Background: an optimization exercise with open tools, aiming at small area and a short achievable clock period. Do not read the settings as production practice. Only simulation tests tie the RTL to the original design; equivalence was not proved. Not every run is shown, and edits may drop behaviour that the tests do not exercise. Power figures rest on the tool's default switching activity, not on a simulated workload. No driver is modelled on the clock port, so clocking that relies on it looks cheaper here than on a real chip.

==> design/flow/constraint.sdc <==
create_clock -name core_clock -period 6.0 [get_ports {clk}]
set_input_delay 1.2000 -clock core_clock [delete_from_list [all_inputs] [get_ports {clk}]]
set_output_delay 1.2000 -clock core_clock [all_outputs]
set_load 0.01 [all_outputs]
==> design/flow/design.v <==
`timescale 1ns / 1ps
module IF_ID_Register(
    clk,
    rst,
    pc_incr4_IF,
    inst_IF,
    pc_incr4_ID,
    inst_ID  
);
    input clk;
    input rst;
    input [31 : 0] pc_incr4_IF;
    input [31 : 0] inst_IF;
    output reg [31 : 0] pc_incr4_ID;
    output reg [31 : 0] inst_ID;
    always @(posedge clk or posedge rst) begin
        if(rst) begin
            pc_incr4_ID <= 32'd0;
            inst_ID <= 32'd0;
        end
        else begin
            pc_incr4_ID <= pc_incr4_IF;
            inst_ID <= inst_IF;
        end
    end
endmodule
`timescale 1ns / 1ps
module ID_EX_Register(
    clk,
    rst,
    reg_dst_ID,
    write_regf_ID,
    alu_src_ID,
    aluop_ID,
    write_dmem_ID,
    read_dmem_ID,
    mem_to_reg_ID,
    is_branch_ID,
    reg_dst_EX,
    write_regf_EX,
    alu_src_EX,
    aluop_EX,
    write_dmem_EX,
    read_dmem_EX,
    mem_to_reg_EX,
    is_branch_EX,
    pc_incr4_ID,
    regf_rdata1_ID,
    regf_rdata2_ID,
    imm_signed_ID,
    rt_ID,
    rd_ID,
    pc_incr4_EX,
    regf_rdata1_EX,
    regf_rdata2_EX,
    imm_signed_EX,
    rt_EX,
    rd_EX
);
    input clk;
    input rst;
    input reg_dst_ID;
    input write_regf_ID;
    input alu_src_ID;
    input [2:0] aluop_ID;
    input write_dmem_ID;
    input read_dmem_ID;
    input mem_to_reg_ID;
    input is_branch_ID;
    output reg reg_dst_EX;
    output reg write_regf_EX;
    output reg alu_src_EX;
    output reg [2:0] aluop_EX;
    output reg write_dmem_EX;
    output reg read_dmem_EX;
    output reg mem_to_reg_EX;
    output reg is_branch_EX;
    input [31:0] pc_incr4_ID;
    input [31:0] regf_rdata1_ID;
    input [31:0] regf_rdata2_ID;
    input [31:0] imm_signed_ID;
    input [4:0] rt_ID;
    input [4:0] rd_ID;
    output reg [31:0] pc_incr4_EX;
    output reg [31:0] regf_rdata1_EX;
    output reg [31:0] regf_rdata2_EX;
    output reg [31:0] imm_signed_EX;
    output reg [4:0] rt_EX;
    output reg [4:0] rd_EX;
    always @(posedge clk or posedge rst) begin
        if(rst) begin
            reg_dst_EX <= 1'b0;
            write_regf_EX <= 1'b0;
            alu_src_EX <= 1'b0;
            aluop_EX <= 3'b000;
            write_dmem_EX <= 1'b0;
            read_dmem_EX <= 1'b0;
            mem_to_reg_EX <= 1'b0;
            is_branch_EX <= 1'b0;
            pc_incr4_EX <= 32'd0;
            regf_rdata1_EX <= 32'd0;
            regf_rdata2_EX <= 32'd0;
            imm_signed_EX <= 32'd0;
            rt_EX <= 5'd0;
            rd_EX <= 5'd0;
        end
        else begin 
            reg_dst_EX <= reg_dst_ID;
            write_regf_EX <= write_regf_ID;
            alu_src_EX <= alu_src_ID;
            aluop_EX <= aluop_ID;
            write_dmem_EX <= write_dmem_ID;
            read_dmem_EX <= read_dmem_ID;
            mem_to_reg_EX <= mem_to_reg_ID;
            is_branch_EX <= is_branch_ID;
            pc_incr4_EX <= pc_incr4_ID;
            regf_rdata1_EX <= regf_rdata1_ID;
            regf_rdata2_EX <= regf_rdata2_ID;
            imm_signed_EX <= imm_signed_ID;
            rt_EX <= rt_ID;
            rd_EX <= rd_ID;
        end
    end
endmodule
`timescale 1ns / 1ps
module EX_MEM_Register(
    clk,
    rst,
    zero_EX,
    write_regf_EX,
    write_dmem_EX,
    read_dmem_EX,
    mem_to_reg_EX,
    is_branch_EX,
    zero_MEM,
    write_regf_MEM,
    write_dmem_MEM,
    read_dmem_MEM,
    mem_to_reg_MEM,
    is_branch_MEM,
    pc_temp_EX,
    alu_result_EX,
    regf_rdata2_EX,
    waddr_regf_EX,
    pc_temp_MEM,
    alu_result_MEM,
    regf_rdata2_MEM,
    waddr_regf_MEM
    );
    input clk;
    input rst;
    input zero_EX;
    input write_regf_EX;
    input write_dmem_EX;
    input read_dmem_EX;
    input mem_to_reg_EX;
    input is_branch_EX;
    output reg zero_MEM;
    output reg write_regf_MEM;
    output reg write_dmem_MEM;
    output reg read_dmem_MEM;
    output reg mem_to_reg_MEM;
    output reg is_branch_MEM;
    input [31:0] pc_temp_EX;
    input [31:0] alu_result_EX;
    input [31:0] regf_rdata2_EX;
    input [4:0] waddr_regf_EX;
    output reg [31:0] pc_temp_MEM;
    output reg [31:0] alu_result_MEM;
    output reg [31:0] regf_rdata2_MEM;
    output reg [4:0] waddr_regf_MEM;
    always @(posedge clk or posedge rst) begin
        if(rst) begin
            zero_MEM <= 1'b0;
            write_regf_MEM <= 1'b0;
            write_dmem_MEM <= 1'b0;
            read_dmem_MEM <= 1'b0;
            mem_to_reg_MEM <= 1'b0;
            is_branch_MEM <= 1'b0;
            pc_temp_MEM <= 32'd0;
            alu_result_MEM <= 32'd0;
            regf_rdata2_MEM <= 32'd0;
            waddr_regf_MEM <= 5'd0;
        end
        else begin 
            zero_MEM <= zero_EX;
            write_regf_MEM <= write_regf_EX;
            write_dmem_MEM <= write_dmem_EX;
            read_dmem_MEM <= read_dmem_EX;
            mem_to_reg_MEM <= mem_to_reg_EX;
            is_branch_MEM <= is_branch_EX;
            pc_temp_MEM <= pc_temp_EX;
            alu_result_MEM <= alu_result_EX;
            regf_rdata2_MEM <= regf_rdata2_EX;
            waddr_regf_MEM <= waddr_regf_EX;
        end
    end
endmodule
`timescale 1ns / 1ps
module MEM_WB_Register(
    clk,
    rst,
    write_regf_MEM,
    mem_to_reg_MEM,
    write_regf_WB,
    mem_to_reg_WB,
    dmem_rdata_MEM,
    alu_result_MEM,
    waddr_regf_MEM,
    dmem_rdata_WB,
    alu_result_WB,
    waddr_regf_WB
    );
    input clk;
    input rst;
    input write_regf_MEM;
    input mem_to_reg_MEM;
    output reg write_regf_WB;
    output reg mem_to_reg_WB;
    input [31:0] dmem_rdata_MEM;
    input [31:0] alu_result_MEM;
    input [4:0] waddr_regf_MEM;
    output reg [31:0] dmem_rdata_WB;
    output reg [31:0] alu_result_WB;
    output reg [4:0] waddr_regf_WB;
    always @(posedge clk or posedge rst) begin
        if(rst) begin
            write_regf_WB <= 1'b0;
            mem_to_reg_WB <= 1'b0;
            dmem_rdata_WB <= 32'd0;
            alu_result_WB <= 32'd0;
            waddr_regf_WB <= 32'd0;
        end
        else begin 
            write_regf_WB <= write_regf_MEM;
            mem_to_reg_WB <= mem_to_reg_MEM;
            dmem_rdata_WB <= dmem_rdata_MEM;
            alu_result_WB <= alu_result_MEM;
            waddr_regf_WB <= waddr_regf_MEM;
        end
    end
endmodule
`timescale 1ns / 1ps
module pipeline_processor(
clk,
rst,
prg_data,
dmem_rdata,
prg_addr,
raddr_dmem,
waddr_dmem,
wdata_dmem,
write_dmem,
read_dmem
);
parameter R_OP =  6'b00_0000;
parameter LW_OP =  6'b10_0011 ;
parameter SW_OP =  6'b10_1011;
parameter BEQ_OP =  6'b00_0100;
parameter ADDI_OP =  6'b00_1000;
parameter LUI_OP = 6'b00_1111;
parameter ADD_FUNC = 6'b10_0000;
parameter SUB_FUNC =  6'b10_0010;
parameter AND_FUNC =  6'b10_0100;
parameter OR_FUNC =  6'b10_0101;
parameter SLT_FUNC =  6'b10_1010;
input clk;  
input rst;  
input [31:0] prg_data;
input [31:0] dmem_rdata;  
output [31:0] prg_addr;
output [31:0] raddr_dmem; 
output [31:0] waddr_dmem; 
output [31:0] wdata_dmem; 
output write_dmem; 
output read_dmem; 
wire [31:0] inst;  
wire [31:0] inst_ID;
reg [31:0] regf [0:31];  
wire [4:0] raddr1_regf;
wire [4:0] raddr2_regf;
wire [4:0] waddr_regf;
wire [4:0] waddr_regf_MEM;
wire [4:0] waddr_regf_WB;
wire [31:0] wdata_regf;
reg [31:0] regf_rdata1;
wire [31:0] regf_rdata1_EX;
reg [31:0] regf_rdata2;
wire [31:0] regf_rdata2_EX;
wire [31:0] regf_rdata2_MEM;
reg write_regf;
wire write_regf_EX;
wire write_regf_MEM;
wire write_regf_WB;
wire [31:0] raddr_dmem;
wire [31:0] waddr_dmem;
wire [31:0] wdata_dmem;
wire [31:0] dmem_rdata;
wire [31:0] dmem_rdata_WB;
wire write_dmem;
reg write_dmem_ID;
wire write_dmem_EX;
wire write_dmem_MEM;
wire read_dmem;
reg read_dmem_ID;
wire read_dmem_EX;
wire read_dmem_MEM;
reg [2:0] aluop;
wire [2:0] aluop_EX;
wire [31:0] op1_alu;
wire [31:0] op2_alu;
reg [31:0] alu_result;
wire [31:0] alu_result_MEM;
wire [31:0] alu_result_WB;
reg zero;
wire zero_MEM;
reg [31:0] pc;
wire [31:0] pc_incr4;
wire [31:0] pc_incr4_ID;
wire [31:0] pc_incr4_EX;
wire [31:0] pc_temp;
wire [31:0] pc_temp_MEM;
wire [5:0] op;
wire [5:0] func;
wire [4:0] rs;
wire [4:0] rt;
wire [4:0] rt_EX;
wire [4:0] rd;
wire [4:0] rd_EX;
wire [15:0] imm;
wire [31:0] imm_signed;
wire [31:0] imm_signed_EX;
reg alu_src;
wire alu_src_EX;
reg reg_dst;
wire reg_dst_EX;
reg mem_to_reg;
wire mem_to_reg_EX;
wire mem_to_reg_MEM;
wire mem_to_reg_WB;
wire pc_src;
reg is_branch;
wire is_branch_EX;
wire is_branch_MEM;
IF_ID_Register pipelined_if_reg(
    .clk(clk),
    .rst(rst),
    .pc_incr4_IF(pc_incr4),
    .inst_IF(inst),
    .pc_incr4_ID(pc_incr4_ID),
    .inst_ID(inst_ID)  
);
ID_EX_Register pipelined_id_reg(
    .clk(clk),
    .rst(rst),
    .reg_dst_ID(reg_dst),
    .write_regf_ID(write_regf),
    .alu_src_ID(alu_src),
    .aluop_ID(aluop),
    .write_dmem_ID(write_dmem_ID),
    .read_dmem_ID(read_dmem_ID),
    .mem_to_reg_ID(mem_to_reg),
    .is_branch_ID(is_branch),
    .reg_dst_EX(reg_dst_EX),
    .write_regf_EX(write_regf_EX),
    .alu_src_EX(alu_src_EX),
    .aluop_EX(aluop_EX),
    .write_dmem_EX(write_dmem_EX),
    .read_dmem_EX(read_dmem_EX),
    .mem_to_reg_EX(mem_to_reg_EX),
    .is_branch_EX(is_branch_EX),
    .pc_incr4_ID(pc_incr4_ID),
    .regf_rdata1_ID(regf_rdata1),
    .regf_rdata2_ID(regf_rdata2),
    .imm_signed_ID(imm_signed),
    .rt_ID(rt),
    .rd_ID(rd),
    .pc_incr4_EX(pc_incr4_EX),
    .regf_rdata1_EX(regf_rdata1_EX),
    .regf_rdata2_EX(regf_rdata2_EX),
    .imm_signed_EX(imm_signed_EX),
    .rt_EX(rt_EX),
    .rd_EX(rd_EX)
);
EX_MEM_Register pipelined_mem_reg(
    .clk(clk),
    .rst(rst),
    .zero_EX(zero),
    .write_regf_EX(write_regf_EX),
    .write_dmem_EX(write_dmem_EX),
    .read_dmem_EX(read_dmem_EX),
    .mem_to_reg_EX(mem_to_reg_EX),
    .is_branch_EX(is_branch_EX),
    .zero_MEM(zero_MEM),
    .write_regf_MEM(write_regf_MEM),
    .write_dmem_MEM(write_dmem_MEM),
    .read_dmem_MEM(read_dmem_MEM),
    .mem_to_reg_MEM(mem_to_reg_MEM),
    .is_branch_MEM(is_branch_MEM),
    .pc_temp_EX(pc_temp),
    .alu_result_EX(alu_result),
    .regf_rdata2_EX(regf_rdata2_EX),
    .waddr_regf_EX(waddr_regf),
    .pc_temp_MEM(pc_temp_MEM),
    .alu_result_MEM(alu_result_MEM),
    .regf_rdata2_MEM(regf_rdata2_MEM),
    .waddr_regf_MEM(waddr_regf_MEM)
);
MEM_WB_Register pipelined_wb_reg(
    .clk(clk),
    .rst(rst),
    .write_regf_MEM(write_regf_MEM),
    .mem_to_reg_MEM(mem_to_reg_MEM),
    .write_regf_WB(write_regf_WB),
    .mem_to_reg_WB(mem_to_reg_WB),
    .dmem_rdata_MEM(dmem_rdata),
    .alu_result_MEM(alu_result_MEM),
    .waddr_regf_MEM(waddr_regf_MEM),
    .dmem_rdata_WB(dmem_rdata_WB),
    .alu_result_WB(alu_result_WB),
    .waddr_regf_WB(waddr_regf_WB)
);
always @(posedge clk) begin
    if(write_regf_WB && waddr_regf_WB != 0) begin
        regf[waddr_regf_WB] <= wdata_regf;
    end
end
always @(*) begin
    regf_rdata1 = (raddr1_regf == 0) ? 32'd0 :
                  (write_regf_WB && waddr_regf_WB == raddr1_regf) ? wdata_regf : regf[raddr1_regf];
    regf_rdata2 = (raddr2_regf == 0) ? 32'd0 :
                  (write_regf_WB && waddr_regf_WB == raddr2_regf) ? wdata_regf : regf[raddr2_regf];
end
assign raddr_dmem = alu_result_MEM;
assign waddr_dmem = alu_result_MEM;
assign wdata_dmem = regf_rdata2_MEM;
assign write_dmem = write_dmem_MEM;
assign read_dmem = read_dmem_MEM;
always @(*) begin
    casex (aluop_EX)
        3'b000: alu_result = op1_alu & op2_alu;
        3'b001: alu_result = op1_alu | op2_alu;
        3'b010: alu_result = op1_alu + op2_alu;
        3'b011: alu_result = op2_alu << 16;      
        3'b110: alu_result = op1_alu - op2_alu;
        3'b111: alu_result = $signed(op1_alu) < $signed(op2_alu);
        default: alu_result = 0;	
    endcase
    zero = (alu_result == 32'd0) ? 1'b1 : 1'b0;
end
assign inst = prg_data;
assign op = inst_ID[31:26];
assign func = inst_ID[5:0];
assign rs = inst_ID[25:21];
assign rt = inst_ID[20:16];
assign rd = inst_ID[15:11];
assign imm = inst_ID[15:0];
assign imm_signed = {{16{imm[15]}},imm[15:0]};
assign raddr1_regf = rs;
assign raddr2_regf = rt;
assign wdata_regf = (mem_to_reg_WB) ? dmem_rdata_WB : alu_result_WB;
assign waddr_regf = (reg_dst_EX) ? rd_EX : rt_EX;
assign op1_alu = regf_rdata1_EX;
assign op2_alu = (alu_src_EX) ? imm_signed_EX : regf_rdata2_EX;
assign pc_src = (zero_MEM && is_branch_MEM) ? 1'b1 : 1'b0;
assign prg_addr = pc;
assign pc_incr4 = pc + 4;
assign pc_temp = pc_incr4_EX + (imm_signed_EX << 2);
always @(posedge clk or posedge rst) begin
    if(rst) begin
        pc <= 0;
    end
    else begin
        pc <= (pc_src) ? pc_temp_MEM : pc_incr4;
    end
end
always @(*) begin
    case(op)
        R_OP:       
            case(func)
                ADD_FUNC: {reg_dst, write_regf, alu_src, aluop, write_dmem_ID, read_dmem_ID, mem_to_reg, is_branch} = 10'b1100100000;  
                SUB_FUNC: {reg_dst, write_regf, alu_src, aluop, write_dmem_ID, read_dmem_ID, mem_to_reg, is_branch} = 10'b1101100000;  
                AND_FUNC: {reg_dst, write_regf, alu_src, aluop, write_dmem_ID, read_dmem_ID, mem_to_reg, is_branch} = 10'b1100000000;  
                OR_FUNC: {reg_dst, write_regf, alu_src, aluop, write_dmem_ID, read_dmem_ID, mem_to_reg, is_branch} = 10'b1100010000;  
                SLT_FUNC: {reg_dst, write_regf, alu_src, aluop, write_dmem_ID, read_dmem_ID, mem_to_reg, is_branch} = 10'b1101110000;  
                default: {reg_dst, write_regf, alu_src, aluop, write_dmem_ID, read_dmem_ID, mem_to_reg, is_branch} = 10'b0000000000;
            endcase
        LW_OP: {reg_dst, write_regf, alu_src, aluop, write_dmem_ID, read_dmem_ID, mem_to_reg, is_branch} = 10'b0110100110;  
        SW_OP: {reg_dst, write_regf, alu_src, aluop, write_dmem_ID, read_dmem_ID, mem_to_reg, is_branch} = 10'b0010101000;  
        BEQ_OP: {reg_dst, write_regf, alu_src, aluop, write_dmem_ID, read_dmem_ID, mem_to_reg, is_branch} = 10'b0001100001;  
        ADDI_OP: {reg_dst, write_regf, alu_src, aluop, write_dmem_ID, read_dmem_ID, mem_to_reg, is_branch} = 10'b0110100000;  
        LUI_OP: {reg_dst, write_regf, alu_src, aluop, write_dmem_ID, read_dmem_ID, mem_to_reg, is_branch} = 10'b0110110000;  
        default: {reg_dst, write_regf, alu_src, aluop, write_dmem_ID, read_dmem_ID, mem_to_reg, is_branch} = 10'b0000000000;
    endcase
end
endmodule
==> design/flow/config.mk <==
export PLATFORM = sky130hd
export DESIGN_NAME = pipeline_processor
export DESIGN_NICKNAME = pipeline_processor
export VERILOG_FILES = /design/flow/design.v
export SDC_FILE = /design/flow/constraint.sdc
export NUM_CORES = 4
export LEC_CHECK = 0
export CAP_MARGIN = 20
export CORE_MARGIN = 2
export CORE_UTILIZATION = 40
export SLEW_MARGIN = 20
==> design/flow/run.sh <==
#!/bin/bash
# synth_recipe.tcl (not shown) runs the flow's synth.tcl, then flattens the netlist and writes it again
# the make line also repeats each setting of config.mk as NAME=value (left out here)
make -C /OpenROAD-flow-scripts/flow DESIGN_CONFIG=/design/flow/config.mk WORK_HOME=/design/flow/orfs CLKGATE_MAP_FILE= SYNTH_SCRIPT=/design/flow/synth_recipe.tcl finish
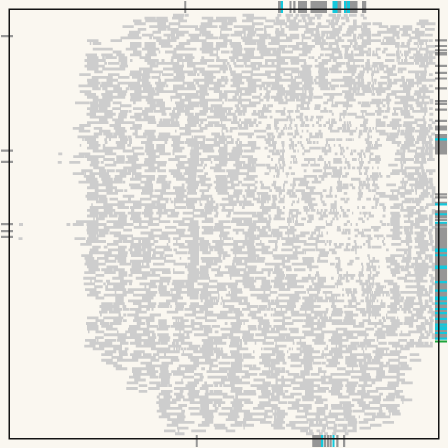
(run_1/pins.png)
Pins as bars across the die edge, other pins in grey.
- green: rst (pins 1; direction input; edge east)
- cyan: raddr_dmem (pins 32; direction output; edge 22 east, 8 north, 2 south)
- all pins by edge: 123 east, 51 north, 16 south, 6 west
I/O Buffers: 195
Die Span X: 412 µm
die height: 412 µm

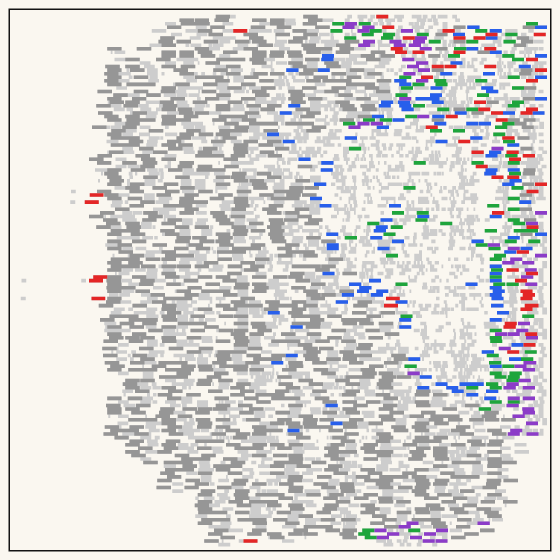
(run_1/hierarchy.png)
- red: pipelined_if_reg (placed flops 64)
- green: pipelined_mem_reg (placed flops 106)
- purple: pipelined_wb_reg (placed flops 71)
- blue: pipelined_id_reg (placed flops 126)
- not coloured: 1056
post-layout util: 0.464
Finished Layout Cells: 6409
full die area: 169000 µm²

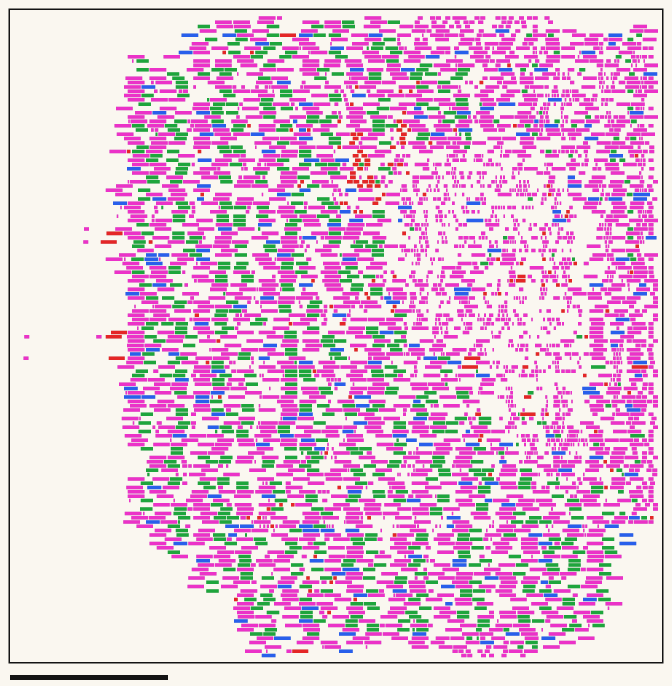
(run_1/drive_strength.png)
Bar = 100 µm.
- red: drive 3 to 4 (cells 152; share 3.6%)
- blue: drive 6 and up (cells 214; share 5.1%)
- magenta: drive 1 or less (cells 3153; share 75%)
- green: drive 2 (cells 696; share 17%)
PnR worst setup slack: 581 ps
area grow syn2layout: 15.1%
Non-CTS buffers: 305
post-route cell area: 76500 µm²

==> summary.txt, run 1 <==
Synthesis
  – Post-synthesis sequential area ratio: 0.613
  – Cells after synthesis: ~3900
  – Largest family of logic cells by synthesized area: multiplexers
  – Top-count cell post-synth: edfxtp_1
  – Yosys synthesis warning count: 5
  – Netlist Area Pre-Place: about 66000 µm²
  – Number of synthesized flops with an enable pin: 1024
  – Area contributors post-synth: edfxtp_1 (46%), mux4_2 (20%), dfrtp_1 (15%)
  – Compound-gate portion of the synthesized area: 0.0538
  – Mapped Avg Cell Area: 17.1 µm²
  – Mux cell area share after synthesis: 0.233
  – Adder-Cell Fraction of Synth Area: 0.0252
  – Synth top cells by count: edfxtp_1 (1024), mux4_2 (598), dfrtp_1 (399)
  – Synth cell types: 86
  – Simple-gate portion of the synthesized area: 0.0368
  – Share of the synthesized area in the top cell type: 0.463

Placement
  – Post-Place Cell Area: 71400 µm²
  – Gp weighted congestion: 0.966
  – Pre-CTS setup slack: 642 ps

GRT
  – Initial antenna violation count: 11
  – Met1 usage: 0.335
  – Vias in the first global route: 39400
  – Met3 usage: 0.0384
  – Total grt overflow: 0
  – All-Layer GR Usage: 0.243
  – Largest net degree at the start of global routing: around 110

Layout
  – Fin nets: 4289
  – Signal buf overhead: 0.0394
  – Sequential cell area share: 0.533
  – Register Area: 40800 µm²
  – Max reg flops: 1024
  – Clkbuf count: 214
  – Sequential cell count: 1423
  – Area of the multi-input gates: 24400 µm²
  – Most frequent cells in the layout: edfxtp_1 (1024), mux4_2 (598), dfrtp_1 (387), clkdlybuf4s50_1 (195), nor2_1 (158)
  – Biggest Area Class: flip-flops and latches
  – Antenna Cells: 5
  – Fraction of area in multi-input gates: 0.319
  – # fillers: 13900
  – Clock-cell share: 0.0662

Timing
  – Max Fclk: around 0.18 GHz
  – TNS Setup: 0 ps
  – Worst slew margin: 0.249
  – Fin. max-slew vios: 0
  – Setup violators final: 0
  – Final clock skew: 27.5 ps
  – Final Hold Fails: 0
  – Worst-Margin Slew: 1120 ps
  – Tmin final: 5420 ps
  – RSZ-0062 raised after global routing: false

Clocking
  – Clk sink count: 1423
  – Setup bufs post-CTS: 0
  – Max Root-Sink Buffers: 3
  – Hold_buf cts: 0
  – CTS tree: built
  – CTS clock-pin slew for the worst setup and hold paths: about 70 ps
  – CTS root buf: clkbuf_16
  – Worst skew pair latency: roughly 800 ps
  – PostCTS Resize Cnt: 0

Power
  – Clock power frac: 0.388
  – Switching Share: 0.260
  – Sw Pwr: 6410 µW
  – Power in the clock group: 9550 µW
  – Comb power frac: 0.143
  – P_seq: between 10000 and 15000 µW
  – Peak supply drop: 287 µV
  – Static leakage: 0.0271 µW
  – Final total power: 24600 µW
  – Sequential power share: 0.469

Critical path
  – Buf+Inv Stages, Crit Path: 1
  – Critical path's largest stage delay: 760 ps
  – Reg2reg start: pipelined_id_reg.alu_src_EX$_DFF_PP0_
  – Critical path class: register to register
  – Critical Path End Type: register
  – Instance count on the critical path: 14
  – Worst-case reg-to-reg path depth: 14
  – Crit-path slowest cell: mux2i_1
  – Cell with the most instances on the worst path: or4_1
  – Start point of the critical path: pipelined_id_reg.alu_src_EX$_DFF_PP0_
  – Worst-path maximum fanout: 17
  – Critical path endpoint: pipelined_mem_reg.zero_MEM$_DFF_PP0_
  – R2r setup slk: 580 ps
  – Critical path arrival: 6110 ps
  – R2R Path End: pipelined_mem_reg.zero_MEM$_DFF_PP0_

Route
  – Final ANT Viol Nets: 0
  – Wire per inst: between 30 and 40 µm
  – Total Wirelength: 206000 µm
  – Met1 wire length: 83300 µm
  – Starting DRT DRC Count: 4745

Worst hold path
  – Worst Hold Path EP: pipelined_id_reg.pc_incr4_EX[18]$_DFF_PP0_
  – Hold Crit Class: register to register
  – HP Start: pipelined_if_reg.pc_incr4_ID[18]$_DFF_PP0_

Floorplanning
  – Io pins: 196
  – Core area: 165000 µm²
  – Tapcells: 2189
  – Starting Density: 0.403
  – Num rows: ~150

Status
  – Status: timing/DRC/antenna clean

Job
  – MaxCap Viol Count: 0
==> run_1/final_worst_path.png <==
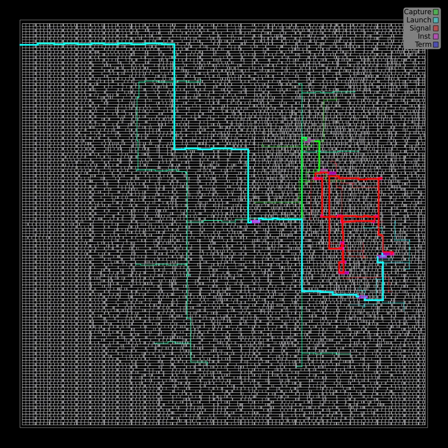

==> run 2: a larger rewrite; changed files in full <==
==> design/flow/design.v <==
`timescale 1ns / 1ps
module pipeline_processor(
    clk,
    rst,
    prg_data,
    dmem_rdata,
    prg_addr,
    raddr_dmem,
    waddr_dmem,
    wdata_dmem,
    write_dmem,
    read_dmem
);
input clk;
input rst;
input [31:0] prg_data;
input [31:0] dmem_rdata;
output [31:0] prg_addr;
output [31:0] raddr_dmem;
output [31:0] waddr_dmem;
output [31:0] wdata_dmem;
output write_dmem;
output read_dmem;
integer i;
reg [31:2] pc;
wire [31:2] pc_incr4 = pc + 30'd1;
assign prg_addr = {pc, 2'b00};
reg        valid_ID;
reg [31:0] inst_ID;
reg [31:2] pc_incr4_ID;
always @(posedge clk or posedge rst) begin
    if (rst) valid_ID <= 1'b0;
    else     valid_ID <= 1'b1;
end
always @(posedge clk) begin
    inst_ID     <= prg_data;
    pc_incr4_ID <= pc_incr4;
end
wire [5:0]  op   = inst_ID[31:26];
wire [4:0]  rs   = inst_ID[25:21];
wire [4:0]  rt   = inst_ID[20:16];
wire [4:0]  rd   = inst_ID[15:11];
wire [15:0] imm  = inst_ID[15:0];
wire [5:0]  func = inst_ID[5:0];
wire is_r    = (op == 6'b00_0000);
wire f_add   = is_r && (func == 6'b10_0000);
wire f_sub   = is_r && (func == 6'b10_0010);
wire f_and   = is_r && (func == 6'b10_0100);
wire f_or    = is_r && (func == 6'b10_0101);
wire f_slt   = is_r && (func == 6'b10_1010);
wire is_lw   = (op == 6'b10_0011);
wire is_sw   = (op == 6'b10_1011);
wire is_beq  = (op == 6'b00_0100);
wire is_addi = (op == 6'b00_1000);
wire is_lui  = (op == 6'b00_1111);
wire r_write   = f_add | f_sub | f_and | f_or | f_slt;
wire [4:0] dest_ID = is_r ? rd : rt;
wire write_regf_ID = valid_ID && (r_write | is_lw | is_addi | is_lui) && (dest_ID != 5'd0);
wire use_imm       = is_lw | is_sw | is_addi | is_lui;
reg [31:0] regf [1:31];
reg [31:0] rs_val;
reg [31:0] rt_val;
always @(*) begin
    rs_val = 32'd0;
    rt_val = 32'd0;
    for (i = 1; i < 32; i = i + 1) begin
        rs_val = rs_val | ({32{rs == i}} & regf[i]);
        rt_val = rt_val | ({32{rt == i}} & regf[i]);
    end
end
wire [31:0] imm_sext = {{16{imm[15]}}, imm};
wire [31:0] imm_ext  = is_lui ? {imm, 16'd0} : imm_sext;
wire [31:2] target_ID = pc_incr4_ID + imm_sext[29:0];
reg [31:0] a_EX;
reg [31:0] b_EX;
reg [31:0] c_EX;
reg [4:0]  waddr_EX;
reg write_regf_EX, read_dmem_EX, write_dmem_EX, is_branch_EX;
reg alu_sub_EX, alu_slt_EX, alu_and_EX, alu_or_EX, alu_lui_EX;
always @(posedge clk) begin
    a_EX     <= rs_val;
    b_EX     <= use_imm ? imm_ext : rt_val;
    c_EX     <= is_beq ? {target_ID, 2'b00} : rt_val;
    waddr_EX <= dest_ID;
    alu_sub_EX <= f_sub | f_slt;
    alu_slt_EX <= f_slt;
    alu_and_EX <= f_and;
    alu_or_EX  <= f_or;
    alu_lui_EX <= is_lui;
end
always @(posedge clk or posedge rst) begin
    if (rst) begin
        write_regf_EX <= 1'b0;
        read_dmem_EX  <= 1'b0;
        write_dmem_EX <= 1'b0;
        is_branch_EX  <= 1'b0;
    end else begin
        write_regf_EX <= write_regf_ID;
        read_dmem_EX  <= valid_ID && is_lw;
        write_dmem_EX <= valid_ID && is_sw;
        is_branch_EX  <= valid_ID && is_beq;
    end
end
wire [31:0] sum = a_EX + (alu_sub_EX ? ~b_EX : b_EX) + {31'd0, alu_sub_EX};
wire slt = (a_EX[31] != b_EX[31]) ? a_EX[31] : sum[31];
reg [31:0] alu_result;
always @(*) begin
    if (alu_and_EX)      alu_result = a_EX & b_EX;
    else if (alu_or_EX)  alu_result = a_EX | b_EX;
    else if (alu_lui_EX) alu_result = b_EX;
    else if (alu_slt_EX) alu_result = {31'd0, slt};
    else                 alu_result = sum;
end
wire taken_EX = is_branch_EX && (a_EX == b_EX);
reg [31:0] alu_result_MEM;
reg [31:0] c_MEM;
reg [4:0]  waddr_MEM;
reg write_regf_MEM, read_dmem_MEM, write_dmem_MEM, taken_MEM;
always @(posedge clk) begin
    alu_result_MEM <= alu_result;
    c_MEM          <= c_EX;
    waddr_MEM      <= waddr_EX;
end
always @(posedge clk or posedge rst) begin
    if (rst) begin
        write_regf_MEM <= 1'b0;
        read_dmem_MEM  <= 1'b0;
        write_dmem_MEM <= 1'b0;
        taken_MEM      <= 1'b0;
    end else begin
        write_regf_MEM <= write_regf_EX;
        read_dmem_MEM  <= read_dmem_EX;
        write_dmem_MEM <= write_dmem_EX;
        taken_MEM      <= taken_EX;
    end
end
assign raddr_dmem = alu_result_MEM;
assign waddr_dmem = alu_result_MEM;
assign wdata_dmem = c_MEM;
assign write_dmem = write_dmem_MEM;
assign read_dmem  = read_dmem_MEM;
wire [31:0] wdata_regf = read_dmem_MEM ? dmem_rdata : alu_result_MEM;
always @(posedge clk) begin
    for (i = 1; i < 32; i = i + 1)
        if (write_regf_MEM && waddr_MEM == i)
            regf[i] <= wdata_regf;
end
always @(posedge clk or posedge rst) begin
    if (rst) pc <= 30'd0;
    else     pc <= taken_MEM ? c_MEM[31:2] : pc_incr4;
end
endmodule
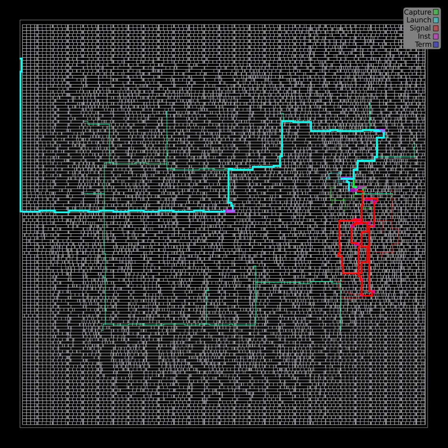
(run_2/final_worst_path.png)
PnR worst setup slack: 2210 ps
TNS Setup: 0 ps
Finished Layout Cells: 5994
post-layout util: 0.473
Tmin final: 3790 ps

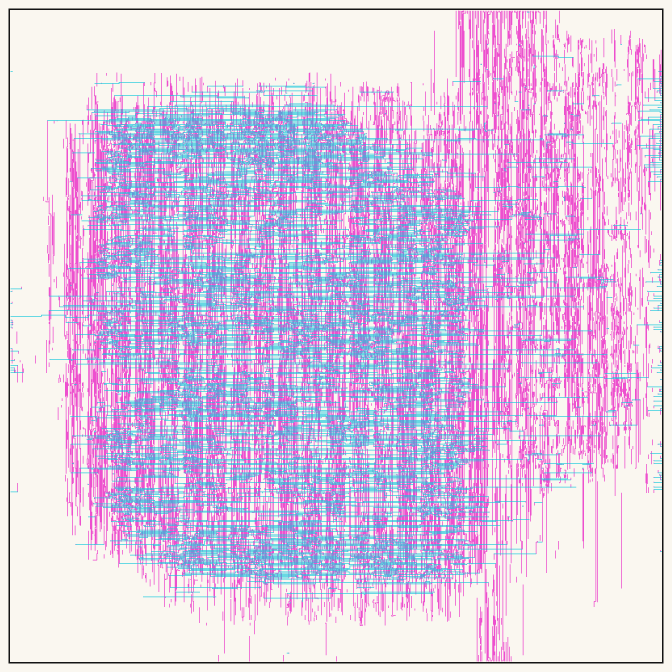
(run_2/metal_stack.png)
Two of the layers only.
- cyan: met3 (wire length 46.2 mm)
- magenta: met2 (wire length 103 mm)
Total Wirelength: 252000 µm
vias: 43700

==> run 2 against run 1 <==
  * Still clean on timing, DRC and antenna
  * Final cell count fell by 6.5%
  * Critical path type unchanged
  * Largest power group unchanged
  * Sequential share of layout area rose by 2.9 points
  * Die area fell by 19%
  * Total power fell by 3.6%
  * Final area fell by 17%
  * Worst hold slack got worse by 16 ps
  * First-iteration DRC count rose by 120%
  * Critical endpoint is now alu_result_MEM[22]$_DFF_P_
  * Sequential cell count fell by 155
  * Combinational power rose by 5%
  * Sequential power barely moved
==> summary.txt, run 2 <==
Status
  – Status: timing/DRC/antenna clean

GRT
  – Vias in the first global route: 40600 (+3.0%)
  – Met3 usage: 0.181 (+0.143)
  – Largest net degree at the start of global routing: 53 (-54%)
  – Total grt overflow: 0 (unchanged)
  – Met1 usage: 0.432 (+0.0970)

Clocking
  – PostCTS Resize Cnt: 0 (unchanged)
  – Clk sink count: 1268 (-11%)
  – CTS clock-pin slew for the worst setup and hold paths: 60 ps (about the same)
  – Max Root-Sink Buffers: 3 (unchanged)
  – CTS tree: built
  – Worst skew pair latency: 790 ps (about the same)
  – CTS root buf: clkbuf_16
  – Setup bufs post-CTS: 0 (unchanged)
  – Hold_buf cts: 0 (unchanged)

Critical path
  – Instance count on the critical path: 11 (-3)
  – Worst-path maximum fanout: 18 (+1)
  – R2R Path End: alu_result_MEM[22]$_DFF_P_
  – Critical path's largest stage delay: 620 ps (-140 ps)
  – R2r setup slk: 2210 ps (+1630 ps)
  – Critical path endpoint: alu_result_MEM[22]$_DFF_P_
  – WP data required: 6660 ps
  – Crit-path slowest cell: dfxtp_2
  – Buf+Inv Stages, Crit Path: 1 (unchanged)
  – Critical path class: register to register
  – Critical path arrival: 4450 ps (-1660 ps)
  – Reg2reg start: alu_sub_EX$_DFF_P_
  – Start point of the critical path: alu_sub_EX$_DFF_P_

Power
  – Sequential power share: 0.479 (+0.010)
  – Sw Pwr: 6660 µW (+3.8%)
  – Peak supply drop: 191 µV (-33%)
  – P_seq: 11400 µW (about the same)
  – Final total power: 23800 µW (-3.6%)
  – Comb power frac: 0.156 (+0.013)
  – Switching Share: 0.280 (+0.0202)
  – Clock power frac: 0.364 (-0.024)
  – Power in the clock group: 8660 µW (-9.3%)

Worst hold path
  – HP Start: c_EX[18]$_DFF_P_
  – Worst Hold Path EP: c_MEM[18]$_DFF_P_
  – Hold Crit Class: register to register

Layout
  – Biggest Area Class: flip-flops and latches
  – Register Area: 35500 µm² (-13%)
  – Area of the multi-input gates: 17700 µm² (-27%)
  – Clock-cell share: 0.0722 (+0.00607)
  – Max reg flops: 992 (-3.1%)
  – Signal buf overhead: 0.0458 (+0.00643)
  – Sequential cell count: 1268 (-11%)
  – # fillers: 11600 (-16%)
  – Sequential cell area share: 0.562 (+0.0285)
  – Most frequent cells in the layout: edfxtp_1 (992), a22oi_1 (588), dfxtp_1 (234), clkdlybuf4s50_1 (193), a221oi_1 (174)
  – Fraction of area in multi-input gates: 0.280 (-0.0390)

Floorplanning
  – Num rows: 134 (-10%)
  – Die height: 371 µm (-9.8%)
  – Starting Density: 0.404 (+0.000654)
  – Io pins: 196 (unchanged)
  – Core area: 134000 µm² (-19%)
  – Full die area: 138000 µm² (-19%)
  – Die Span X: 371 µm (-9.8%)
  – Tapcells: 1768 (-19%)

Synthesis
  – Synth cell types: 72 (-16%)
  – Netlist Area Pre-Place: 54000 µm² (-19%)
  – Simple-gate portion of the synthesized area: 0.0696 (+0.0329)
  – Cells after synthesis: 3937 (+1.3%)
  – Largest family of logic cells by synthesized area: compound AO/OA/AOI/OAI gates
  – Top-count cell post-synth: edfxtp_1
  – Synth top cells by count: edfxtp_1 (992), a22oi_1 (588), dfxtp_1 (237)
  – Post-synthesis sequential area ratio: 0.658 (+0.0449)
  – Share of the synthesized area in the top cell type: 0.552 (+0.0891)
  – Area contributors post-synth: edfxtp_1 (55%), dfxtp_1 (8.8%), a22oi_1 (8.2%)
  – Mux cell area share after synthesis: 0.0149 (-0.218)
  – Adder-Cell Fraction of Synth Area: 0.0295 (+0.00429)
  – Number of synthesized flops with an enable pin: 992 (-3.1%)
  – Compound-gate portion of the synthesized area: 0.183 (+0.129)

Route
  – Final ANT Viol Nets: 0 (unchanged)
  – Starting DRT DRC Count: 10500 (+120%)
  – Met1 wire length: 83800 µm (+0.57%)

Placement
  – Post-Place Cell Area: 58600 µm² (-18%)
  – I/O Buffers: 193 (-1.0%)
  – Pre-CTS setup slack: 2280 ps (+1640 ps)

Timing
  – Worst slew margin: 0.120 (-0.128)
  – Final Hold Fails: 0 (unchanged)
  – Fin. max-slew vios: 0 (unchanged)
  – Final clock skew: 34.7 ps (+7.19 ps)
  – Setup violators final: 0 (unchanged)
  – RSZ-0062 raised after global routing: false
  – Max Fclk: 0.264 GHz (+43%)

Job
  – MaxCap Viol Count: 0 (unchanged)
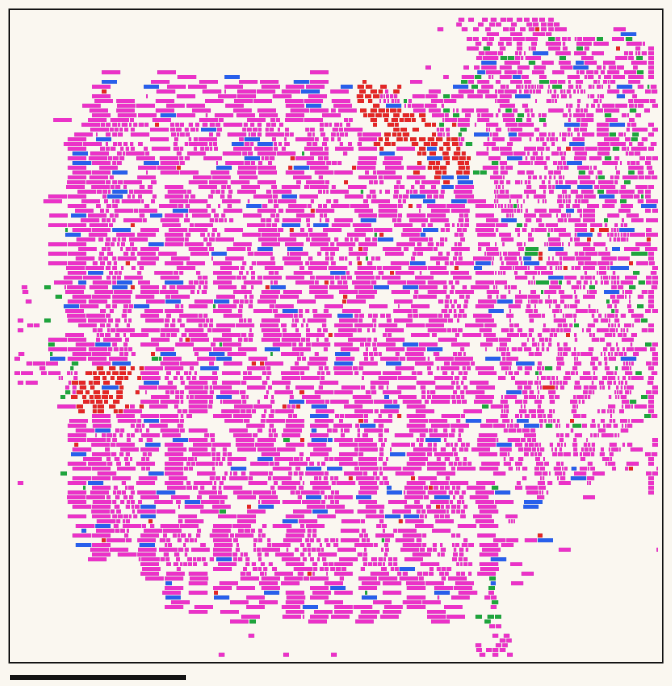
(run_2/drive_strength.png)
Bar = 100 µm.
- green: drive 2 (cells 110; share 2.6%)
- blue: drive 6 and up (cells 185; share 4.4%)
- red: drive 3 to 4 (cells 217; share 5.1%)
- magenta: drive 1 or less (cells 3704; share 88%)
area grow syn2layout: 17.1%
post-route cell area: 63200 µm²

==> run_2/final_all.png <==
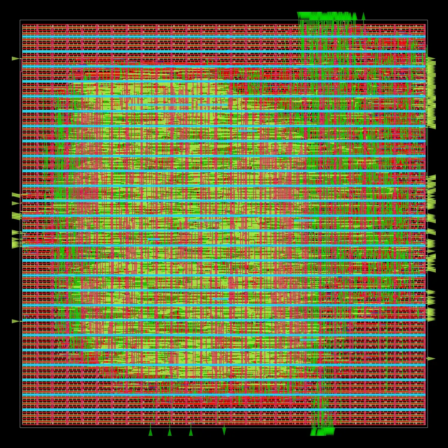

==> inputs of run 3 (changes only) <==
--- a/design/flow/design.v
+++ b/design/flow/design.v
@@ -21,7 +21,7 @@
 output [31:0] wdata_dmem;
 output write_dmem;
 output read_dmem;
-integer i;
+integer i, k, j;
 reg [31:2] pc;
 wire [31:2] pc_incr4 = pc + 30'd1;
 assign prg_addr = {pc, 2'b00};
@@ -57,6 +57,7 @@
 wire [4:0] dest_ID = is_r ? rd : rt;
 wire write_regf_ID = valid_ID && (r_write | is_lw | is_addi | is_lui) && (dest_ID != 5'd0);
 wire use_imm       = is_lw | is_sw | is_addi | is_lui;
+wire sub_ID        = f_sub | f_slt;
 reg [31:0] regf [1:31];
 reg [31:0] rs_val;
 reg [31:0] rt_val;
@@ -64,29 +65,29 @@
     rs_val = 32'd0;
     rt_val = 32'd0;
     for (i = 1; i < 32; i = i + 1) begin
-        rs_val = rs_val | ({32{rs == i}} & regf[i]);
+        rs_val = rs_val | ({32{rs == i && !is_lui}} & regf[i]);
         rt_val = rt_val | ({32{rt == i}} & regf[i]);
     end
 end
 wire [31:0] imm_sext = {{16{imm[15]}}, imm};
 wire [31:0] imm_ext  = is_lui ? {imm, 16'd0} : imm_sext;
+wire [31:0] b_ID     = use_imm ? imm_ext : rt_val;
 wire [31:2] target_ID = pc_incr4_ID + imm_sext[29:0];
 reg [31:0] a_EX;
-reg [31:0] b_EX;
+reg [31:0] p_EX;
 reg [31:0] c_EX;
 reg [4:0]  waddr_EX;
 reg write_regf_EX, read_dmem_EX, write_dmem_EX, is_branch_EX;
-reg alu_sub_EX, alu_slt_EX, alu_and_EX, alu_or_EX, alu_lui_EX;
+reg alu_sub_EX, alu_slt_EX, alu_and_EX, alu_or_EX;
 always @(posedge clk) begin
     a_EX     <= rs_val;
-    b_EX     <= use_imm ? imm_ext : rt_val;
+    p_EX     <= rs_val ^ b_ID ^ {32{sub_ID}};
     c_EX     <= is_beq ? {target_ID, 2'b00} : rt_val;
     waddr_EX <= dest_ID;
-    alu_sub_EX <= f_sub | f_slt;
+    alu_sub_EX <= sub_ID;
     alu_slt_EX <= f_slt;
     alu_and_EX <= f_and;
     alu_or_EX  <= f_or;
-    alu_lui_EX <= is_lui;
 end
 always @(posedge clk or posedge rst) begin
     if (rst) begin
@@ -101,17 +102,35 @@
         is_branch_EX  <= valid_ID && is_beq;
     end
 end
-wire [31:0] sum = a_EX + (alu_sub_EX ? ~b_EX : b_EX) + {31'd0, alu_sub_EX};
-wire slt = (a_EX[31] != b_EX[31]) ? a_EX[31] : sum[31];
+reg [31:0] gp [0:5];
+reg [31:0] pp [0:5];
+always @(*) begin
+    gp[0] = a_EX & ~p_EX;
+    pp[0] = p_EX;
+    gp[0][0] = p_EX[0] ? alu_sub_EX : a_EX[0];
+    for (k = 0; k < 5; k = k + 1) begin
+        for (j = 0; j < 32; j = j + 1) begin
+            if (j[k]) begin
+                gp[k+1][j] = gp[k][j] | (pp[k][j] & gp[k][(j >> k << k) - 1]);
+                pp[k+1][j] = pp[k][j] & pp[k][(j >> k << k) - 1];
+            end else begin
+                gp[k+1][j] = gp[k][j];
+                pp[k+1][j] = pp[k][j];
+            end
+        end
+    end
+end
+wire [31:0] carry = {gp[5][30:0], alu_sub_EX};
+wire [31:0] sum = p_EX ^ carry;
+wire slt = p_EX[31] ? sum[31] : a_EX[31];
 reg [31:0] alu_result;
 always @(*) begin
-    if (alu_and_EX)      alu_result = a_EX & b_EX;
-    else if (alu_or_EX)  alu_result = a_EX | b_EX;
-    else if (alu_lui_EX) alu_result = b_EX;
+    if (alu_and_EX)      alu_result = a_EX & ~p_EX;
+    else if (alu_or_EX)  alu_result = a_EX | p_EX;
     else if (alu_slt_EX) alu_result = {31'd0, slt};
     else                 alu_result = sum;
 end
-wire taken_EX = is_branch_EX && (a_EX == b_EX);
+wire taken_EX = is_branch_EX && (p_EX == 32'd0);
 reg [31:0] alu_result_MEM;
 reg [31:0] c_MEM;
 reg [4:0]  waddr_MEM;
--- a/design/flow/config.mk
+++ b/design/flow/config.mk
@@ -8,4 +8,5 @@
 export CAP_MARGIN = 20
 export CORE_MARGIN = 2
 export CORE_UTILIZATION = 40
+export SETUP_SLACK_MARGIN = 3.0
 export SLEW_MARGIN = 20
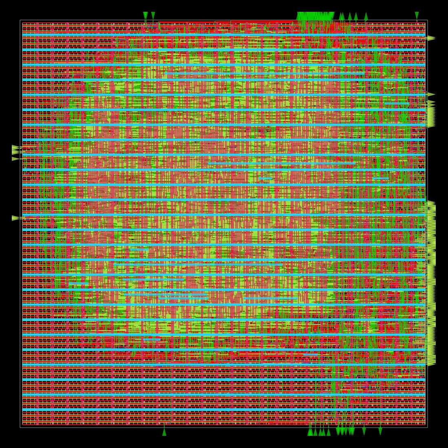
(run_3/final_all.png)
die height: 370 µm
post-route cell area: 66900 µm²
Total Wirelength: 285000 µm

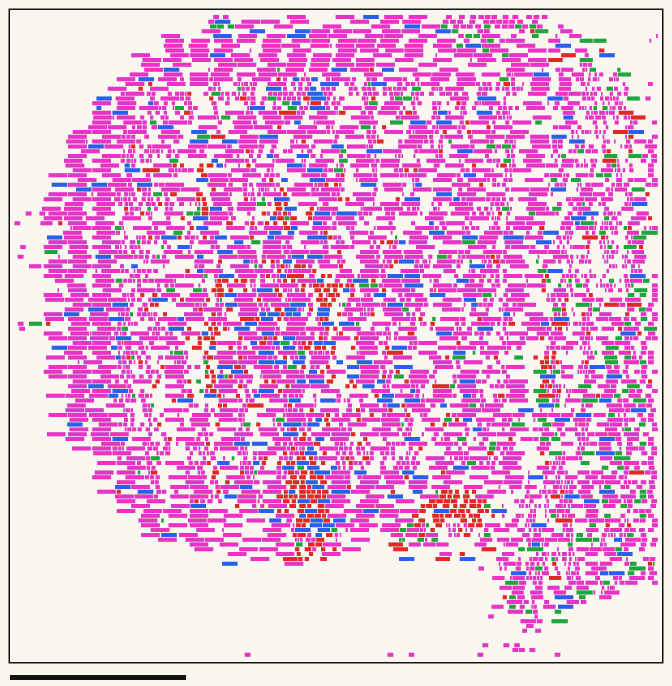
(run_3/drive_strength.png)
Bar = 100 µm.
- green: drive 2 (cells 242; share 5.3%)
- red: drive 3 to 4 (cells 507; share 11%)
- magenta: drive 1 or less (cells 3562; share 77%)
- blue: drive 6 and up (cells 290; share 6.3%)
area grow syn2layout: 25.1%
PnR worst setup slack: 2810 ps
Non-CTS buffers: 638

==> run 3 against run 2 <==
  * Still clean on timing, DRC and antenna
  * Sequential power about the same
  * Critical path depth up 1
  * First-iteration DRC count up 18%
  * Wire length up 13%
  * Global-route usage up 4.7 points
  * Register-to-register slack better by 600 ps
  * Sequential share of layout area down 3.0 points
  * Core utilization up 3.0 points
  * Largest power group unchanged
==> summary.txt, run 3 <==
Layout
  – Area of the multi-input gates: 18200 µm² (+2.8%)
  – Most frequent cells in the layout: edfxtp_1 (992), a22oi_1 (700), buf_4 (330), dfxtp_1 (188), nand2_1 (185)
  – Clock-cell share: 0.0668 (-0.00542)
  – Register Area: 35600 µm² (+0.23%)
  – Signal buf overhead: 0.0944 (+0.0486)
  – Finished Layout Cells: 6388 (+6.6%)
  – Max reg flops: 992 (unchanged)
  – # fillers: 11300 (-2.8%)
  – Sequential cell area share: 0.532 (-0.0295)

GRT
  – Met1 usage: 0.461 (+0.0294)
  – Vias in the first global route: 43900 (+8.2%)

Worst hold path
  – HP Start: c_EX[24]$_DFF_P_
  – Worst Hold Path EP: c_MEM[24]$_DFF_P_
  – Hold Crit Class: register to register

Floorplanning
  – Die Span X: 370 µm (-0.45%)
  – Num rows: 134 (unchanged)
  – Full die area: 137000 µm² (-0.90%)
  – Io pins: 196 (unchanged)

Placement
  – Pre-CTS setup slack: 1680 ps (-601 ps)
  – I/O Buffers: 193 (unchanged)
  – Post-Place Cell Area: 58500 µm² (-0.12%)

Synthesis
  – Cells after synthesis: 4001 (+1.6%)
  – Compound-gate portion of the synthesized area: 0.179 (-0.00405)
  – Largest family of logic cells by synthesized area: compound AO/OA/AOI/OAI gates
  – Mux cell area share after synthesis: 0.0245 (+0.00961)
  – Synth cell types: 80 (+11%)
  – Simple-gate portion of the synthesized area: 0.0817 (+0.0121)
  – Share of the synthesized area in the top cell type: 0.557 (+0.00508)
  – Post-synthesis sequential area ratio: 0.663 (+0.00568)
  – Netlist Area Pre-Place: 53500 µm² (-0.91%)
  – Top-count cell post-synth: edfxtp_1
  – Area contributors post-synth: edfxtp_1 (56%), a22oi_1 (9.9%), dfxtp_1 (8.8%)
  – Synth top cells by count: edfxtp_1 (992), a22oi_1 (705), dfxtp_1 (236)

Timing
  – Fin. max-slew vios: 0 (unchanged)
  – Final clock skew: 54.0 ps (+19.3 ps)
  – RSZ-0062 raised after global routing: true
  – TNS Setup: 0 ps (unchanged)
  – Setup violators final: 0 (unchanged)
  – Final Hold Fails: 0 (unchanged)
  – Max Fclk: 0.314 GHz (+19%)

Critical path
  – Crit-path slowest cell: buf_4
  – R2r setup slk: 2810 ps (+600 ps)
  – Worst-path maximum fanout: 17 (-1)
  – WP data required: 6660 ps (about the same)
  – R2R Path End: p_EX[1]$_DFF_P_
  – Instance count on the critical path: 12 (+1)
  – Critical path endpoint: p_EX[1]$_DFF_P_
  – Start point of the critical path: inst_ID[20]$_DFF_P_

Status
  – Status: timing/DRC/antenna clean

Power
  – Sequential power share: 0.474 (-0.005)
  – Comb power frac: 0.170 (+0.014)
  – Peak supply drop: 194 µV (+1.6%)
  – Power in the clock group: 8560 µW (-1%)
  – Final total power: 24100 µW (+1.3%)
  – Sw Pwr: 6920 µW (+4.0%)
  – P_seq: 11400 µW (about the same)

Clocking
  – CTS clock-pin slew for the worst setup and hold paths: 60 ps (about the same)
  – Hold_buf cts: 0 (unchanged)
  – Clk sink count: 1267 (-0.079%)
  – CTS root buf: clkbuf_16
  – Worst skew pair latency: 820 ps (+30 ps)
  – Setup bufs post-CTS: 197 (+197)

Route
  – Final ANT Viol Nets: 0 (unchanged)
  – Vias: 48000 (+9.7%)
  – Starting DRT DRC Count: 12300 (+18%)

Job
  – MaxCap Viol Count: 0 (unchanged)
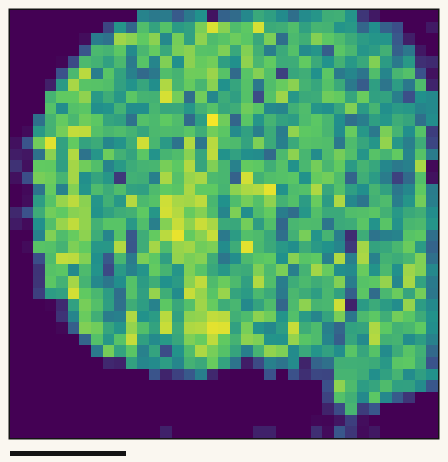
(run_3/density.png)
Bar = 100 µm. The die is cut into 37 by 37 equal tiles; dark purple is low, yellow is high, 0 to 100% covered.
- mean over tiles: 47%
- nearly empty tiles: 20%
- densest ninth of the die: centre
- tiles over 75% full: 18%
- emptiest ninth of the die: south-west
core area: 133000 µm²
Starting Density: 0.402

==> run_3/final_worst_path.png <==
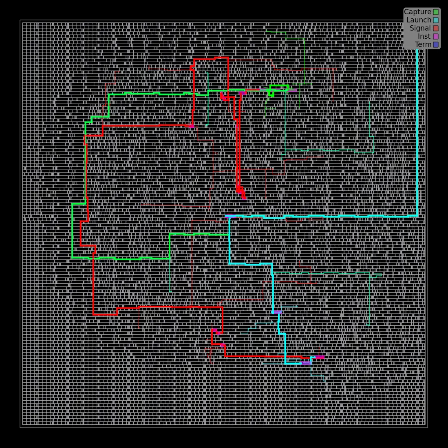

==> inputs of run 4 (changes only) <==
--- a/design/flow/design.v
+++ b/design/flow/design.v
@@ -27,14 +27,14 @@
 assign prg_addr = {pc, 2'b00};
 reg        valid_ID;
 reg [31:0] inst_ID;
-reg [31:2] pc_incr4_ID;
+reg [31:2] tp_ID;
 always @(posedge clk or posedge rst) begin
     if (rst) valid_ID <= 1'b0;
     else     valid_ID <= 1'b1;
 end
 always @(posedge clk) begin
     inst_ID     <= prg_data;
-    pc_incr4_ID <= pc_incr4;
+    tp_ID       <= pc_incr4 ^ {{14{prg_data[15]}}, prg_data[15:0]};
 end
 wire [5:0]  op   = inst_ID[31:26];
 wire [4:0]  rs   = inst_ID[25:21];
@@ -59,26 +59,45 @@
 wire use_imm       = is_lw | is_sw | is_addi | is_lui;
 wire sub_ID        = f_sub | f_slt;
 reg [31:0] regf [1:31];
-reg [31:0] rs_val;
-reg [31:0] rt_val;
-always @(*) begin
-    rs_val = 32'd0;
-    rt_val = 32'd0;
-    for (i = 1; i < 32; i = i + 1) begin
-        rs_val = rs_val | ({32{rs == i && !is_lui}} & regf[i]);
-        rt_val = rt_val | ({32{rt == i}} & regf[i]);
-    end
-end
+wire [32*32-1:0] regf_flat;
+assign regf_flat[31:0] = 32'd0;
+genvar gi;
+generate
+    for (gi = 1; gi < 32; gi = gi + 1) begin : g_flat
+        assign regf_flat[gi*32 +: 32] = regf[gi];
+    end
+endgenerate
+wire [31:0] rs_val;
+wire [31:0] rt_val;
+rf_read read_rs (.regs(regf_flat), .addr(rs), .data(rs_val));
+rf_read read_rt (.regs(regf_flat), .addr(rt), .data(rt_val));
 wire [31:0] imm_sext = {{16{imm[15]}}, imm};
 wire [31:0] imm_ext  = is_lui ? {imm, 16'd0} : imm_sext;
 wire [31:0] b_ID     = use_imm ? imm_ext : rt_val;
-wire [31:2] target_ID = pc_incr4_ID + imm_sext[29:0];
+reg [29:0] tg [0:5];
+reg [29:0] tpp [0:5];
+always @(*) begin
+    tg[0] = imm_sext[29:0] & ~tp_ID;
+    tpp[0] = tp_ID;
+    for (k = 0; k < 5; k = k + 1) begin
+        for (j = 0; j < 30; j = j + 1) begin
+            if (j[k]) begin
+                tg[k+1][j] = tg[k][j] | (tpp[k][j] & tg[k][(j >> k << k) - 1]);
+                tpp[k+1][j] = tpp[k][j] & tpp[k][(j >> k << k) - 1];
+            end else begin
+                tg[k+1][j] = tg[k][j];
+                tpp[k+1][j] = tpp[k][j];
+            end
+        end
+    end
+end
+wire [31:2] target_ID = tp_ID ^ {tg[5][28:0], 1'b0};
 reg [31:0] a_EX;
 reg [31:0] p_EX;
 reg [31:0] c_EX;
 reg [4:0]  waddr_EX;
 reg write_regf_EX, read_dmem_EX, write_dmem_EX, is_branch_EX;
-reg alu_sub_EX, alu_slt_EX, alu_and_EX, alu_or_EX;
+reg alu_sub_EX, alu_slt_EX, alu_and_EX, alu_or_EX, alu_xor_EX;
 always @(posedge clk) begin
     a_EX     <= rs_val;
     p_EX     <= rs_val ^ b_ID ^ {32{sub_ID}};
@@ -88,6 +107,7 @@
     alu_slt_EX <= f_slt;
     alu_and_EX <= f_and;
     alu_or_EX  <= f_or;
+    alu_xor_EX <= is_lui;
 end
 always @(posedge clk or posedge rst) begin
     if (rst) begin
@@ -127,6 +147,7 @@
 always @(*) begin
     if (alu_and_EX)      alu_result = a_EX & ~p_EX;
     else if (alu_or_EX)  alu_result = a_EX | p_EX;
+    else if (alu_xor_EX) alu_result = a_EX ^ p_EX;    
     else if (alu_slt_EX) alu_result = {31'd0, slt};
     else                 alu_result = sum;
 end
@@ -169,3 +190,25 @@
     else     pc <= taken_MEM ? c_MEM[31:2] : pc_incr4;
 end
 endmodule
+module rf_read(regs, addr, data);
+input  [32*32-1:0] regs;
+input  [4:0]  addr;
+output [31:0] data;
+wire [31:0] sel = 32'd1 << addr;
+wire [31:0] g [0:10];
+genvar gi;
+generate
+    for (gi = 0; gi < 10; gi = gi + 1) begin : g_aoi
+        rf_aoi3 u (.a(regs[(3*gi+1)*32 +: 32]), .b(regs[(3*gi+2)*32 +: 32]), .c(regs[(3*gi+3)*32 +: 32]),
+                   .sa(sel[3*gi+1]), .sb(sel[3*gi+2]), .sc(sel[3*gi+3]), .y(g[gi]));
+    end
+endgenerate
+assign g[10] = ~({32{sel[31]}} & regs[31*32 +: 32]);
+assign data = ~(g[0] & g[1] & g[2] & g[3]) | ~(g[4] & g[5] & g[6] & g[7]) | ~(g[8] & g[9] & g[10]);
+endmodule
+module rf_aoi3(a, b, c, sa, sb, sc, y);
+input  [31:0] a, b, c;
+input  sa, sb, sc;
+output [31:0] y;
+assign y = ~(({32{sa}} & a) | ({32{sb}} & b) | ({32{sc}} & c));
+endmodule
--- a/design/flow/config.mk
+++ b/design/flow/config.mk
@@ -10,3 +10,5 @@
 export CORE_UTILIZATION = 40
 export SETUP_SLACK_MARGIN = 3.0
 export SLEW_MARGIN = 20
+export SYNTH_HIERARCHICAL = 1
+export SYNTH_MINIMUM_KEEP_SIZE = 0
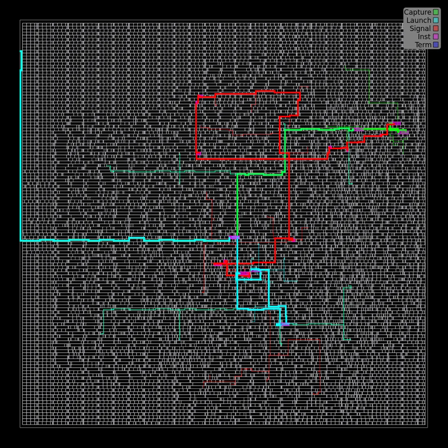
(run_4/final_worst_path.png)
Finished Layout Cells: 5649
Tmin final: 3070 ps

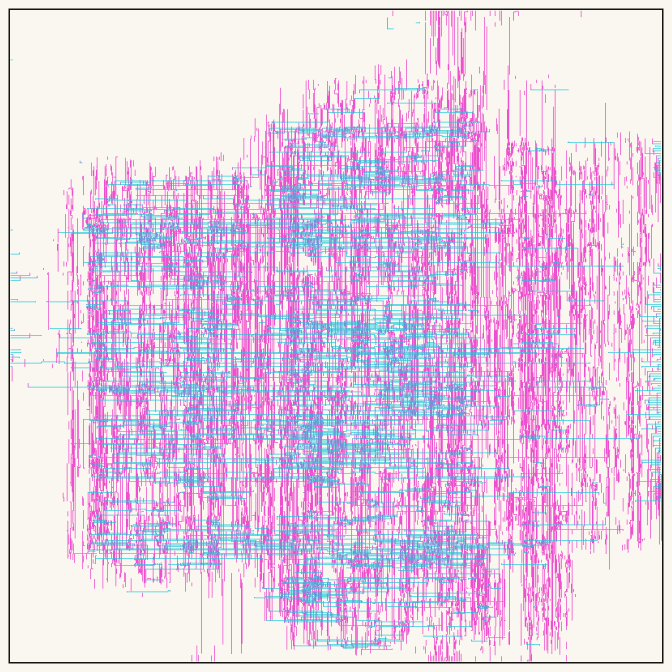
(run_4/metal_stack.png)
Two of the layers only.
- cyan: met3 (wire length 31.1 mm)
- magenta: met2 (wire length 83.7 mm)
wire per inst: 34.3 µm
All-Layer GR Usage: 0.272
Total Wirelength: 194000 µm

==> run 4 against run 3 <==
  * Sequential share of layout area grew 4.2 points
  * Combinational power decreased by 1%
  * Core utilization decreased by 3.8 points
  * First-iteration DRC count fell by 17%
  * Highest routed layer unchanged
  * Die area increased by 0.16%
  * Maximum frequency rose by 3.8%
  * Final cell count decreased by 12%
  * Still clean
  * Critical path depth is 1 lower
  * Global-route usage down 13 points
  * Sequential cell count up 1
  * Clock power is 3.7% lower
  * Largest power group unchanged
  * Area after synthesis increased by 0.16%
==> summary.txt, run 4 <==
Placement
  – Pre-CTS setup slack: 2610 ps (+936 ps)
  – Post-Place Cell Area: 56700 µm² (-3.2%)
  – I/O Buffers: 193 (unchanged)

Status
  – Status: timing/DRC/antenna clean

Clocking
  – Max Root-Sink Buffers: 3
  – # H-tree levels: 4
  – CTS root buf: clkbuf_16
  – Worst skew pair latency: 750 ps (-70 ps)
  – Clk sink count: 1268 (+0.079%)
  – Hold_buf cts: 0 (unchanged)
  – CTS clock-pin slew for the worst setup and hold paths: 60 ps (about the same)
  – Setup bufs post-CTS: 11 (-94%)

Synthesis
  – Compound-gate portion of the synthesized area: 0.165 (-0.0136)
  – Share of the synthesized area in the top cell type: 0.556 (-0.000884)
  – Post-synthesis sequential area ratio: 0.663 (-0.000679)
  – Netlist Area Pre-Place: 53600 µm² (+0.16%)
  – Top-count cell post-synth: edfxtp_1
  – Cell taking the most area after synthesis: edfxtp_1
  – Area contributors post-synth: edfxtp_1 (56%), a222oi_1 (12%), dfxtp_1 (8.9%)
  – Largest family of logic cells by synthesized area: compound AO/OA/AOI/OAI gates
  – Adder-Cell Fraction of Synth Area: 0.0152
  – Cells after synthesis: 3564 (-11%)
  – Synth cell types: 89 (+11%)
  – Synth top cells by count: edfxtp_1 (992), a222oi_1 (642), dfxtp_1 (237)
  – Mux cell area share after synthesis: 0.0199 (-0.00459)
  – Simple-gate portion of the synthesized area: 0.0595 (-0.0222)

Layout
  – Max reg flops: 992 (unchanged)
  – Clkbuf count: 183
  – # fillers: 11500 (+1.7%)
  – Signal buf overhead: 0.0551 (-0.0392)
  – Register Area: 35600 µm² (about the same)
  – Sequential cell area share: 0.574 (+0.0423)
  – Most frequent cells in the layout: edfxtp_1 (992), a222oi_1 (642), dfxtp_1 (213), clkdlybuf4s50_1 (181), nand2_1 (166)
  – Biggest Area Class: flip-flops and latches
  – Area of the multi-input gates: 16100 µm² (-12%)
  – Antenna Cells: 0
  – Clock-cell share: 0.0698 (+0.00294)

Power
  – Power in the clock group: 8240 µW (-3.7%)
  – Power Combinational: a little over 4000 µW
  – Sw Pwr: 6700 µW (-3.2%)
  – Comb power frac: 0.170 (about the same)
  – P_seq: 11500 µW (about the same)
  – Leading power group: registers
  – Peak supply drop: 264 µV (+36%)
  – Final total power: 23700 µW (-1.4%)
  – Sequential power share: 0.483 (+0.009)

Worst hold path
  – Hold Crit Class: register to register
  – Worst Hold Path EP: c_MEM[12]$_DFF_P_
  – HP Start: c_EX[12]$_DFF_P_

Floorplanning
  – Die height: 370 µm (about the same)
  – Die Span X: 370 µm (about the same)
  – Num rows: 134 (unchanged)
  – Core area: 133000 µm² (+0.13%)
  – Starting Density: 0.402 (about the same)
  – Tapcells: roughly 1800
  – Io pins: 196 (unchanged)
  – Full die area: 137000 µm² (+0.16%)

Critical path
  – Worst-case reg-to-reg path depth: 11
  – Start point of the critical path: inst_ID[18]$_DFF_P_
  – Critical path arrival: approximately 3700 ps
  – Crit-path cells: clkbuf_2 > nand3b_1 > buf_4 > nor2_4 > buf_4 > a222oi_1 > nand4_1 > a2111o_1 > buf_4 > nand2_1 > o21ai_1
  – Instance count on the critical path: 11 (-1)
  – Worst-path maximum fanout: 17 (unchanged)
  – Critical path endpoint: c_EX[21]$_DFF_P_
  – R2r setup slk: 2930 ps (+120 ps)
  – Cell with the most instances on the worst path: buf_4
  – Reg2reg start: inst_ID[18]$_DFF_P_
  – Crit-path slowest cell: nor2_4
  – R2R Path End: c_EX[21]$_DFF_P_
  – WP data required: 6650 ps (about the same)

GRT
  – Met1 usage: 0.367 (-0.0945)
  – GR Layer Usage met2: 0.400
  – Largest net degree at the start of global routing: between 40 and 50
  – Met3 usage: 0.0983
  – Vias in the first global route: 36700 (-16%)

Timing
  – Final clock skew: 26.4 ps (-27.6 ps)
  – Final Hold Fails: 0 (unchanged)
  – TNS Setup: 0 ps (unchanged)
  – Worst-Margin Slew: 1190 ps
  – Fin crit share: 0.512
  – Max Fclk: 0.326 GHz (+3.8%)
  – Setup violators final: 0 (unchanged)
  – Worst slew margin: 0.203
  – Fin. max-slew vios: 0 (unchanged)
  – Final hold slack: 321 ps
  – RSZ-0062 raised after global routing: true

Route
  – Vias: 38300 (-20%)
  – Final ANT Viol Nets: 0 (unchanged)
  – Starting DRT DRC Count: 10200 (-17%)

Job
  – MaxCap Viol Count: 0 (unchanged)
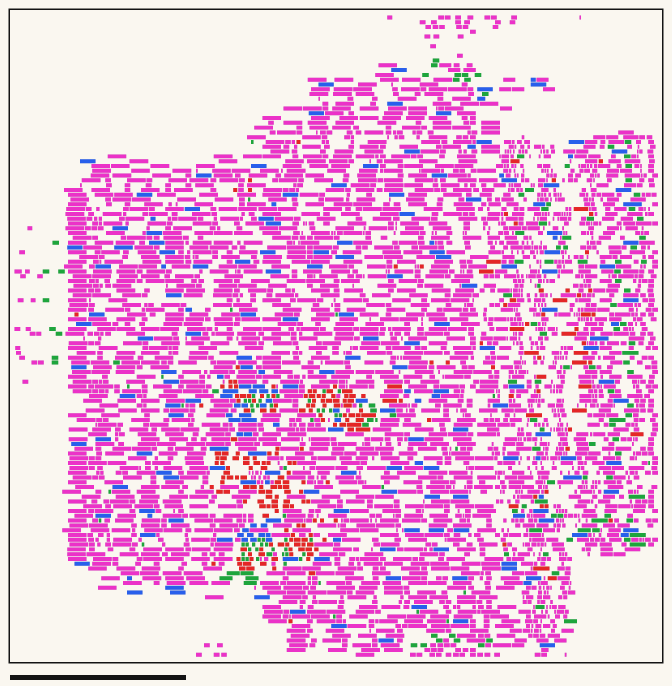
(run_4/drive_strength.png)
Bar = 100 µm.
- magenta: drive 1 or less (cells 3263; share 84%)
- red: drive 3 to 4 (cells 227; share 5.8%)
- green: drive 2 (cells 182; share 4.7%)
- blue: drive 6 and up (cells 209; share 5.4%)
post-route cell area: 62000 µm²
PnR worst setup slack: 2930 ps
area grow syn2layout: 15.6%
Non-CTS buffers: 360

==> run_4/density.png <==
Bar = 100 µm. The die is cut into 37 by 37 equal tiles; dark purple is low, yellow is high, 0 to 100% covered.
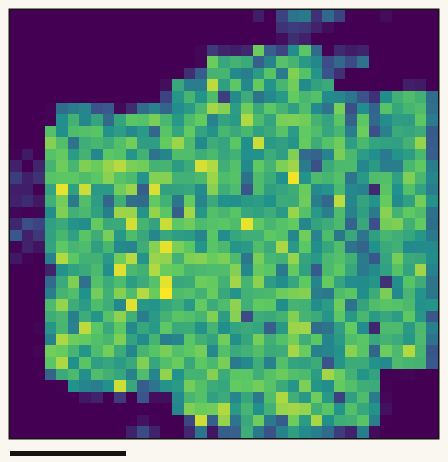

==> run 5: a larger rewrite; changed files in full <==
==> design/flow/design.v <==
`timescale 1ns / 1ps
module pipeline_processor(
    clk,
    rst,
    prg_data,
    dmem_rdata,
    prg_addr,
    raddr_dmem,
    waddr_dmem,
    wdata_dmem,
    write_dmem,
    read_dmem
);
input clk;
input rst;
input [31:0] prg_data;
input [31:0] dmem_rdata;
output [31:0] prg_addr;
output [31:0] raddr_dmem;
output [31:0] waddr_dmem;
output [31:0] wdata_dmem;
output write_dmem;
output read_dmem;
integer i, k, j;
reg [31:2] pc;
wire [31:2] pc_incr4 = pc + 30'd1;
assign prg_addr = {pc, 2'b00};
wire [5:0]  op   = prg_data[31:26];
wire [4:0]  rs   = prg_data[25:21];
wire [4:0]  rt   = prg_data[20:16];
wire [4:0]  rd   = prg_data[15:11];
wire [15:0] imm  = prg_data[15:0];
wire [5:0]  func = prg_data[5:0];
wire is_r    = (op == 6'b00_0000);
wire f_add   = is_r && (func == 6'b10_0000);
wire f_sub   = is_r && (func == 6'b10_0010);
wire f_and   = is_r && (func == 6'b10_0100);
wire f_or    = is_r && (func == 6'b10_0101);
wire f_slt   = is_r && (func == 6'b10_1010);
wire is_lw   = (op == 6'b10_0011);
wire is_sw   = (op == 6'b10_1011);
wire is_beq  = (op == 6'b00_0100);
wire is_addi = (op == 6'b00_1000);
wire is_lui  = (op == 6'b00_1111);
wire [4:0]  dest     = is_r ? rd : rt;
wire        write_rf = (f_add | f_sub | f_and | f_or | f_slt | is_lw | is_addi | is_lui) && (dest != 5'd0);
wire [31:0] rs_dec   = is_lui ? 32'd0 : (32'd1 << rs);
wire [31:0] rt_dec   = 32'd1 << rt;
wire [29:0] imm_word = {{14{imm[15]}}, imm};
reg [31:1] rs_sel_ID;
reg [31:1] rt_sel_ID;
reg [15:0] imm_ID;
reg [4:0]  dest_ID;
reg [31:2] tp_ID;
reg use_imm_ID, lui_ID, sub_ID, and_ID, or_ID, slt_ID;
reg write_regf_ID, read_dmem_ID, write_dmem_ID, is_branch_ID;
always @(posedge clk) begin
    rs_sel_ID  <= rs_dec[31:1];
    rt_sel_ID  <= rt_dec[31:1];
    imm_ID     <= imm;
    dest_ID    <= dest;
    tp_ID      <= pc ^ imm_word;
    use_imm_ID <= is_lw | is_sw | is_addi | is_lui;
    lui_ID     <= is_lui;
    sub_ID     <= f_sub | f_slt;
    and_ID     <= f_and;
    or_ID      <= f_or;
    slt_ID     <= f_slt;
end
always @(posedge clk or posedge rst) begin
    if (rst) begin
        write_regf_ID <= 1'b0;
        read_dmem_ID  <= 1'b0;
        write_dmem_ID <= 1'b0;
        is_branch_ID  <= 1'b0;
    end else begin
        write_regf_ID <= write_rf;
        read_dmem_ID  <= is_lw;
        write_dmem_ID <= is_sw;
        is_branch_ID  <= is_beq;
    end
end
reg [31:0] regf [1:31];
wire [32*32-1:0] regf_flat;
assign regf_flat[31:0] = 32'd0;
genvar gi;
generate
    for (gi = 1; gi < 32; gi = gi + 1) begin : g_flat
        assign regf_flat[gi*32 +: 32] = regf[gi];
    end
endgenerate
wire [31:0] rs_val;
wire [31:0] rt_val;
rf_read read_rs (.regs(regf_flat), .sel({rs_sel_ID, 1'b0}), .data(rs_val));
rf_read read_rt (.regs(regf_flat), .sel({rt_sel_ID, 1'b0}), .data(rt_val));
wire [31:0] imm_ext = lui_ID ? {imm_ID, 16'd0} : {{16{imm_ID[15]}}, imm_ID};
wire [31:0] b_ID    = use_imm_ID ? imm_ext : rt_val;
wire [29:0] t_imm = {{14{imm_ID[15]}}, imm_ID};
reg  [29:0] tg [0:5];
reg  [29:0] tpp [0:5];
always @(*) begin
    tg[0] = t_imm & ~tp_ID;
    tpp[0] = tp_ID;
    tg[0][0] = tp_ID[2] | t_imm[0];
    for (k = 0; k < 5; k = k + 1) begin
        for (j = 0; j < 30; j = j + 1) begin
            if (j[k]) begin
                tg[k+1][j] = tg[k][j] | (tpp[k][j] & tg[k][(j >> k << k) - 1]);
                tpp[k+1][j] = tpp[k][j] & tpp[k][(j >> k << k) - 1];
            end else begin
                tg[k+1][j] = tg[k][j];
                tpp[k+1][j] = tpp[k][j];
            end
        end
    end
end
wire [31:2] target_ID = tp_ID ^ {tg[5][28:0], 1'b1};
reg [31:0] a_EX;
reg [31:0] p_EX;
reg [31:0] c_EX;
reg [4:0]  waddr_EX;
reg write_regf_EX, read_dmem_EX, write_dmem_EX, is_branch_EX;
reg alu_sub_EX, alu_slt_EX, alu_and_EX, alu_or_EX;
always @(posedge clk) begin
    a_EX       <= rs_val;
    p_EX       <= rs_val ^ b_ID ^ {32{sub_ID}};
    c_EX       <= is_branch_ID ? {target_ID, 2'b00} : rt_val;
    waddr_EX   <= dest_ID;
    alu_sub_EX <= sub_ID;
    alu_slt_EX <= slt_ID;
    alu_and_EX <= and_ID;
    alu_or_EX  <= or_ID;
end
always @(posedge clk or posedge rst) begin
    if (rst) begin
        write_regf_EX <= 1'b0;
        read_dmem_EX  <= 1'b0;
        write_dmem_EX <= 1'b0;
        is_branch_EX  <= 1'b0;
    end else begin
        write_regf_EX <= write_regf_ID;
        read_dmem_EX  <= read_dmem_ID;
        write_dmem_EX <= write_dmem_ID;
        is_branch_EX  <= is_branch_ID;
    end
end
reg [31:0] gp [0:5];
reg [31:0] pp [0:5];
always @(*) begin
    gp[0] = a_EX & ~p_EX;
    pp[0] = p_EX;
    gp[0][0] = p_EX[0] ? alu_sub_EX : a_EX[0];
    for (k = 0; k < 5; k = k + 1) begin
        for (j = 0; j < 32; j = j + 1) begin
            if (j[k]) begin
                gp[k+1][j] = gp[k][j] | (pp[k][j] & gp[k][(j >> k << k) - 1]);
                pp[k+1][j] = pp[k][j] & pp[k][(j >> k << k) - 1];
            end else begin
                gp[k+1][j] = gp[k][j];
                pp[k+1][j] = pp[k][j];
            end
        end
    end
end
wire [31:0] carry = {gp[5][30:0], alu_sub_EX};
wire [31:0] sum = p_EX ^ carry;
wire slt = p_EX[31] ? sum[31] : a_EX[31];
reg [31:0] alu_result;
always @(*) begin
    if (alu_and_EX)      alu_result = a_EX & ~p_EX;
    else if (alu_or_EX)  alu_result = a_EX | p_EX;
    else if (alu_slt_EX) alu_result = {31'd0, slt};
    else                 alu_result = sum;
end
wire taken_EX = is_branch_EX && (p_EX == 32'd0);
reg [31:0] alu_result_MEM;
reg [31:0] c_MEM;
reg [4:0]  waddr_MEM;
reg write_regf_MEM, read_dmem_MEM, write_dmem_MEM, taken_MEM;
always @(posedge clk) begin
    alu_result_MEM <= alu_result;
    c_MEM          <= c_EX;
    waddr_MEM      <= waddr_EX;
end
always @(posedge clk or posedge rst) begin
    if (rst) begin
        write_regf_MEM <= 1'b0;
        read_dmem_MEM  <= 1'b0;
        write_dmem_MEM <= 1'b0;
        taken_MEM      <= 1'b0;
    end else begin
        write_regf_MEM <= write_regf_EX;
        read_dmem_MEM  <= read_dmem_EX;
        write_dmem_MEM <= write_dmem_EX;
        taken_MEM      <= taken_EX;
    end
end
assign raddr_dmem = alu_result_MEM;
assign waddr_dmem = alu_result_MEM;
assign wdata_dmem = c_MEM;
assign write_dmem = write_dmem_MEM;
assign read_dmem  = read_dmem_MEM;
wire [31:0] wdata_regf = read_dmem_MEM ? dmem_rdata : alu_result_MEM;
always @(posedge clk) begin
    for (i = 1; i < 32; i = i + 1)
        if (write_regf_MEM && waddr_MEM == i)
            regf[i] <= wdata_regf;
end
always @(posedge clk or posedge rst) begin
    if (rst) pc <= 30'd0;
    else     pc <= taken_MEM ? c_MEM[31:2] : pc_incr4;
end
endmodule
module rf_read(regs, sel, data);
input  [32*32-1:0] regs;
input  [31:0] sel;
output [31:0] data;
wire [31:0] g [0:10];
genvar gi;
generate
    for (gi = 0; gi < 10; gi = gi + 1) begin : g_aoi
        rf_aoi3 u (.a(regs[(3*gi+1)*32 +: 32]), .b(regs[(3*gi+2)*32 +: 32]), .c(regs[(3*gi+3)*32 +: 32]),
                   .sa(sel[3*gi+1]), .sb(sel[3*gi+2]), .sc(sel[3*gi+3]), .y(g[gi]));
    end
endgenerate
assign g[10] = ~({32{sel[31]}} & regs[31*32 +: 32]);
assign data = ~(g[0] & g[1] & g[2] & g[3]) | ~(g[4] & g[5] & g[6] & g[7]) | ~(g[8] & g[9] & g[10]);
endmodule
module rf_aoi3(a, b, c, sa, sb, sc, y);
input  [31:0] a, b, c;
input  sa, sb, sc;
output [31:0] y;
assign y = ~(({32{sa}} & a) | ({32{sb}} & b) | ({32{sc}} & c));
endmodule
==> design/flow/config.mk <==
export PLATFORM = sky130hd
export DESIGN_NAME = pipeline_processor
export DESIGN_NICKNAME = pipeline_processor
export VERILOG_FILES = /design/flow/design.v
export SDC_FILE = /design/flow/constraint.sdc
export NUM_CORES = 4
export LEC_CHECK = 0
export CAP_MARGIN = 20
export CORE_MARGIN = 2
export CORE_UTILIZATION = 40
export SETUP_SLACK_MARGIN = 3.3
export SLEW_MARGIN = 20
export SYNTH_HIERARCHICAL = 1
export SYNTH_MINIMUM_KEEP_SIZE = 0
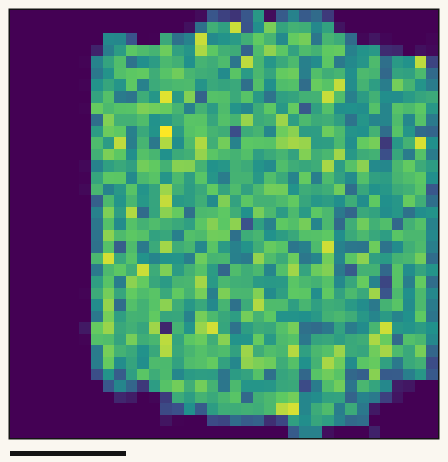
(run_5/density.png)
Bar = 100 µm. The die is cut into 37 by 37 equal tiles; dark purple is low, yellow is high, 0 to 100% covered.
- tiles over 75% full: 11%
- nearly empty tiles: 26%
- emptiest ninth of the die: south-west
- mean over tiles: 43%
- fullest tile: 100%
core area: 132000 µm²
Starting Density: 0.404
post-layout util: 0.462

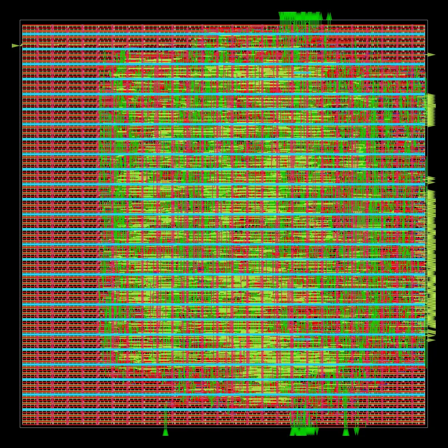
(run_5/final_all.png)
Die Span X: 369 µm
full die area: 136000 µm²
num rows: 133
post-route cell area: 60800 µm²
Finished Layout Cells: 5541

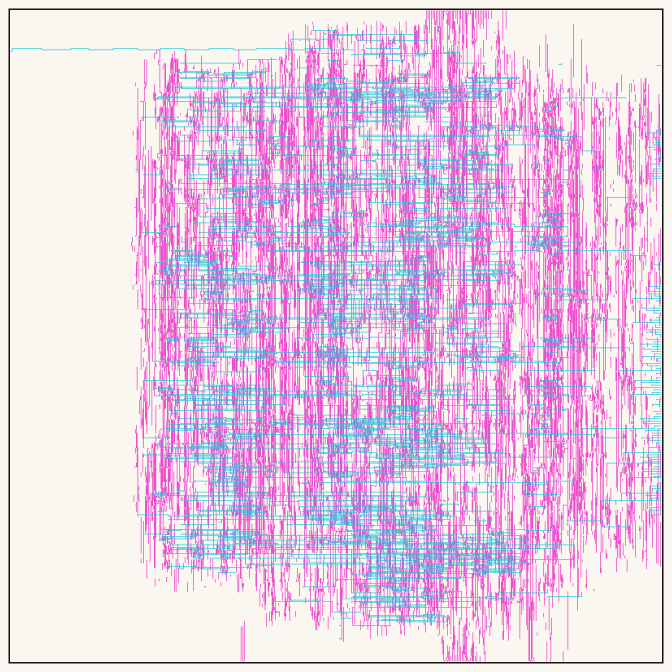
(run_5/metal_stack.png)
Two of the layers only.
- magenta: met2 (wire length 84.7 mm)
- cyan: met3 (wire length 27.8 mm)
wire per inst: 33.4 µm
Total Wirelength: 185000 µm

==> run 5 against run 4 <==
  * Sequential share of layout area grew 3.0 points
  * Synthesized cell count is 1.9% lower
  * Worst hold slack worse by 0.89 ps
  * Non-clock buffer count is 30 lower
  * Combinational power shrank 16%
  * Still clean on timing, DRC and antenna
  * Via count decreased by 2.8%
  * Global-route usage shrank 0.99 points
  * Clock skew rose by 6.3 ps
  * Core utilization down 0.32 points
  * Final cell count down 1.9%
  * Wire length fell by 4.5%
  * Sequential power is essentially flat
==> summary.txt, run 5 <==
Status
  – Status: timing/DRC/antenna clean

Timing
  – Fin crit share: 0.446 (-0.0657)
  – Final Hold Fails: 0 (unchanged)
  – Final hold slack: 320 ps (-0.892 ps)
  – TNS Setup: 0 ps (unchanged)
  – Worst slew margin: 0.294 (+0.0914)
  – Final clock skew: 32.7 ps (+6.31 ps)
  – RSZ-0062 raised after global routing: true
  – Fin. max-slew vios: 0 (unchanged)
  – Tmin final: 2680 ps (-394 ps)

Critical path
  – Critical path arrival: 3300 ps (-420 ps)
  – Reg2reg start: rt_sel_ID[20]$_SDFF_PN0_
  – Crit-path slowest cell: or4_4
  – Cell with the most instances on the worst path: or4_4
  – WP data required: 6620 ps (-30 ps)
  – Critical path endpoint: write_regf_ID$_DFF_PP0_
  – Start point of the critical path: prg_data[29]
  – Crit-path cells: buf_2 > or4_4 > or3_4 > mux2_4 > or4_4 > o21a_1
  – Instance count on the critical path: 6 (-5)

Clocking
  – Setup bufs post-CTS: 30 (+19)
  – Worst skew pair latency: 750 ps (about the same)
  – Max Root-Sink Buffers: 3 (unchanged)
  – Clk sink count: 1327 (+4.7%)
  – Hold_buf cts: 0 (unchanged)

Layout
  – Most frequent cells in the layout: edfxtp_1 (992), a222oi_1 (640), dfxtp_1 (269), nand2_1 (163), nand4_1 (149)
  – Clkbuf count: 187 (+2.2%)
  – Max reg flops: 992 (unchanged)
  – Sequential cell area share: 0.604 (+0.0301)
  – Register Area: 36800 µm² (+3.3%)
  – Area grow syn2layout: 14.1%
  – Antenna Cells: 3 (+3)

Power
  – Peak supply drop: 217 µV (-18%)
  – Sw Pwr: 6320 µW (-5.7%)
  – Final total power: 23500 µW (-1.2%)
  – Comb power frac: 0.144 (-0.026)
  – P_seq: 11800 µW (about the same)

Floorplanning
  – Tapcells: 1755 (-0.74%)

Synthesis
  – Adder-Cell Fraction of Synth Area: 0.000235 (-0.0149)
  – Simple-gate portion of the synthesized area: 0.0632 (+0.00375)
  – Area contributors post-synth: edfxtp_1 (56%), a222oi_1 (12%), dfxtp_1 (11%)
  – Cells after synthesis: 3498 (-1.9%)
  – Top-count cell post-synth: edfxtp_1
  – Synth top cells by count: edfxtp_1 (992), a222oi_1 (640), dfxtp_1 (293)
  – Netlist Area Pre-Place: 53300 µm² (-0.54%)
  – Compound-gate portion of the synthesized area: 0.161 (-0.00425)
  – Share of the synthesized area in the top cell type: 0.559 (+0.00300)
  – Largest family of logic cells by synthesized area: compound AO/OA/AOI/OAI gates

Job
  – MaxCap Viol Count: 0 (unchanged)

Worst hold path
  – HP Start: c_EX[11]$_DFF_P_
  – Hold Crit Class: register to register

Placement
  – I/O Buffers: 193 (unchanged)
  – Pre-CTS setup slack: 2040 ps (-572 ps)
  – Post-Place Cell Area: 56200 µm² (-0.77%)

GRT
  – Largest net degree at the start of global routing: 63 (+34%)
  – All-Layer GR Usage: 0.262 (-0.00986)
  – GR Layer Usage met2: 0.414 (+0.0141)
  – Met3 usage: 0.0885 (-0.00979)
==> run_5/pins.png <==
Pins as bars across the die edge, other pins in grey.
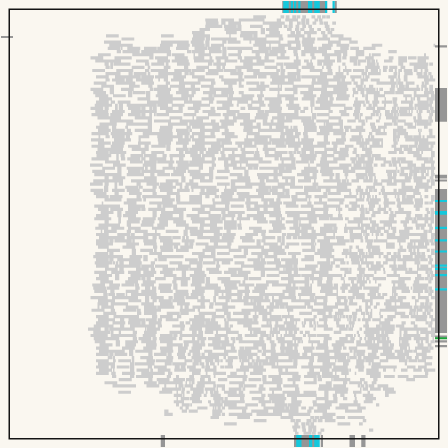

==> inputs of run 6 (changes only) <==
--- a/design/flow/config.mk
+++ b/design/flow/config.mk
@@ -8,7 +8,7 @@
 export CAP_MARGIN = 20
 export CORE_MARGIN = 2
 export CORE_UTILIZATION = 40
-export SETUP_SLACK_MARGIN = 3.3
+export SETUP_SLACK_MARGIN = 3.6
 export SLEW_MARGIN = 20
 export SYNTH_HIERARCHICAL = 1
 export SYNTH_MINIMUM_KEEP_SIZE = 0
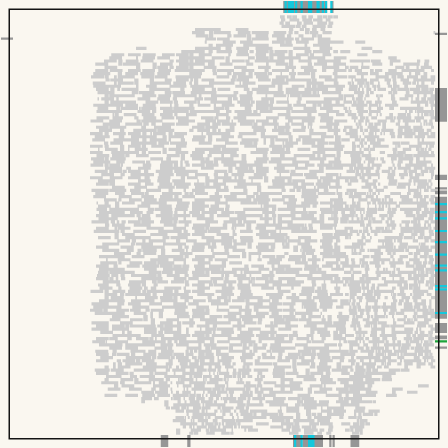
(run_6/pins.png)
Pins as bars across the die edge, other pins in grey.
- cyan: raddr_dmem (pins 32; direction output; edge 14 north, 11 east, 7 south)
- green: rst (pins 1; direction input; edge east)
- all pins by edge: 115 east, 42 north, 38 south, 1 west
die height: 369 µm
I/O Buffers: 193

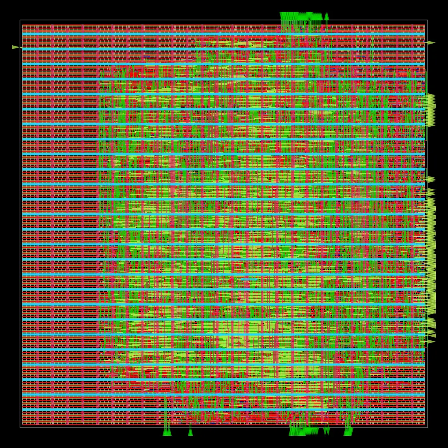
(run_6/final_all.png)
post-route cell area: 62300 µm²
io pins: 196
Total Wirelength: 190000 µm
Finished Layout Cells: 5601

==> run 6 against run 5 <==
  * Maximum frequency is 2.3% higher
  * Sequential cell count unchanged
  * Non-clock buffer count rose by 70
  * Core utilization up 1.1 points
  * Worst hold slack is essentially flat
  * Combinational power rose by 12%
==> summary.txt, run 6 <==
Critical path
  – Cell with the most instances on the worst path: buf_12
  – Crit-path cells: buf_12 > buf_12 > a222oi_1 > nand4_1 > a2111o_1 > buf_6 > mux2_4
  – WP data required: 6640 ps (+20 ps)
  – Instance count on the critical path: 7 (+1)
  – Start point of the critical path: rt_sel_ID[7]$_SDFF_PP0_
  – Critical path arrival: 3260 ps (-40 ps)

Timing
  – TNS Setup: 0 ps (unchanged)
  – Tmin final: 2620 ps (-59.6 ps)
  – Worst slew margin: 0.312 (+0.0175)
  – Final Hold Fails: 0 (unchanged)
  – Fin crit share: 0.436 (-0.00994)

Placement
  – Post-Place Cell Area: 56200 µm² (about the same)

Clocking
  – Clk sink count: 1327 (unchanged)
  – Hold_buf cts: 0 (unchanged)
  – Max Root-Sink Buffers: 3 (unchanged)

Synthesis
  – Share of the synthesized area in the top cell type: 0.559 (unchanged)
  – Largest family of logic cells by synthesized area: compound AO/OA/AOI/OAI gates
  – Adder-Cell Fraction of Synth Area: 0.000235 (unchanged)
  – Area contributors post-synth: edfxtp_1 (56%), a222oi_1 (12%), dfxtp_1 (11%)
  – Compound-gate portion of the synthesized area: 0.161 (unchanged)
  – Netlist Area Pre-Place: 53300 µm² (unchanged)

Job
  – MaxCap Viol Count: 0 (unchanged)

Layout
  – Register Area: 37000 µm² (+0.48%)
  – Antenna Cells: 1 (-2)
  – Max reg flops: 992 (unchanged)

Worst hold path
  – HP Start: c_EX[24]$_DFF_P_
  – Hold Crit Class: register to register

GRT
  – GR Layer Usage met2: 0.428 (+0.0140)
  – Met3 usage: 0.0827 (-0.00579)
  – Largest net degree at the start of global routing: 63 (unchanged)

Power
  – Sw Pwr: 6480 µW (+2.4%)
  – Final total power: 23900 µW (+1.8%)
  – Peak supply drop: 228 µV (+5.3%)

Floorplanning
  – Starting Density: 0.404 (unchanged)
  – Core area: 132000 µm² (unchanged)
  – Full die area: 136000 µm² (unchanged)
  – Num rows: 133 (unchanged)
  – Tapcells: 1755 (unchanged)
  – Die Span X: 369 µm (unchanged)

Status
  – Status: timing/DRC/antenna clean
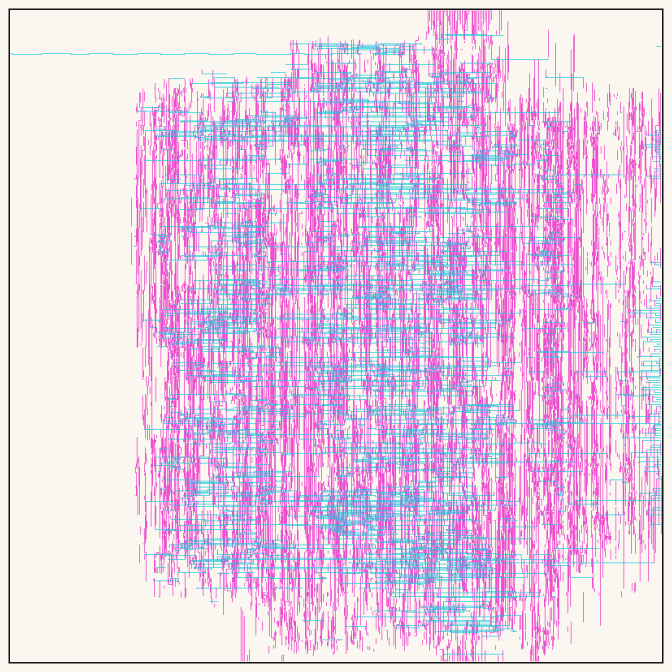
(run_6/metal_stack.png)
Two of the layers only.
- magenta: met2 (wire length 87.8 mm)
- cyan: met3 (wire length 27.1 mm)
vias: 37800
wire per inst: 34.0 µm
All-Layer GR Usage: 0.268

==> run_6/density.png <==
Bar = 100 µm. The die is cut into 37 by 37 equal tiles; dark purple is low, yellow is high, 0 to 100% covered.
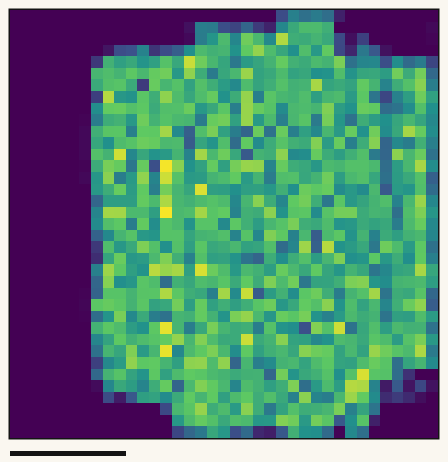

==> inputs of run 7 (changes only) <==
--- a/design/flow/design.v
+++ b/design/flow/design.v
@@ -25,27 +25,15 @@
 reg [31:2] pc;
 wire [31:2] pc_incr4 = pc + 30'd1;
 assign prg_addr = {pc, 2'b00};
-wire [5:0]  op   = prg_data[31:26];
-wire [4:0]  rs   = prg_data[25:21];
-wire [4:0]  rt   = prg_data[20:16];
-wire [4:0]  rd   = prg_data[15:11];
-wire [15:0] imm  = prg_data[15:0];
-wire [5:0]  func = prg_data[5:0];
-wire is_r    = (op == 6'b00_0000);
-wire f_add   = is_r && (func == 6'b10_0000);
-wire f_sub   = is_r && (func == 6'b10_0010);
-wire f_and   = is_r && (func == 6'b10_0100);
-wire f_or    = is_r && (func == 6'b10_0101);
-wire f_slt   = is_r && (func == 6'b10_1010);
-wire is_lw   = (op == 6'b10_0011);
-wire is_sw   = (op == 6'b10_1011);
-wire is_beq  = (op == 6'b00_0100);
-wire is_addi = (op == 6'b00_1000);
-wire is_lui  = (op == 6'b00_1111);
-wire [4:0]  dest     = is_r ? rd : rt;
-wire        write_rf = (f_add | f_sub | f_and | f_or | f_slt | is_lw | is_addi | is_lui) && (dest != 5'd0);
-wire [31:0] rs_dec   = is_lui ? 32'd0 : (32'd1 << rs);
-wire [31:0] rt_dec   = 32'd1 << rt;
+wire [31:1] rs_dec, rt_dec;
+wire [4:0]  dest;
+wire write_rf, use_imm, is_lui, is_sub, is_and, is_or, is_slt, is_lw, is_sw, is_beq;
+if_decode decode (
+    .inst(prg_data), .rs_dec(rs_dec), .rt_dec(rt_dec), .dest(dest),
+    .write_rf(write_rf), .use_imm(use_imm), .is_lui(is_lui), .is_sub(is_sub),
+    .is_and(is_and), .is_or(is_or), .is_slt(is_slt), .is_lw(is_lw), .is_sw(is_sw),
+    .is_beq(is_beq));
+wire [15:0] imm = prg_data[15:0];
 wire [29:0] imm_word = {{14{imm[15]}}, imm};
 reg [31:1] rs_sel_ID;
 reg [31:1] rt_sel_ID;
@@ -55,17 +43,17 @@
 reg use_imm_ID, lui_ID, sub_ID, and_ID, or_ID, slt_ID;
 reg write_regf_ID, read_dmem_ID, write_dmem_ID, is_branch_ID;
 always @(posedge clk) begin
-    rs_sel_ID  <= rs_dec[31:1];
-    rt_sel_ID  <= rt_dec[31:1];
+    rs_sel_ID  <= rs_dec;
+    rt_sel_ID  <= rt_dec;
     imm_ID     <= imm;
     dest_ID    <= dest;
     tp_ID      <= pc ^ imm_word;
-    use_imm_ID <= is_lw | is_sw | is_addi | is_lui;
+    use_imm_ID <= use_imm;
     lui_ID     <= is_lui;
-    sub_ID     <= f_sub | f_slt;
-    and_ID     <= f_and;
-    or_ID      <= f_or;
-    slt_ID     <= f_slt;
+    sub_ID     <= is_sub;
+    and_ID     <= is_and;
+    or_ID      <= is_or;
+    slt_ID     <= is_slt;
 end
 always @(posedge clk or posedge rst) begin
     if (rst) begin
@@ -232,3 +220,38 @@
 output [31:0] y;
 assign y = ~(({32{sa}} & a) | ({32{sb}} & b) | ({32{sc}} & c));
 endmodule
+module if_decode(inst, rs_dec, rt_dec, dest, write_rf, use_imm, is_lui, is_sub,
+                 is_and, is_or, is_slt, is_lw, is_sw, is_beq);
+input  [31:0] inst;
+output [31:1] rs_dec;       
+output [31:1] rt_dec;       
+output [4:0]  dest;
+output write_rf, use_imm, is_lui, is_sub, is_and, is_or, is_slt, is_lw, is_sw, is_beq;
+wire [5:0] op   = inst[31:26];
+wire [4:0] rs   = inst[25:21];
+wire [4:0] rt   = inst[20:16];
+wire [4:0] rd   = inst[15:11];
+wire [5:0] func = inst[5:0];
+wire is_r    = (op == 6'b00_0000);
+wire f_add   = is_r && (func == 6'b10_0000);
+wire f_sub   = is_r && (func == 6'b10_0010);
+wire f_and   = is_r && (func == 6'b10_0100);
+wire f_or    = is_r && (func == 6'b10_0101);
+wire f_slt   = is_r && (func == 6'b10_1010);
+wire is_addi = (op == 6'b00_1000);
+assign is_lw  = (op == 6'b10_0011);
+assign is_sw  = (op == 6'b10_1011);
+assign is_beq = (op == 6'b00_0100);
+assign is_lui = (op == 6'b00_1111);
+assign dest     = is_r ? rd : rt;
+assign write_rf = f_add | f_sub | f_and | f_or | f_slt | is_lw | is_addi | is_lui;
+assign use_imm  = is_lw | is_sw | is_addi | is_lui;
+assign is_sub   = f_sub | f_slt;
+assign is_and   = f_and;
+assign is_or    = f_or;
+assign is_slt   = f_slt;
+wire [31:0] rs_one = 32'd1 << rs;
+wire [31:0] rt_one = 32'd1 << rt;
+assign rs_dec = is_lui ? 31'd0 : rs_one[31:1];
+assign rt_dec = rt_one[31:1];
+endmodule
==> design/flow/flow/run.sh (new file) <==
#!/bin/bash
# Own layout flow: the standard layout (standard.sh), with smaller port
# buffers and no dummy clock-tree loads. Each tool's log is in orfs/logs/;
# standard.sh's own output goes to standard.log.
set -euo pipefail
export BUFFER_PORTS_ARGS="-buffer_cell sky130_fd_sc_hd__buf_2"
export CTS_ARGS="-sink_clustering_enable -repair_clock_nets -dont_use_dummy_load -buf_list {sky130_fd_sc_hd__clkbuf_4 sky130_fd_sc_hd__clkbuf_8}"
bash standard.sh > standard.log 2>&1
==> design/flow/standard.sh (new file) <==
#!/bin/bash
# synth_recipe.tcl (not shown) runs the flow's synth.tcl, then flattens the netlist and writes it again
# the make line also repeats each setting of config.mk as NAME=value (left out here)
make -C /OpenROAD-flow-scripts/flow DESIGN_CONFIG=/design/flow/config.mk WORK_HOME=/design/flow/orfs CLKGATE_MAP_FILE= SYNTH_SCRIPT=/design/flow/synth_recipe.tcl "${@:-finish}"
--- a/design/flow/config.mk
+++ b/design/flow/config.mk
@@ -7,8 +7,9 @@
 export LEC_CHECK = 0
 export CAP_MARGIN = 20
 export CORE_MARGIN = 2
-export CORE_UTILIZATION = 40
-export SETUP_SLACK_MARGIN = 3.6
+export CORE_UTILIZATION = 50
+export CTS_BUF_LIST = sky130_fd_sc_hd__clkbuf_4 sky130_fd_sc_hd__clkbuf_8
+export SETUP_SLACK_MARGIN = 3.5
 export SLEW_MARGIN = 20
 export SYNTH_HIERARCHICAL = 1
 export SYNTH_MINIMUM_KEEP_SIZE = 0
removed: design/flow/run.sh
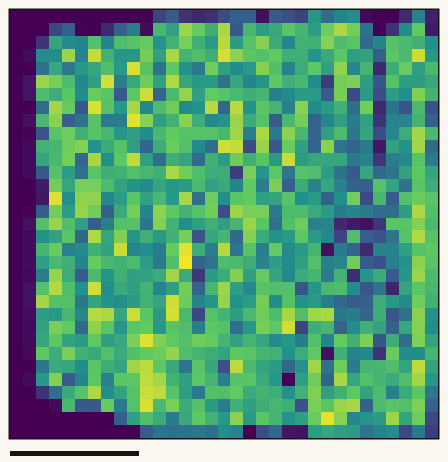
(run_7/density.png)
Bar = 100 µm. The die is cut into 33 by 33 equal tiles; dark purple is low, yellow is high, 0 to 100% covered.
- mean over tiles: 53%
- tiles over 75% full: 18%
- fullest tile: 98%
- nearly empty tiles: 7.3%
post-layout util: 0.566
core area: 106000 µm²
Starting Density: 0.506

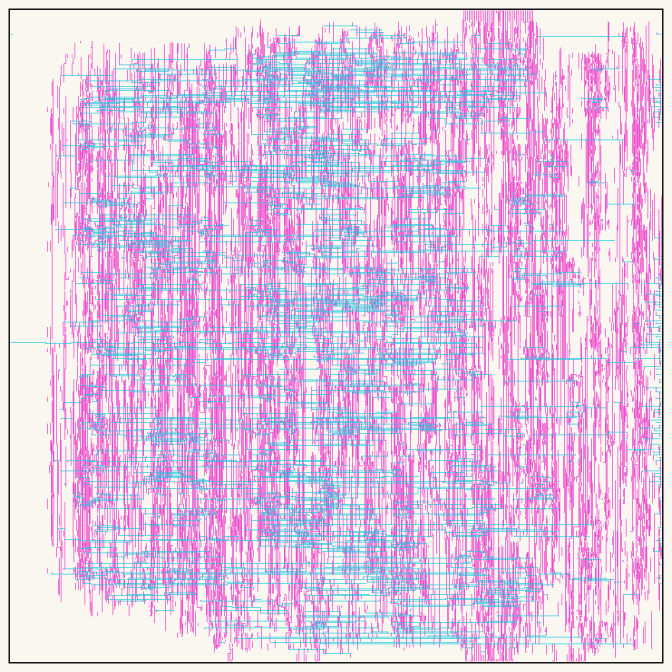
(run_7/metal_stack.png)
Two of the layers only.
- cyan: met3 (wire length 27.9 mm)
- magenta: met2 (wire length 87.8 mm)
vias: 38300
Total Wirelength: 193000 µm

==> run 7 against run 6 <==
  * First-iteration DRC count up 4.3%
  * Setup slack worse by 130 ps
  * Critical path type is now register to primary output
  * Combinational power fell by 1%
  * Critical endpoint is now read_dmem
  * Sequential share of layout area is 2.5 points higher
  * Register-to-register slack gained 40 ps
==> summary.txt, run 7 <==
Power
  – Static leakage: 0.0202 µW
  – Leading power group: registers
  – Sw Pwr: 6170 µW (-4.8%)
  – Comb power frac: 0.172
  – Power density over the cells: 366 nW/µm²
  – Peak supply drop: 292 µV (+28%)
  – Sequential power share: 0.545
  – Clock power frac: 0.284
  – P_seq: around 12000 µW
  – Final total power: 21900 µW (-8.4%)

Clocking
  – Hold_buf cts: 0 (unchanged)
  – # H-tree levels: 4
  – Max Root-Sink Buffers: 3 (unchanged)
  – Clk sink count: 1327 (unchanged)
  – PostCTS Resize Cnt: 255
  – CTS tree: built
  – CTS clock-pin slew for the worst setup and hold paths: roughly 60 ps
  – CTS Buf Count: about 210

Floorplanning
  – Tapcells: 1391 (-21%)
  – Io pins: 196 (unchanged)
  – Full die area: 109000 µm² (-20%)

Layout
  – Most frequent cells in the layout: edfxtp_1 (992), a222oi_1 (640), clkbuf_8 (208), dfxtp_1 (185), nand2_1 (163)
  – Fraction of area in multi-input gates: 0.245
  – Non-clk invs: 31
  – Register Area: 37000 µm² (about the same)
  – Area grow syn2layout: 12.0%
  – Max reg flops: 992 (unchanged)
  – Non-CTS buffers: 365
  – Biggest Area Class: flip-flops and latches
  – Antenna Cells: 3 (+2)
  – Clock-cell share: 0.0479
  – Sequential cell count: 1327
  – Fin nets: 3882
  – Signal buf overhead: 0.0569
  – Clkbuf count: 208
  – Multi-input logic cell count: between 1500 and 2000
  – # fillers: 8250

Synthesis
  – Netlist Area Pre-Place: 53400 µm² (+0.15%)
  – Share of the synthesized area in the top cell type: 0.558 (-0.000851)
  – Synth Area in XOR/XNOR: 0.0248
  – Async SR Flop Fraction: 0.0317
  – Yosys synthesis warning count: 13
  – Synth top cells by count: edfxtp_1 (992), a222oi_1 (640), dfxtp_1 (293)
  – Area contributors post-synth: edfxtp_1 (56%), a222oi_1 (12%), dfxtp_1 (11%)
  – Synth cell types: 86
  – Synth Flop Type: edfxtp_1
  – Top-count cell post-synth: edfxtp_1
  – Number of synthesized flops with an enable pin: between 900 and 1000
  – Largest family of logic cells by synthesized area: compound AO/OA/AOI/OAI gates
  – Compound-gate portion of the synthesized area: 0.166 (+0.00505)
  – Adder-Cell Fraction of Synth Area: 0.000234 (-0.000000358)

Worst hold path
  – HP Start: c_EX[22]$_DFF_P_
  – Hold Crit Depth: 0
  – Hold Crit Class: register to register

GRT
  – Largest net degree at the start of global routing: 63 (unchanged)
  – Vias in the first global route: 38000
  – Initial antenna violation count: 9
  – Total grt overflow: 0
  – Met1 usage: 0.421
  – All-Layer GR Usage: 0.338 (+0.0702)
  – GR peak layer: met2
  – Met3 usage: 0.0981 (+0.0154)
  – GR Layer Usage met2: 0.531 (+0.103)

Timing
  – Tmin final: 2750 ps (+130 ps)
  – Worst slew margin: 0.225 (-0.0865)
  – Max Fclk: roughly 0.36 GHz
  – Final Hold Fails: 0 (unchanged)
  – Final hold slack: about 320 ps
  – PnR worst setup slack: 3250 ps
  – Fin. max-slew vios: 0
  – TNS Setup: 0 ps (unchanged)
  – Worst-Margin Slew: 1160 ps
  – Fin crit share: 0.458 (+0.0217)

Critical path
  – Worst Setup Start Kind: register
  – Critical path endpoint: read_dmem
  – Buf+Inv Stages, Crit Path: 2
  – R2R Path End: p_EX[24]$_DFF_P_
  – Critical path arrival: 1550 ps (-1710 ps)
  – Instance count on the critical path: 2 (-5)
  – Start point of the critical path: read_dmem_MEM$_DFF_PP0_
  – Critical path class: register to primary output
  – Cell family with most CP delay: flip-flops
  – Critical path's largest stage delay: 420 ps
  – Crit-path cells: buf_12 > buf_6
  – Crit-path slowest cell: dfrtp_2
  – Worst-case reg-to-reg path depth: 5
  – Critical Path End Type: primary output
  – WP data required: 4800 ps (-1840 ps)

Route
  – Top Metal Used: met5
  – Final ANT Viol Nets: 0
  – Residual DRC: 0
  – Pre-antenna DRT Iters: 10
  – Wire per inst: 37.2 µm (+9.3%)
  – Met1 wire length: 67000 µm
  – Met2 wire len: 87800 µm
  – Via density: 7.35

Placement
  – Detailed placement HPWL: between 100000 and 150000 µm
  – Placed Cells incl. Taps: 4912
  – Post-Place Cell Area: 54800 µm² (-2.6%)
  – I/O Buffers: 193 (unchanged)
  – Gp weighted congestion: a little over 0.9

Job
  – MaxCap Viol Count: 0 (unchanged)

Status
  – Status: timing/DRC/antenna clean
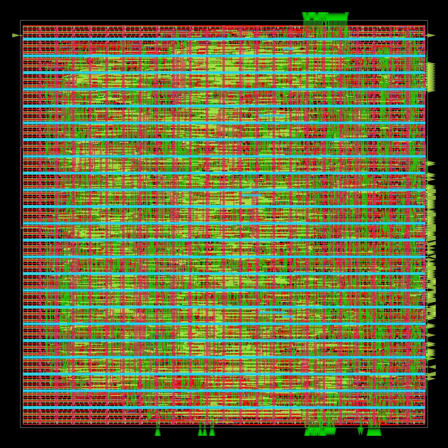
(run_7/final_all.png)
Finished Layout Cells: 5207
Die Span X: 331 µm
num rows: 119
die height: 331 µm
post-route cell area: 59800 µm²

==> run_7/pins.png <==
Pins as bars across the die edge, other pins in grey.
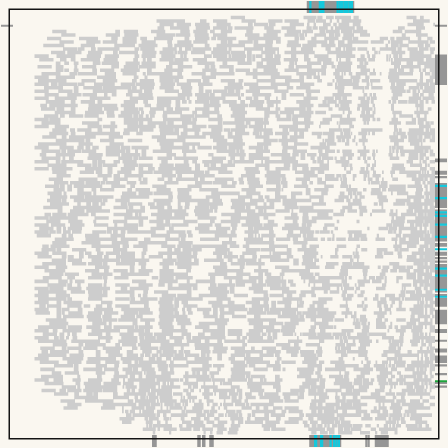

==> inputs of run 8 (changes only) <==
--- a/design/flow/design.v
+++ b/design/flow/design.v
@@ -212,7 +212,16 @@
     end
 endgenerate
 assign g[10] = ~({32{sel[31]}} & regs[31*32 +: 32]);
-assign data = ~(g[0] & g[1] & g[2] & g[3]) | ~(g[4] & g[5] & g[6] & g[7]) | ~(g[8] & g[9] & g[10]);
+wire [31:0] h0, h1, h2;
+rf_nand4 n0 (.a(g[0]), .b(g[1]), .c(g[2]), .d(g[3]), .y(h0));
+rf_nand4 n1 (.a(g[4]), .b(g[5]), .c(g[6]), .d(g[7]), .y(h1));
+rf_nand3 n2 (.a(g[8]), .b(g[9]), .c(g[10]), .y(h2));
+assign data = h0 | h1 | h2;
+endmodule
+module rf_nand4(a, b, c, d, y);
+input  [31:0] a, b, c, d;
+output [31:0] y;
+assign y = ~(a & b & c & d);
 endmodule
 module rf_aoi3(a, b, c, sa, sb, sc, y);
 input  [31:0] a, b, c;
@@ -255,3 +264,8 @@
 assign rs_dec = is_lui ? 31'd0 : rs_one[31:1];
 assign rt_dec = rt_one[31:1];
 endmodule
+module rf_nand3(a, b, c, y);
+input  [31:0] a, b, c;
+output [31:0] y;
+assign y = ~(a & b & c);
+endmodule
==> design/flow/run.sh (new file) <==
#!/bin/bash
# synth_recipe.tcl (not shown) runs the flow's synth.tcl, then flattens the netlist and writes it again
# the make line also repeats each setting of config.mk as NAME=value (left out here)
make -C /OpenROAD-flow-scripts/flow DESIGN_CONFIG=/design/flow/config.mk WORK_HOME=/design/flow/orfs CLKGATE_MAP_FILE= SYNTH_SCRIPT=/design/flow/synth_recipe.tcl finish
--- a/design/flow/config.mk
+++ b/design/flow/config.mk
@@ -7,9 +7,8 @@
 export LEC_CHECK = 0
 export CAP_MARGIN = 20
 export CORE_MARGIN = 2
-export CORE_UTILIZATION = 50
-export CTS_BUF_LIST = sky130_fd_sc_hd__clkbuf_4 sky130_fd_sc_hd__clkbuf_8
-export SETUP_SLACK_MARGIN = 3.5
+export CORE_UTILIZATION = 40
+export SETUP_SLACK_MARGIN = 3.6
 export SLEW_MARGIN = 20
 export SYNTH_HIERARCHICAL = 1
 export SYNTH_MINIMUM_KEEP_SIZE = 0
removed: design/flow/flow/run.sh
removed: design/flow/standard.sh
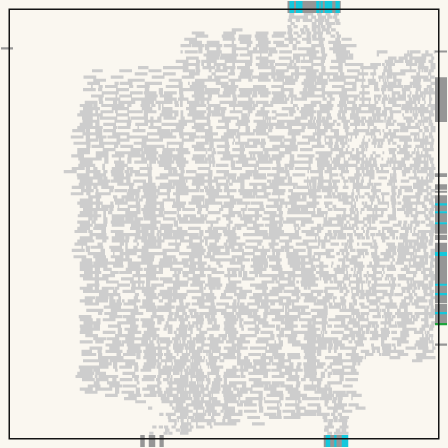
(run_8/pins.png)
Pins as bars across the die edge, other pins in grey.
- green: rst (pins 1; direction input; edge east)
- cyan: raddr_dmem (pins 32; direction output; edge 17 north, 8 east, 7 south)
Die Span X: 369 µm
die height: 369 µm

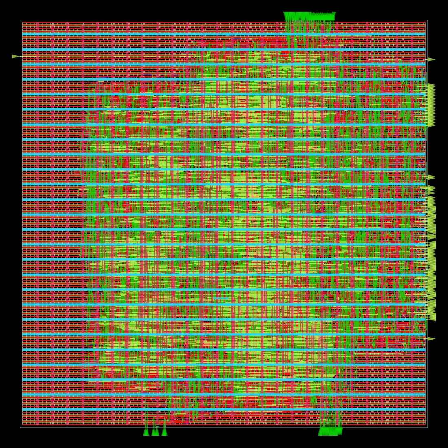
(run_8/final_all.png)
Total Wirelength: 200000 µm
num rows: 134
post-layout util: 0.474
Finished Layout Cells: 5719

==> run 8 against run 7 <==
  * Count of clock-buffer cells in the layout is 18 lower
  * Sequential share of layout area is 3.2 points lower
  * Core utilization is 9.2 points lower
  * Area after synthesis stayed put
  * Final cell count is 9.8% higher
  * Critical path depth stayed put
  * Sequential power hardly changed
  * Worst hold slack better by 7.5 ps
  * Die area is 25% higher
  * Sequential cell count stayed put
  * Largest cell class unchanged
==> summary.txt, run 8 <==
Timing
  – Final Hold Fails: 0 (unchanged)
  – TNS Setup: 0 ps (unchanged)
  – Worst-Margin Slew: 1020 ps (-143 ps)
  – Fin crit share: 0.433 (-0.0247)
  – Max Fclk: 0.385 GHz (+5.7%)
  – Worst slew margin: 0.321 (+0.0952)
  – Final hold slack: 325 ps (+7.45 ps)
  – Fin. max-slew vios: 0 (unchanged)

Synthesis
  – Top-count cell post-synth: edfxtp_1
  – Synth cell types: 85 (-1.2%)
  – Share of the synthesized area in the top cell type: 0.558 (unchanged)
  – Netlist Area Pre-Place: 53400 µm² (unchanged)
  – Synth top cells by count: edfxtp_1 (992), a222oi_1 (640), dfxtp_1 (293)
  – Async SR Flop Fraction: 0.0317 (unchanged)
  – Compound-gate portion of the synthesized area: 0.152 (-0.0135)
  – Yosys synthesis warning count: 13 (unchanged)
  – Number of synthesized flops with an enable pin: 992 (unchanged)
  – Adder-Cell Fraction of Synth Area: 0.000234 (unchanged)
  – Synth Area in XOR/XNOR: 0.0248 (unchanged)
  – Area contributors post-synth: edfxtp_1 (56%), a222oi_1 (12%), dfxtp_1 (11%)
  – Largest family of logic cells by synthesized area: compound AO/OA/AOI/OAI gates
  – Synth Flop Type: edfxtp_1

GRT
  – Met3 usage: 0.0826 (-0.0155)
  – All-Layer GR Usage: 0.274 (-0.0635)
  – Vias in the first global route: 37000 (-2.7%)
  – Total grt overflow: 0 (unchanged)
  – Largest net degree at the start of global routing: 63 (unchanged)
  – GR Layer Usage met2: 0.432 (-0.0992)
  – Met1 usage: 0.345 (-0.0755)

Route
  – Final ANT Viol Nets: 0 (unchanged)
  – Residual DRC: 0 (unchanged)
  – Pre-antenna DRT Iters: 14 (+4)
  – Vias: 38900 (+1.6%)
  – Top Metal Used: met5
  – Met2 wire len: 89600 µm (+2.1%)
  – Met1 wire length: 69600 µm (+4.0%)
  – Wire per inst: 35.0 µm (-5.9%)

Layout
  – Fraction of area in multi-input gates: 0.240 (-0.00513)
  – Biggest Area Class: flip-flops and latches
  – Clkbuf count: 190 (-8.7%)
  – Clock-cell share: 0.0669 (+0.0190)
  – Multi-input logic cell count: 1946 (+3.4%)
  – Fin nets: 3903 (+0.54%)
  – Non-clk invs: 31 (unchanged)
  – Sequential cell count: 1327 (unchanged)
  – Register Area: 37000 µm² (about the same)
  – Signal buf overhead: 0.0689 (+0.0120)

Placement
  – Detailed placement HPWL: 108000 µm (-3.4%)
  – I/O Buffers: 193 (unchanged)
  – Gp weighted congestion: 0.921 (-0.53%)
  – Placed Cells incl. Taps: 5369 (+9.3%)
  – Post-Place Cell Area: 56300 µm² (+2.8%)

Floorplanning
  – Tapcells: 1768 (+27%)
  – Io pins: 196 (unchanged)
  – Full die area: 136000 µm² (+25%)
  – Core area: 133000 µm² (+26%)

Critical path
  – Cell family with most CP delay: flip-flops
  – Start point of the critical path: read_dmem_MEM$_DFF_PP0_
  – R2R Path End: p_EX[8]$_DFF_P_
  – Worst-case reg-to-reg path depth: 7 (+2)
  – Buf+Inv Stages, Crit Path: 2 (unchanged)
  – Crit-path slowest cell: dfrtp_2
  – Critical path class: register to primary output
  – Crit-path cells: buf_12 > buf_6
  – Critical Path End Type: primary output
  – Critical path endpoint: read_dmem
  – WP data required: 4800 ps (about the same)
  – Critical path's largest stage delay: 420 ps (about the same)

Clocking
  – CTS tree: built
  – Hold_buf cts: 0 (unchanged)
  – Clk sink count: 1327 (unchanged)
  – PostCTS Resize Cnt: 810 (+220%)
  – CTS Buf Count: 136 (-35%)
  – # H-tree levels: 4 (unchanged)

Power
  – Comb power frac: 0.163 (-0.009)
  – Leading power group: registers
  – Static leakage: 0.0208 µW (+3.2%)
  – Power density over the cells: 380 nW/µm² (+4.0%)
  – Sw Pwr: 6700 µW (+8.7%)
  – Peak supply drop: 306 µV (+4.8%)
  – Clock power frac: 0.339 (+0.055)
  – P_seq: 11900 µW (about the same)
  – Final total power: 24000 µW (+9.7%)

Job
  – MaxCap Viol Count: 0 (unchanged)

Worst hold path
  – HP Start: c_EX[26]$_DFF_P_
  – Hold Crit Class: register to register

Status
  – Status: timing/DRC/antenna clean
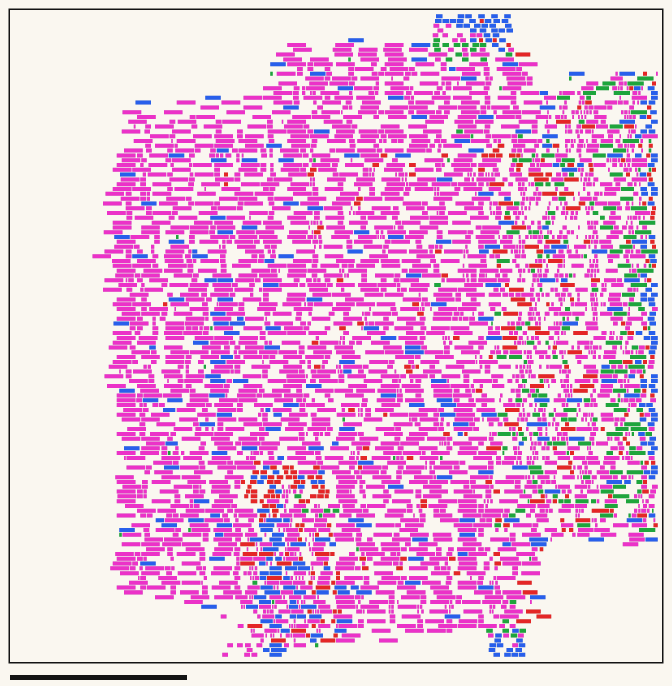
(run_8/drive_strength.png)
Bar = 100 µm.
- blue: drive 6 and up (cells 366; share 9.3%)
- magenta: drive 1 or less (cells 3084; share 78%)
- green: drive 2 (cells 218; share 5.5%)
- red: drive 3 to 4 (cells 279; share 7.1%)
Non-CTS buffers: 394
area grow syn2layout: 18.1%
PnR worst setup slack: 3400 ps

==> run_8/density.png <==
Bar = 100 µm. The die is cut into 37 by 37 equal tiles; dark purple is low, yellow is high, 0 to 100% covered.
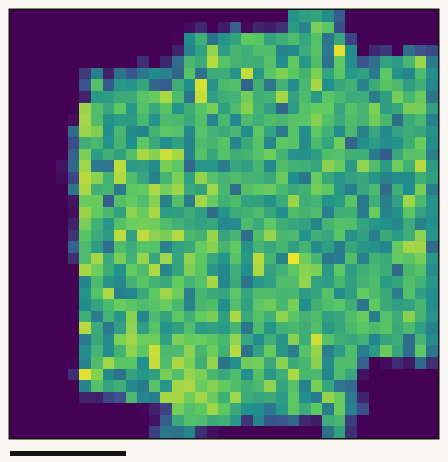

==> inputs of run 9 (changes only) <==
==> design/flow/flow/run.sh (new file) <==
#!/bin/bash
# Own layout flow: the standard layout (standard.sh), with smaller port
# buffers, larger clock-tree sink clusters and no dummy clock-tree loads.
# Each tool's log is in orfs/logs/; standard.sh's own output goes to
# standard.log.
set -euo pipefail
export BUFFER_PORTS_ARGS="-buffer_cell sky130_fd_sc_hd__buf_2"
export CTS_ARGS="-sink_clustering_enable -repair_clock_nets -dont_use_dummy_load -sink_clustering_size 30 -sink_clustering_max_diameter 100"
bash standard.sh > standard.log 2>&1
==> design/flow/standard.sh (new file) <==
#!/bin/bash
# synth_recipe.tcl (not shown) runs the flow's synth.tcl, then flattens the netlist and writes it again
# the make line also repeats each setting of config.mk as NAME=value (left out here)
make -C /OpenROAD-flow-scripts/flow DESIGN_CONFIG=/design/flow/config.mk WORK_HOME=/design/flow/orfs CLKGATE_MAP_FILE= SYNTH_SCRIPT=/design/flow/synth_recipe.tcl "${@:-finish}"
removed: design/flow/run.sh
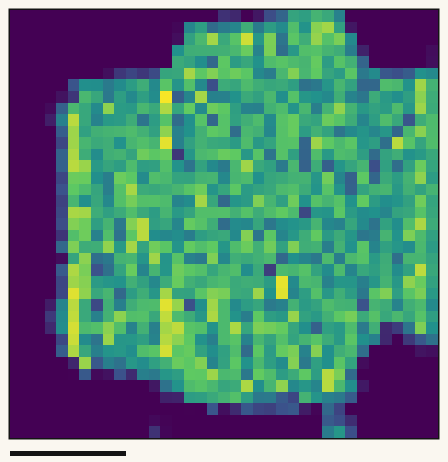
(run_9/density.png)
Bar = 100 µm. The die is cut into 37 by 37 equal tiles; dark purple is low, yellow is high, 0 to 100% covered.
- mean over tiles: 42%
- fullest tile: 99%
- nearly empty tiles: 27%
- tiles over 75% full: 10%
core area: 133000 µm²
post-layout util: 0.445
Starting Density: 0.402

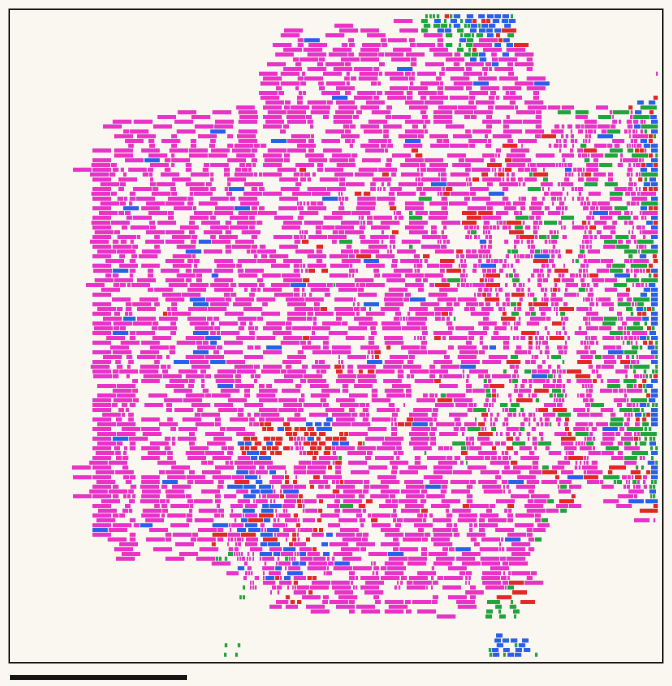
(run_9/drive_strength.png)
Bar = 100 µm.
- green: drive 2 (cells 254; share 6.8%)
- red: drive 3 to 4 (cells 264; share 7.1%)
- blue: drive 6 and up (cells 226; share 6.1%)
- magenta: drive 1 or less (cells 2987; share 80%)
Non-CTS buffers: 375
area grow syn2layout: 10.9%
post-route cell area: 59200 µm²

==> run 9 against run 8 <==
  * Still clean
  * Setup slack gained 49 ps
  * Sequential cell count is the same
  * Clock skew grew 69 ps
  * Maximum frequency grew 1.9%
  * Sequential power is essentially flat
  * Critical path type is now register to register
==> summary.txt, run 9 <==
Layout
  – Fin nets: 3800 (-2.6%)
  – Non-clk invs: 31 (unchanged)
  – Multi-input logic cell count: 1946 (unchanged)
  – Signal buf overhead: 0.0600 (-0.00889)
  – Clkbuf count: 52 (-73%)
  – Sequential cell count: 1327 (unchanged)

Placement
  – Post-Place Cell Area: 55300 µm² (-1.7%)
  – Gp weighted congestion: 0.915 (-0.60%)

Floorplanning
  – Tapcells: 1768 (unchanged)
  – Die Span X: 369 µm (unchanged)

Power
  – Clock power frac: 0.213 (-0.126)
  – Comb power frac: 0.194 (+0.031)
  – Final total power: 20100 µW (-16%)
  – Sw Pwr: 5810 µW (-13%)

Clocking
  – PostCTS Resize Cnt: 287 (-65%)
  – Clk sink count: 1327 (unchanged)
  – CTS Buf Count: 52 (-62%)

Synthesis
  – Yosys synthesis warning count: 13 (unchanged)
  – Largest family of logic cells by synthesized area: compound AO/OA/AOI/OAI gates
  – Area contributors post-synth: edfxtp_1 (56%), a222oi_1 (12%), dfxtp_1 (11%)
  – Top-count cell post-synth: edfxtp_1
  – Compound-gate portion of the synthesized area: 0.152 (unchanged)
  – Synth Area in XOR/XNOR: 0.0248 (unchanged)
  – Adder-Cell Fraction of Synth Area: 0.000234 (unchanged)
  – Number of synthesized flops with an enable pin: 992 (unchanged)
  – Netlist Area Pre-Place: 53400 µm² (unchanged)

Worst hold path
  – Hold Crit Class: register to register

Timing
  – Max Fclk: 0.392 GHz (+1.9%)
  – Final Hold Fails: 0 (unchanged)
  – Final hold slack: 276 ps (-48.9 ps)
  – Worst-Margin Slew: 993 ps (-25.7 ps)
  – Fin. max-slew vios: 0 (unchanged)
  – TNS Setup: 0 ps (unchanged)
  – PnR worst setup slack: 3450 ps (+48.7 ps)
  – Fin crit share: 0.425 (-0.00811)

Critical path
  – Crit-path cells: buf_12 > clkbuf_16 > a222oi_1 > nand4_1 > or3_4 > nor2_1 > a21oi_1 > xnor2_1
  – Buf+Inv Stages, Crit Path: 2 (unchanged)
  – Crit-path slowest cell: or3_4
  – Critical path endpoint: p_EX[25]$_DFF_P_
  – Critical path's largest stage delay: 500 ps (+80 ps)

Route
  – Pre-antenna DRT Iters: 10 (-4)
  – Met2 wire len: 84000 µm (-6.3%)
  – Met1 wire length: 69200 µm (-0.54%)
  – Wire per inst: 34.9 µm (about the same)

Status
  – Status: timing/DRC/antenna clean

GRT
  – Met1 usage: 0.351 (+0.00513)
  – Largest net degree at the start of global routing: 63 (unchanged)
  – GR Layer Usage met2: 0.399 (-0.0326)

Job
  – MaxCap Viol Count: 0 (unchanged)
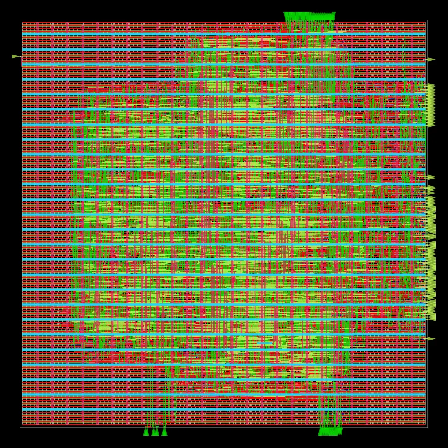
(run_9/final_all.png)
Total Wirelength: 192000 µm
Finished Layout Cells: 5500
full die area: 136000 µm²


==> layout pictures side by side <==
Wiring by layer.
Two of the layers only.
shot_01.png
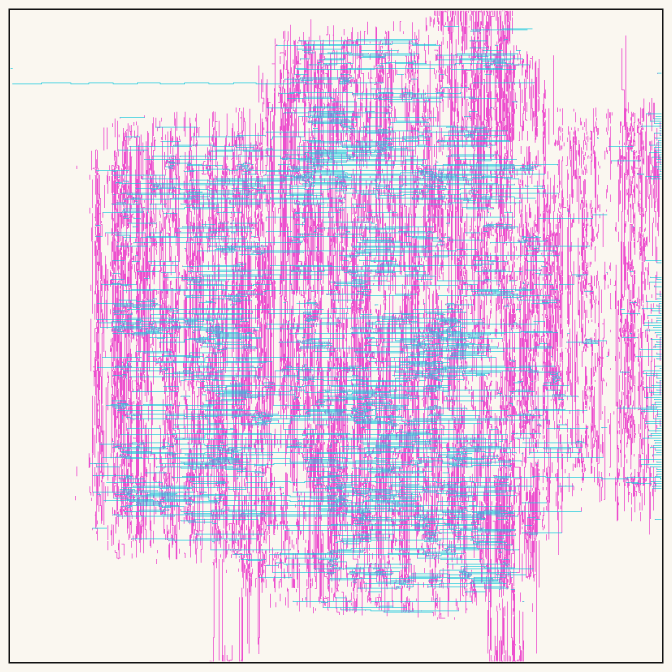
shot_02.png
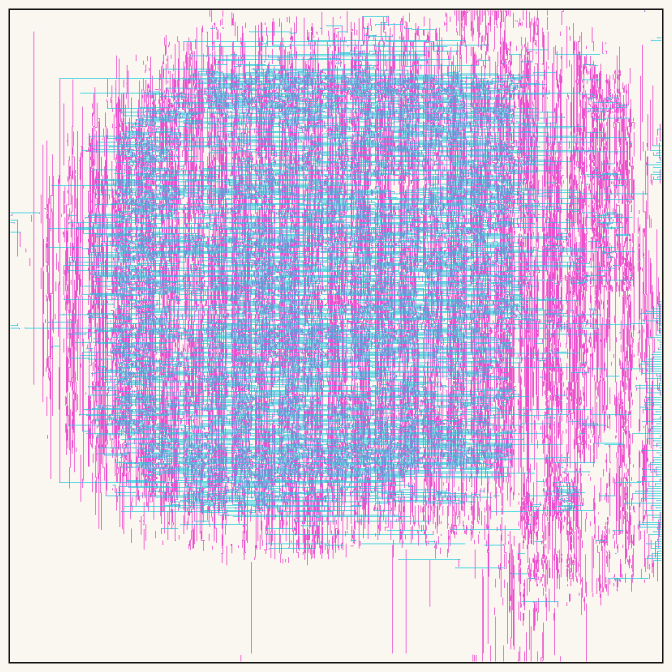
shot_03.png
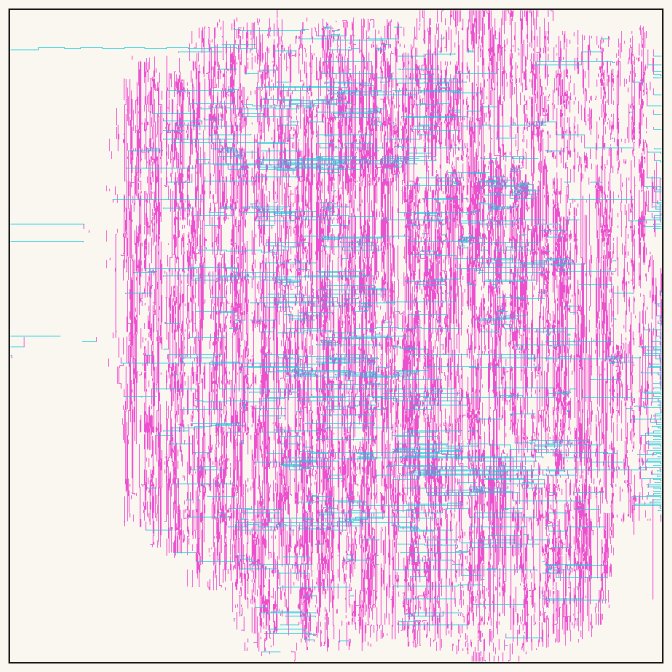
| picture | from |
|---|---|
| shot_01.png | run 9 |
| shot_02.png | run 3 |
| shot_03.png | run 1 |

Key to shot_01.png:
- magenta: met2 (wire length 84.0 mm)
- cyan: met3 (wire length 29.1 mm)


==> layout pictures side by side <==
Pin map.
Pins as bars across the die edge, other pins in grey.
(a)
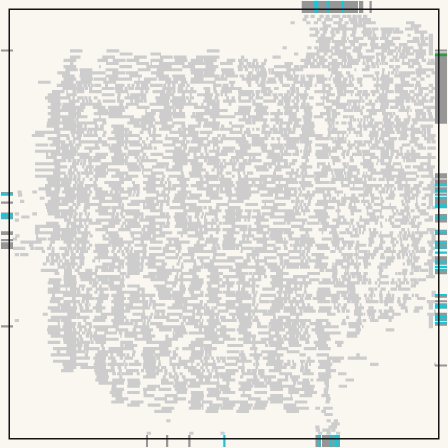
(b)
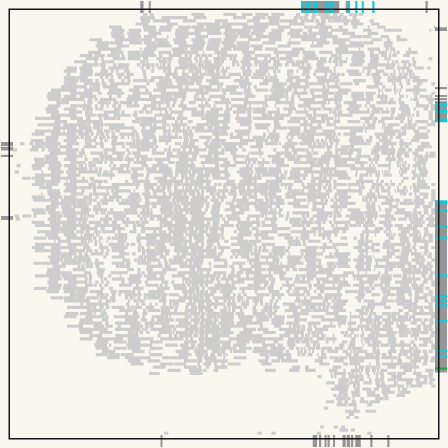
(c)
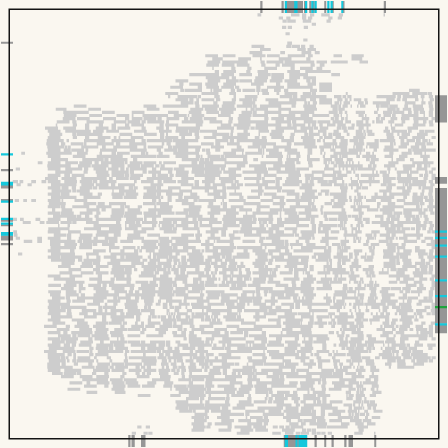
| from | picture |
|---|---|
| run 3 | (b) |
| run 2 | (a) |
| run 4 | (c) |

Key to (b):
- green: rst (pins 1; direction input; edge east)
- cyan: raddr_dmem (pins 32; direction output; edge 18 east, 14 north)
- all pins by edge: 127 east, 44 north, 18 south, 7 west

what the ideal ports hide:
Ports are ideal in the flow. The routed layouts listed here were re-timed in OpenROAD.
Step 1: set_driving_cell puts a clkbuf_16 on clk and a buf_2 on each other input, an assumption about the parent block.
Step 2 adds t to the input delays and takes it off the output delays; t is the mean of the earliest and latest rising clock arrival at the registers after step 1. Input paths then give back, and output paths get back, about the clock's delay inside the block.
Three values: ideal, step 1, step 2; two values: the first two.
| run | t (ns) | slack for setup (ns) | slew at the worst register clock pin (ns) | worst slew at a driven data input, ns |
|---|---|---|---|---|
| run 1 | 0.877 | 0.581 / 0.581 / 0.581 | 0.07 / 0.07 | 0.06 |
| run 2 | 0.847 | 2.209 / 2.209 / 2.209 | 0.07 / 0.07 | 0.07 |
| run 3 | 0.879 | 2.812 / 2.812 / 2.812 | 0.07 / 0.07 | 0.06 |
| run 4 | 0.809 | 2.929 / 2.929 / 2.929 | 0.07 / 0.07 | 0.06 |
| run 5 | 0.821 | 3.323 / 3.266 / 2.548 | 0.07 / 0.07 | 0.24 |
| run 6 | 0.830 | 3.383 / 3.383 / 2.584 | 0.07 / 0.07 | 0.24 |
| run 7 | 0.939 | 3.253 / 3.186 / 3.240 | 0.07 / 0.07 | 0.04 |
| run 8 | 0.841 | 3.401 / 3.320 / 3.002 | 0.07 / 0.07 | 0.06 |
| run 9 | 0.753 | 3.449 / 3.439 / 3.319 | 0.12 / 0.12 | 0.05 |
After both steps every run listed still meets setup and hold. The setup slack of run 6, which loses most, moves by 0.000 ns with the drivers and by -0.799 ns with both steps.
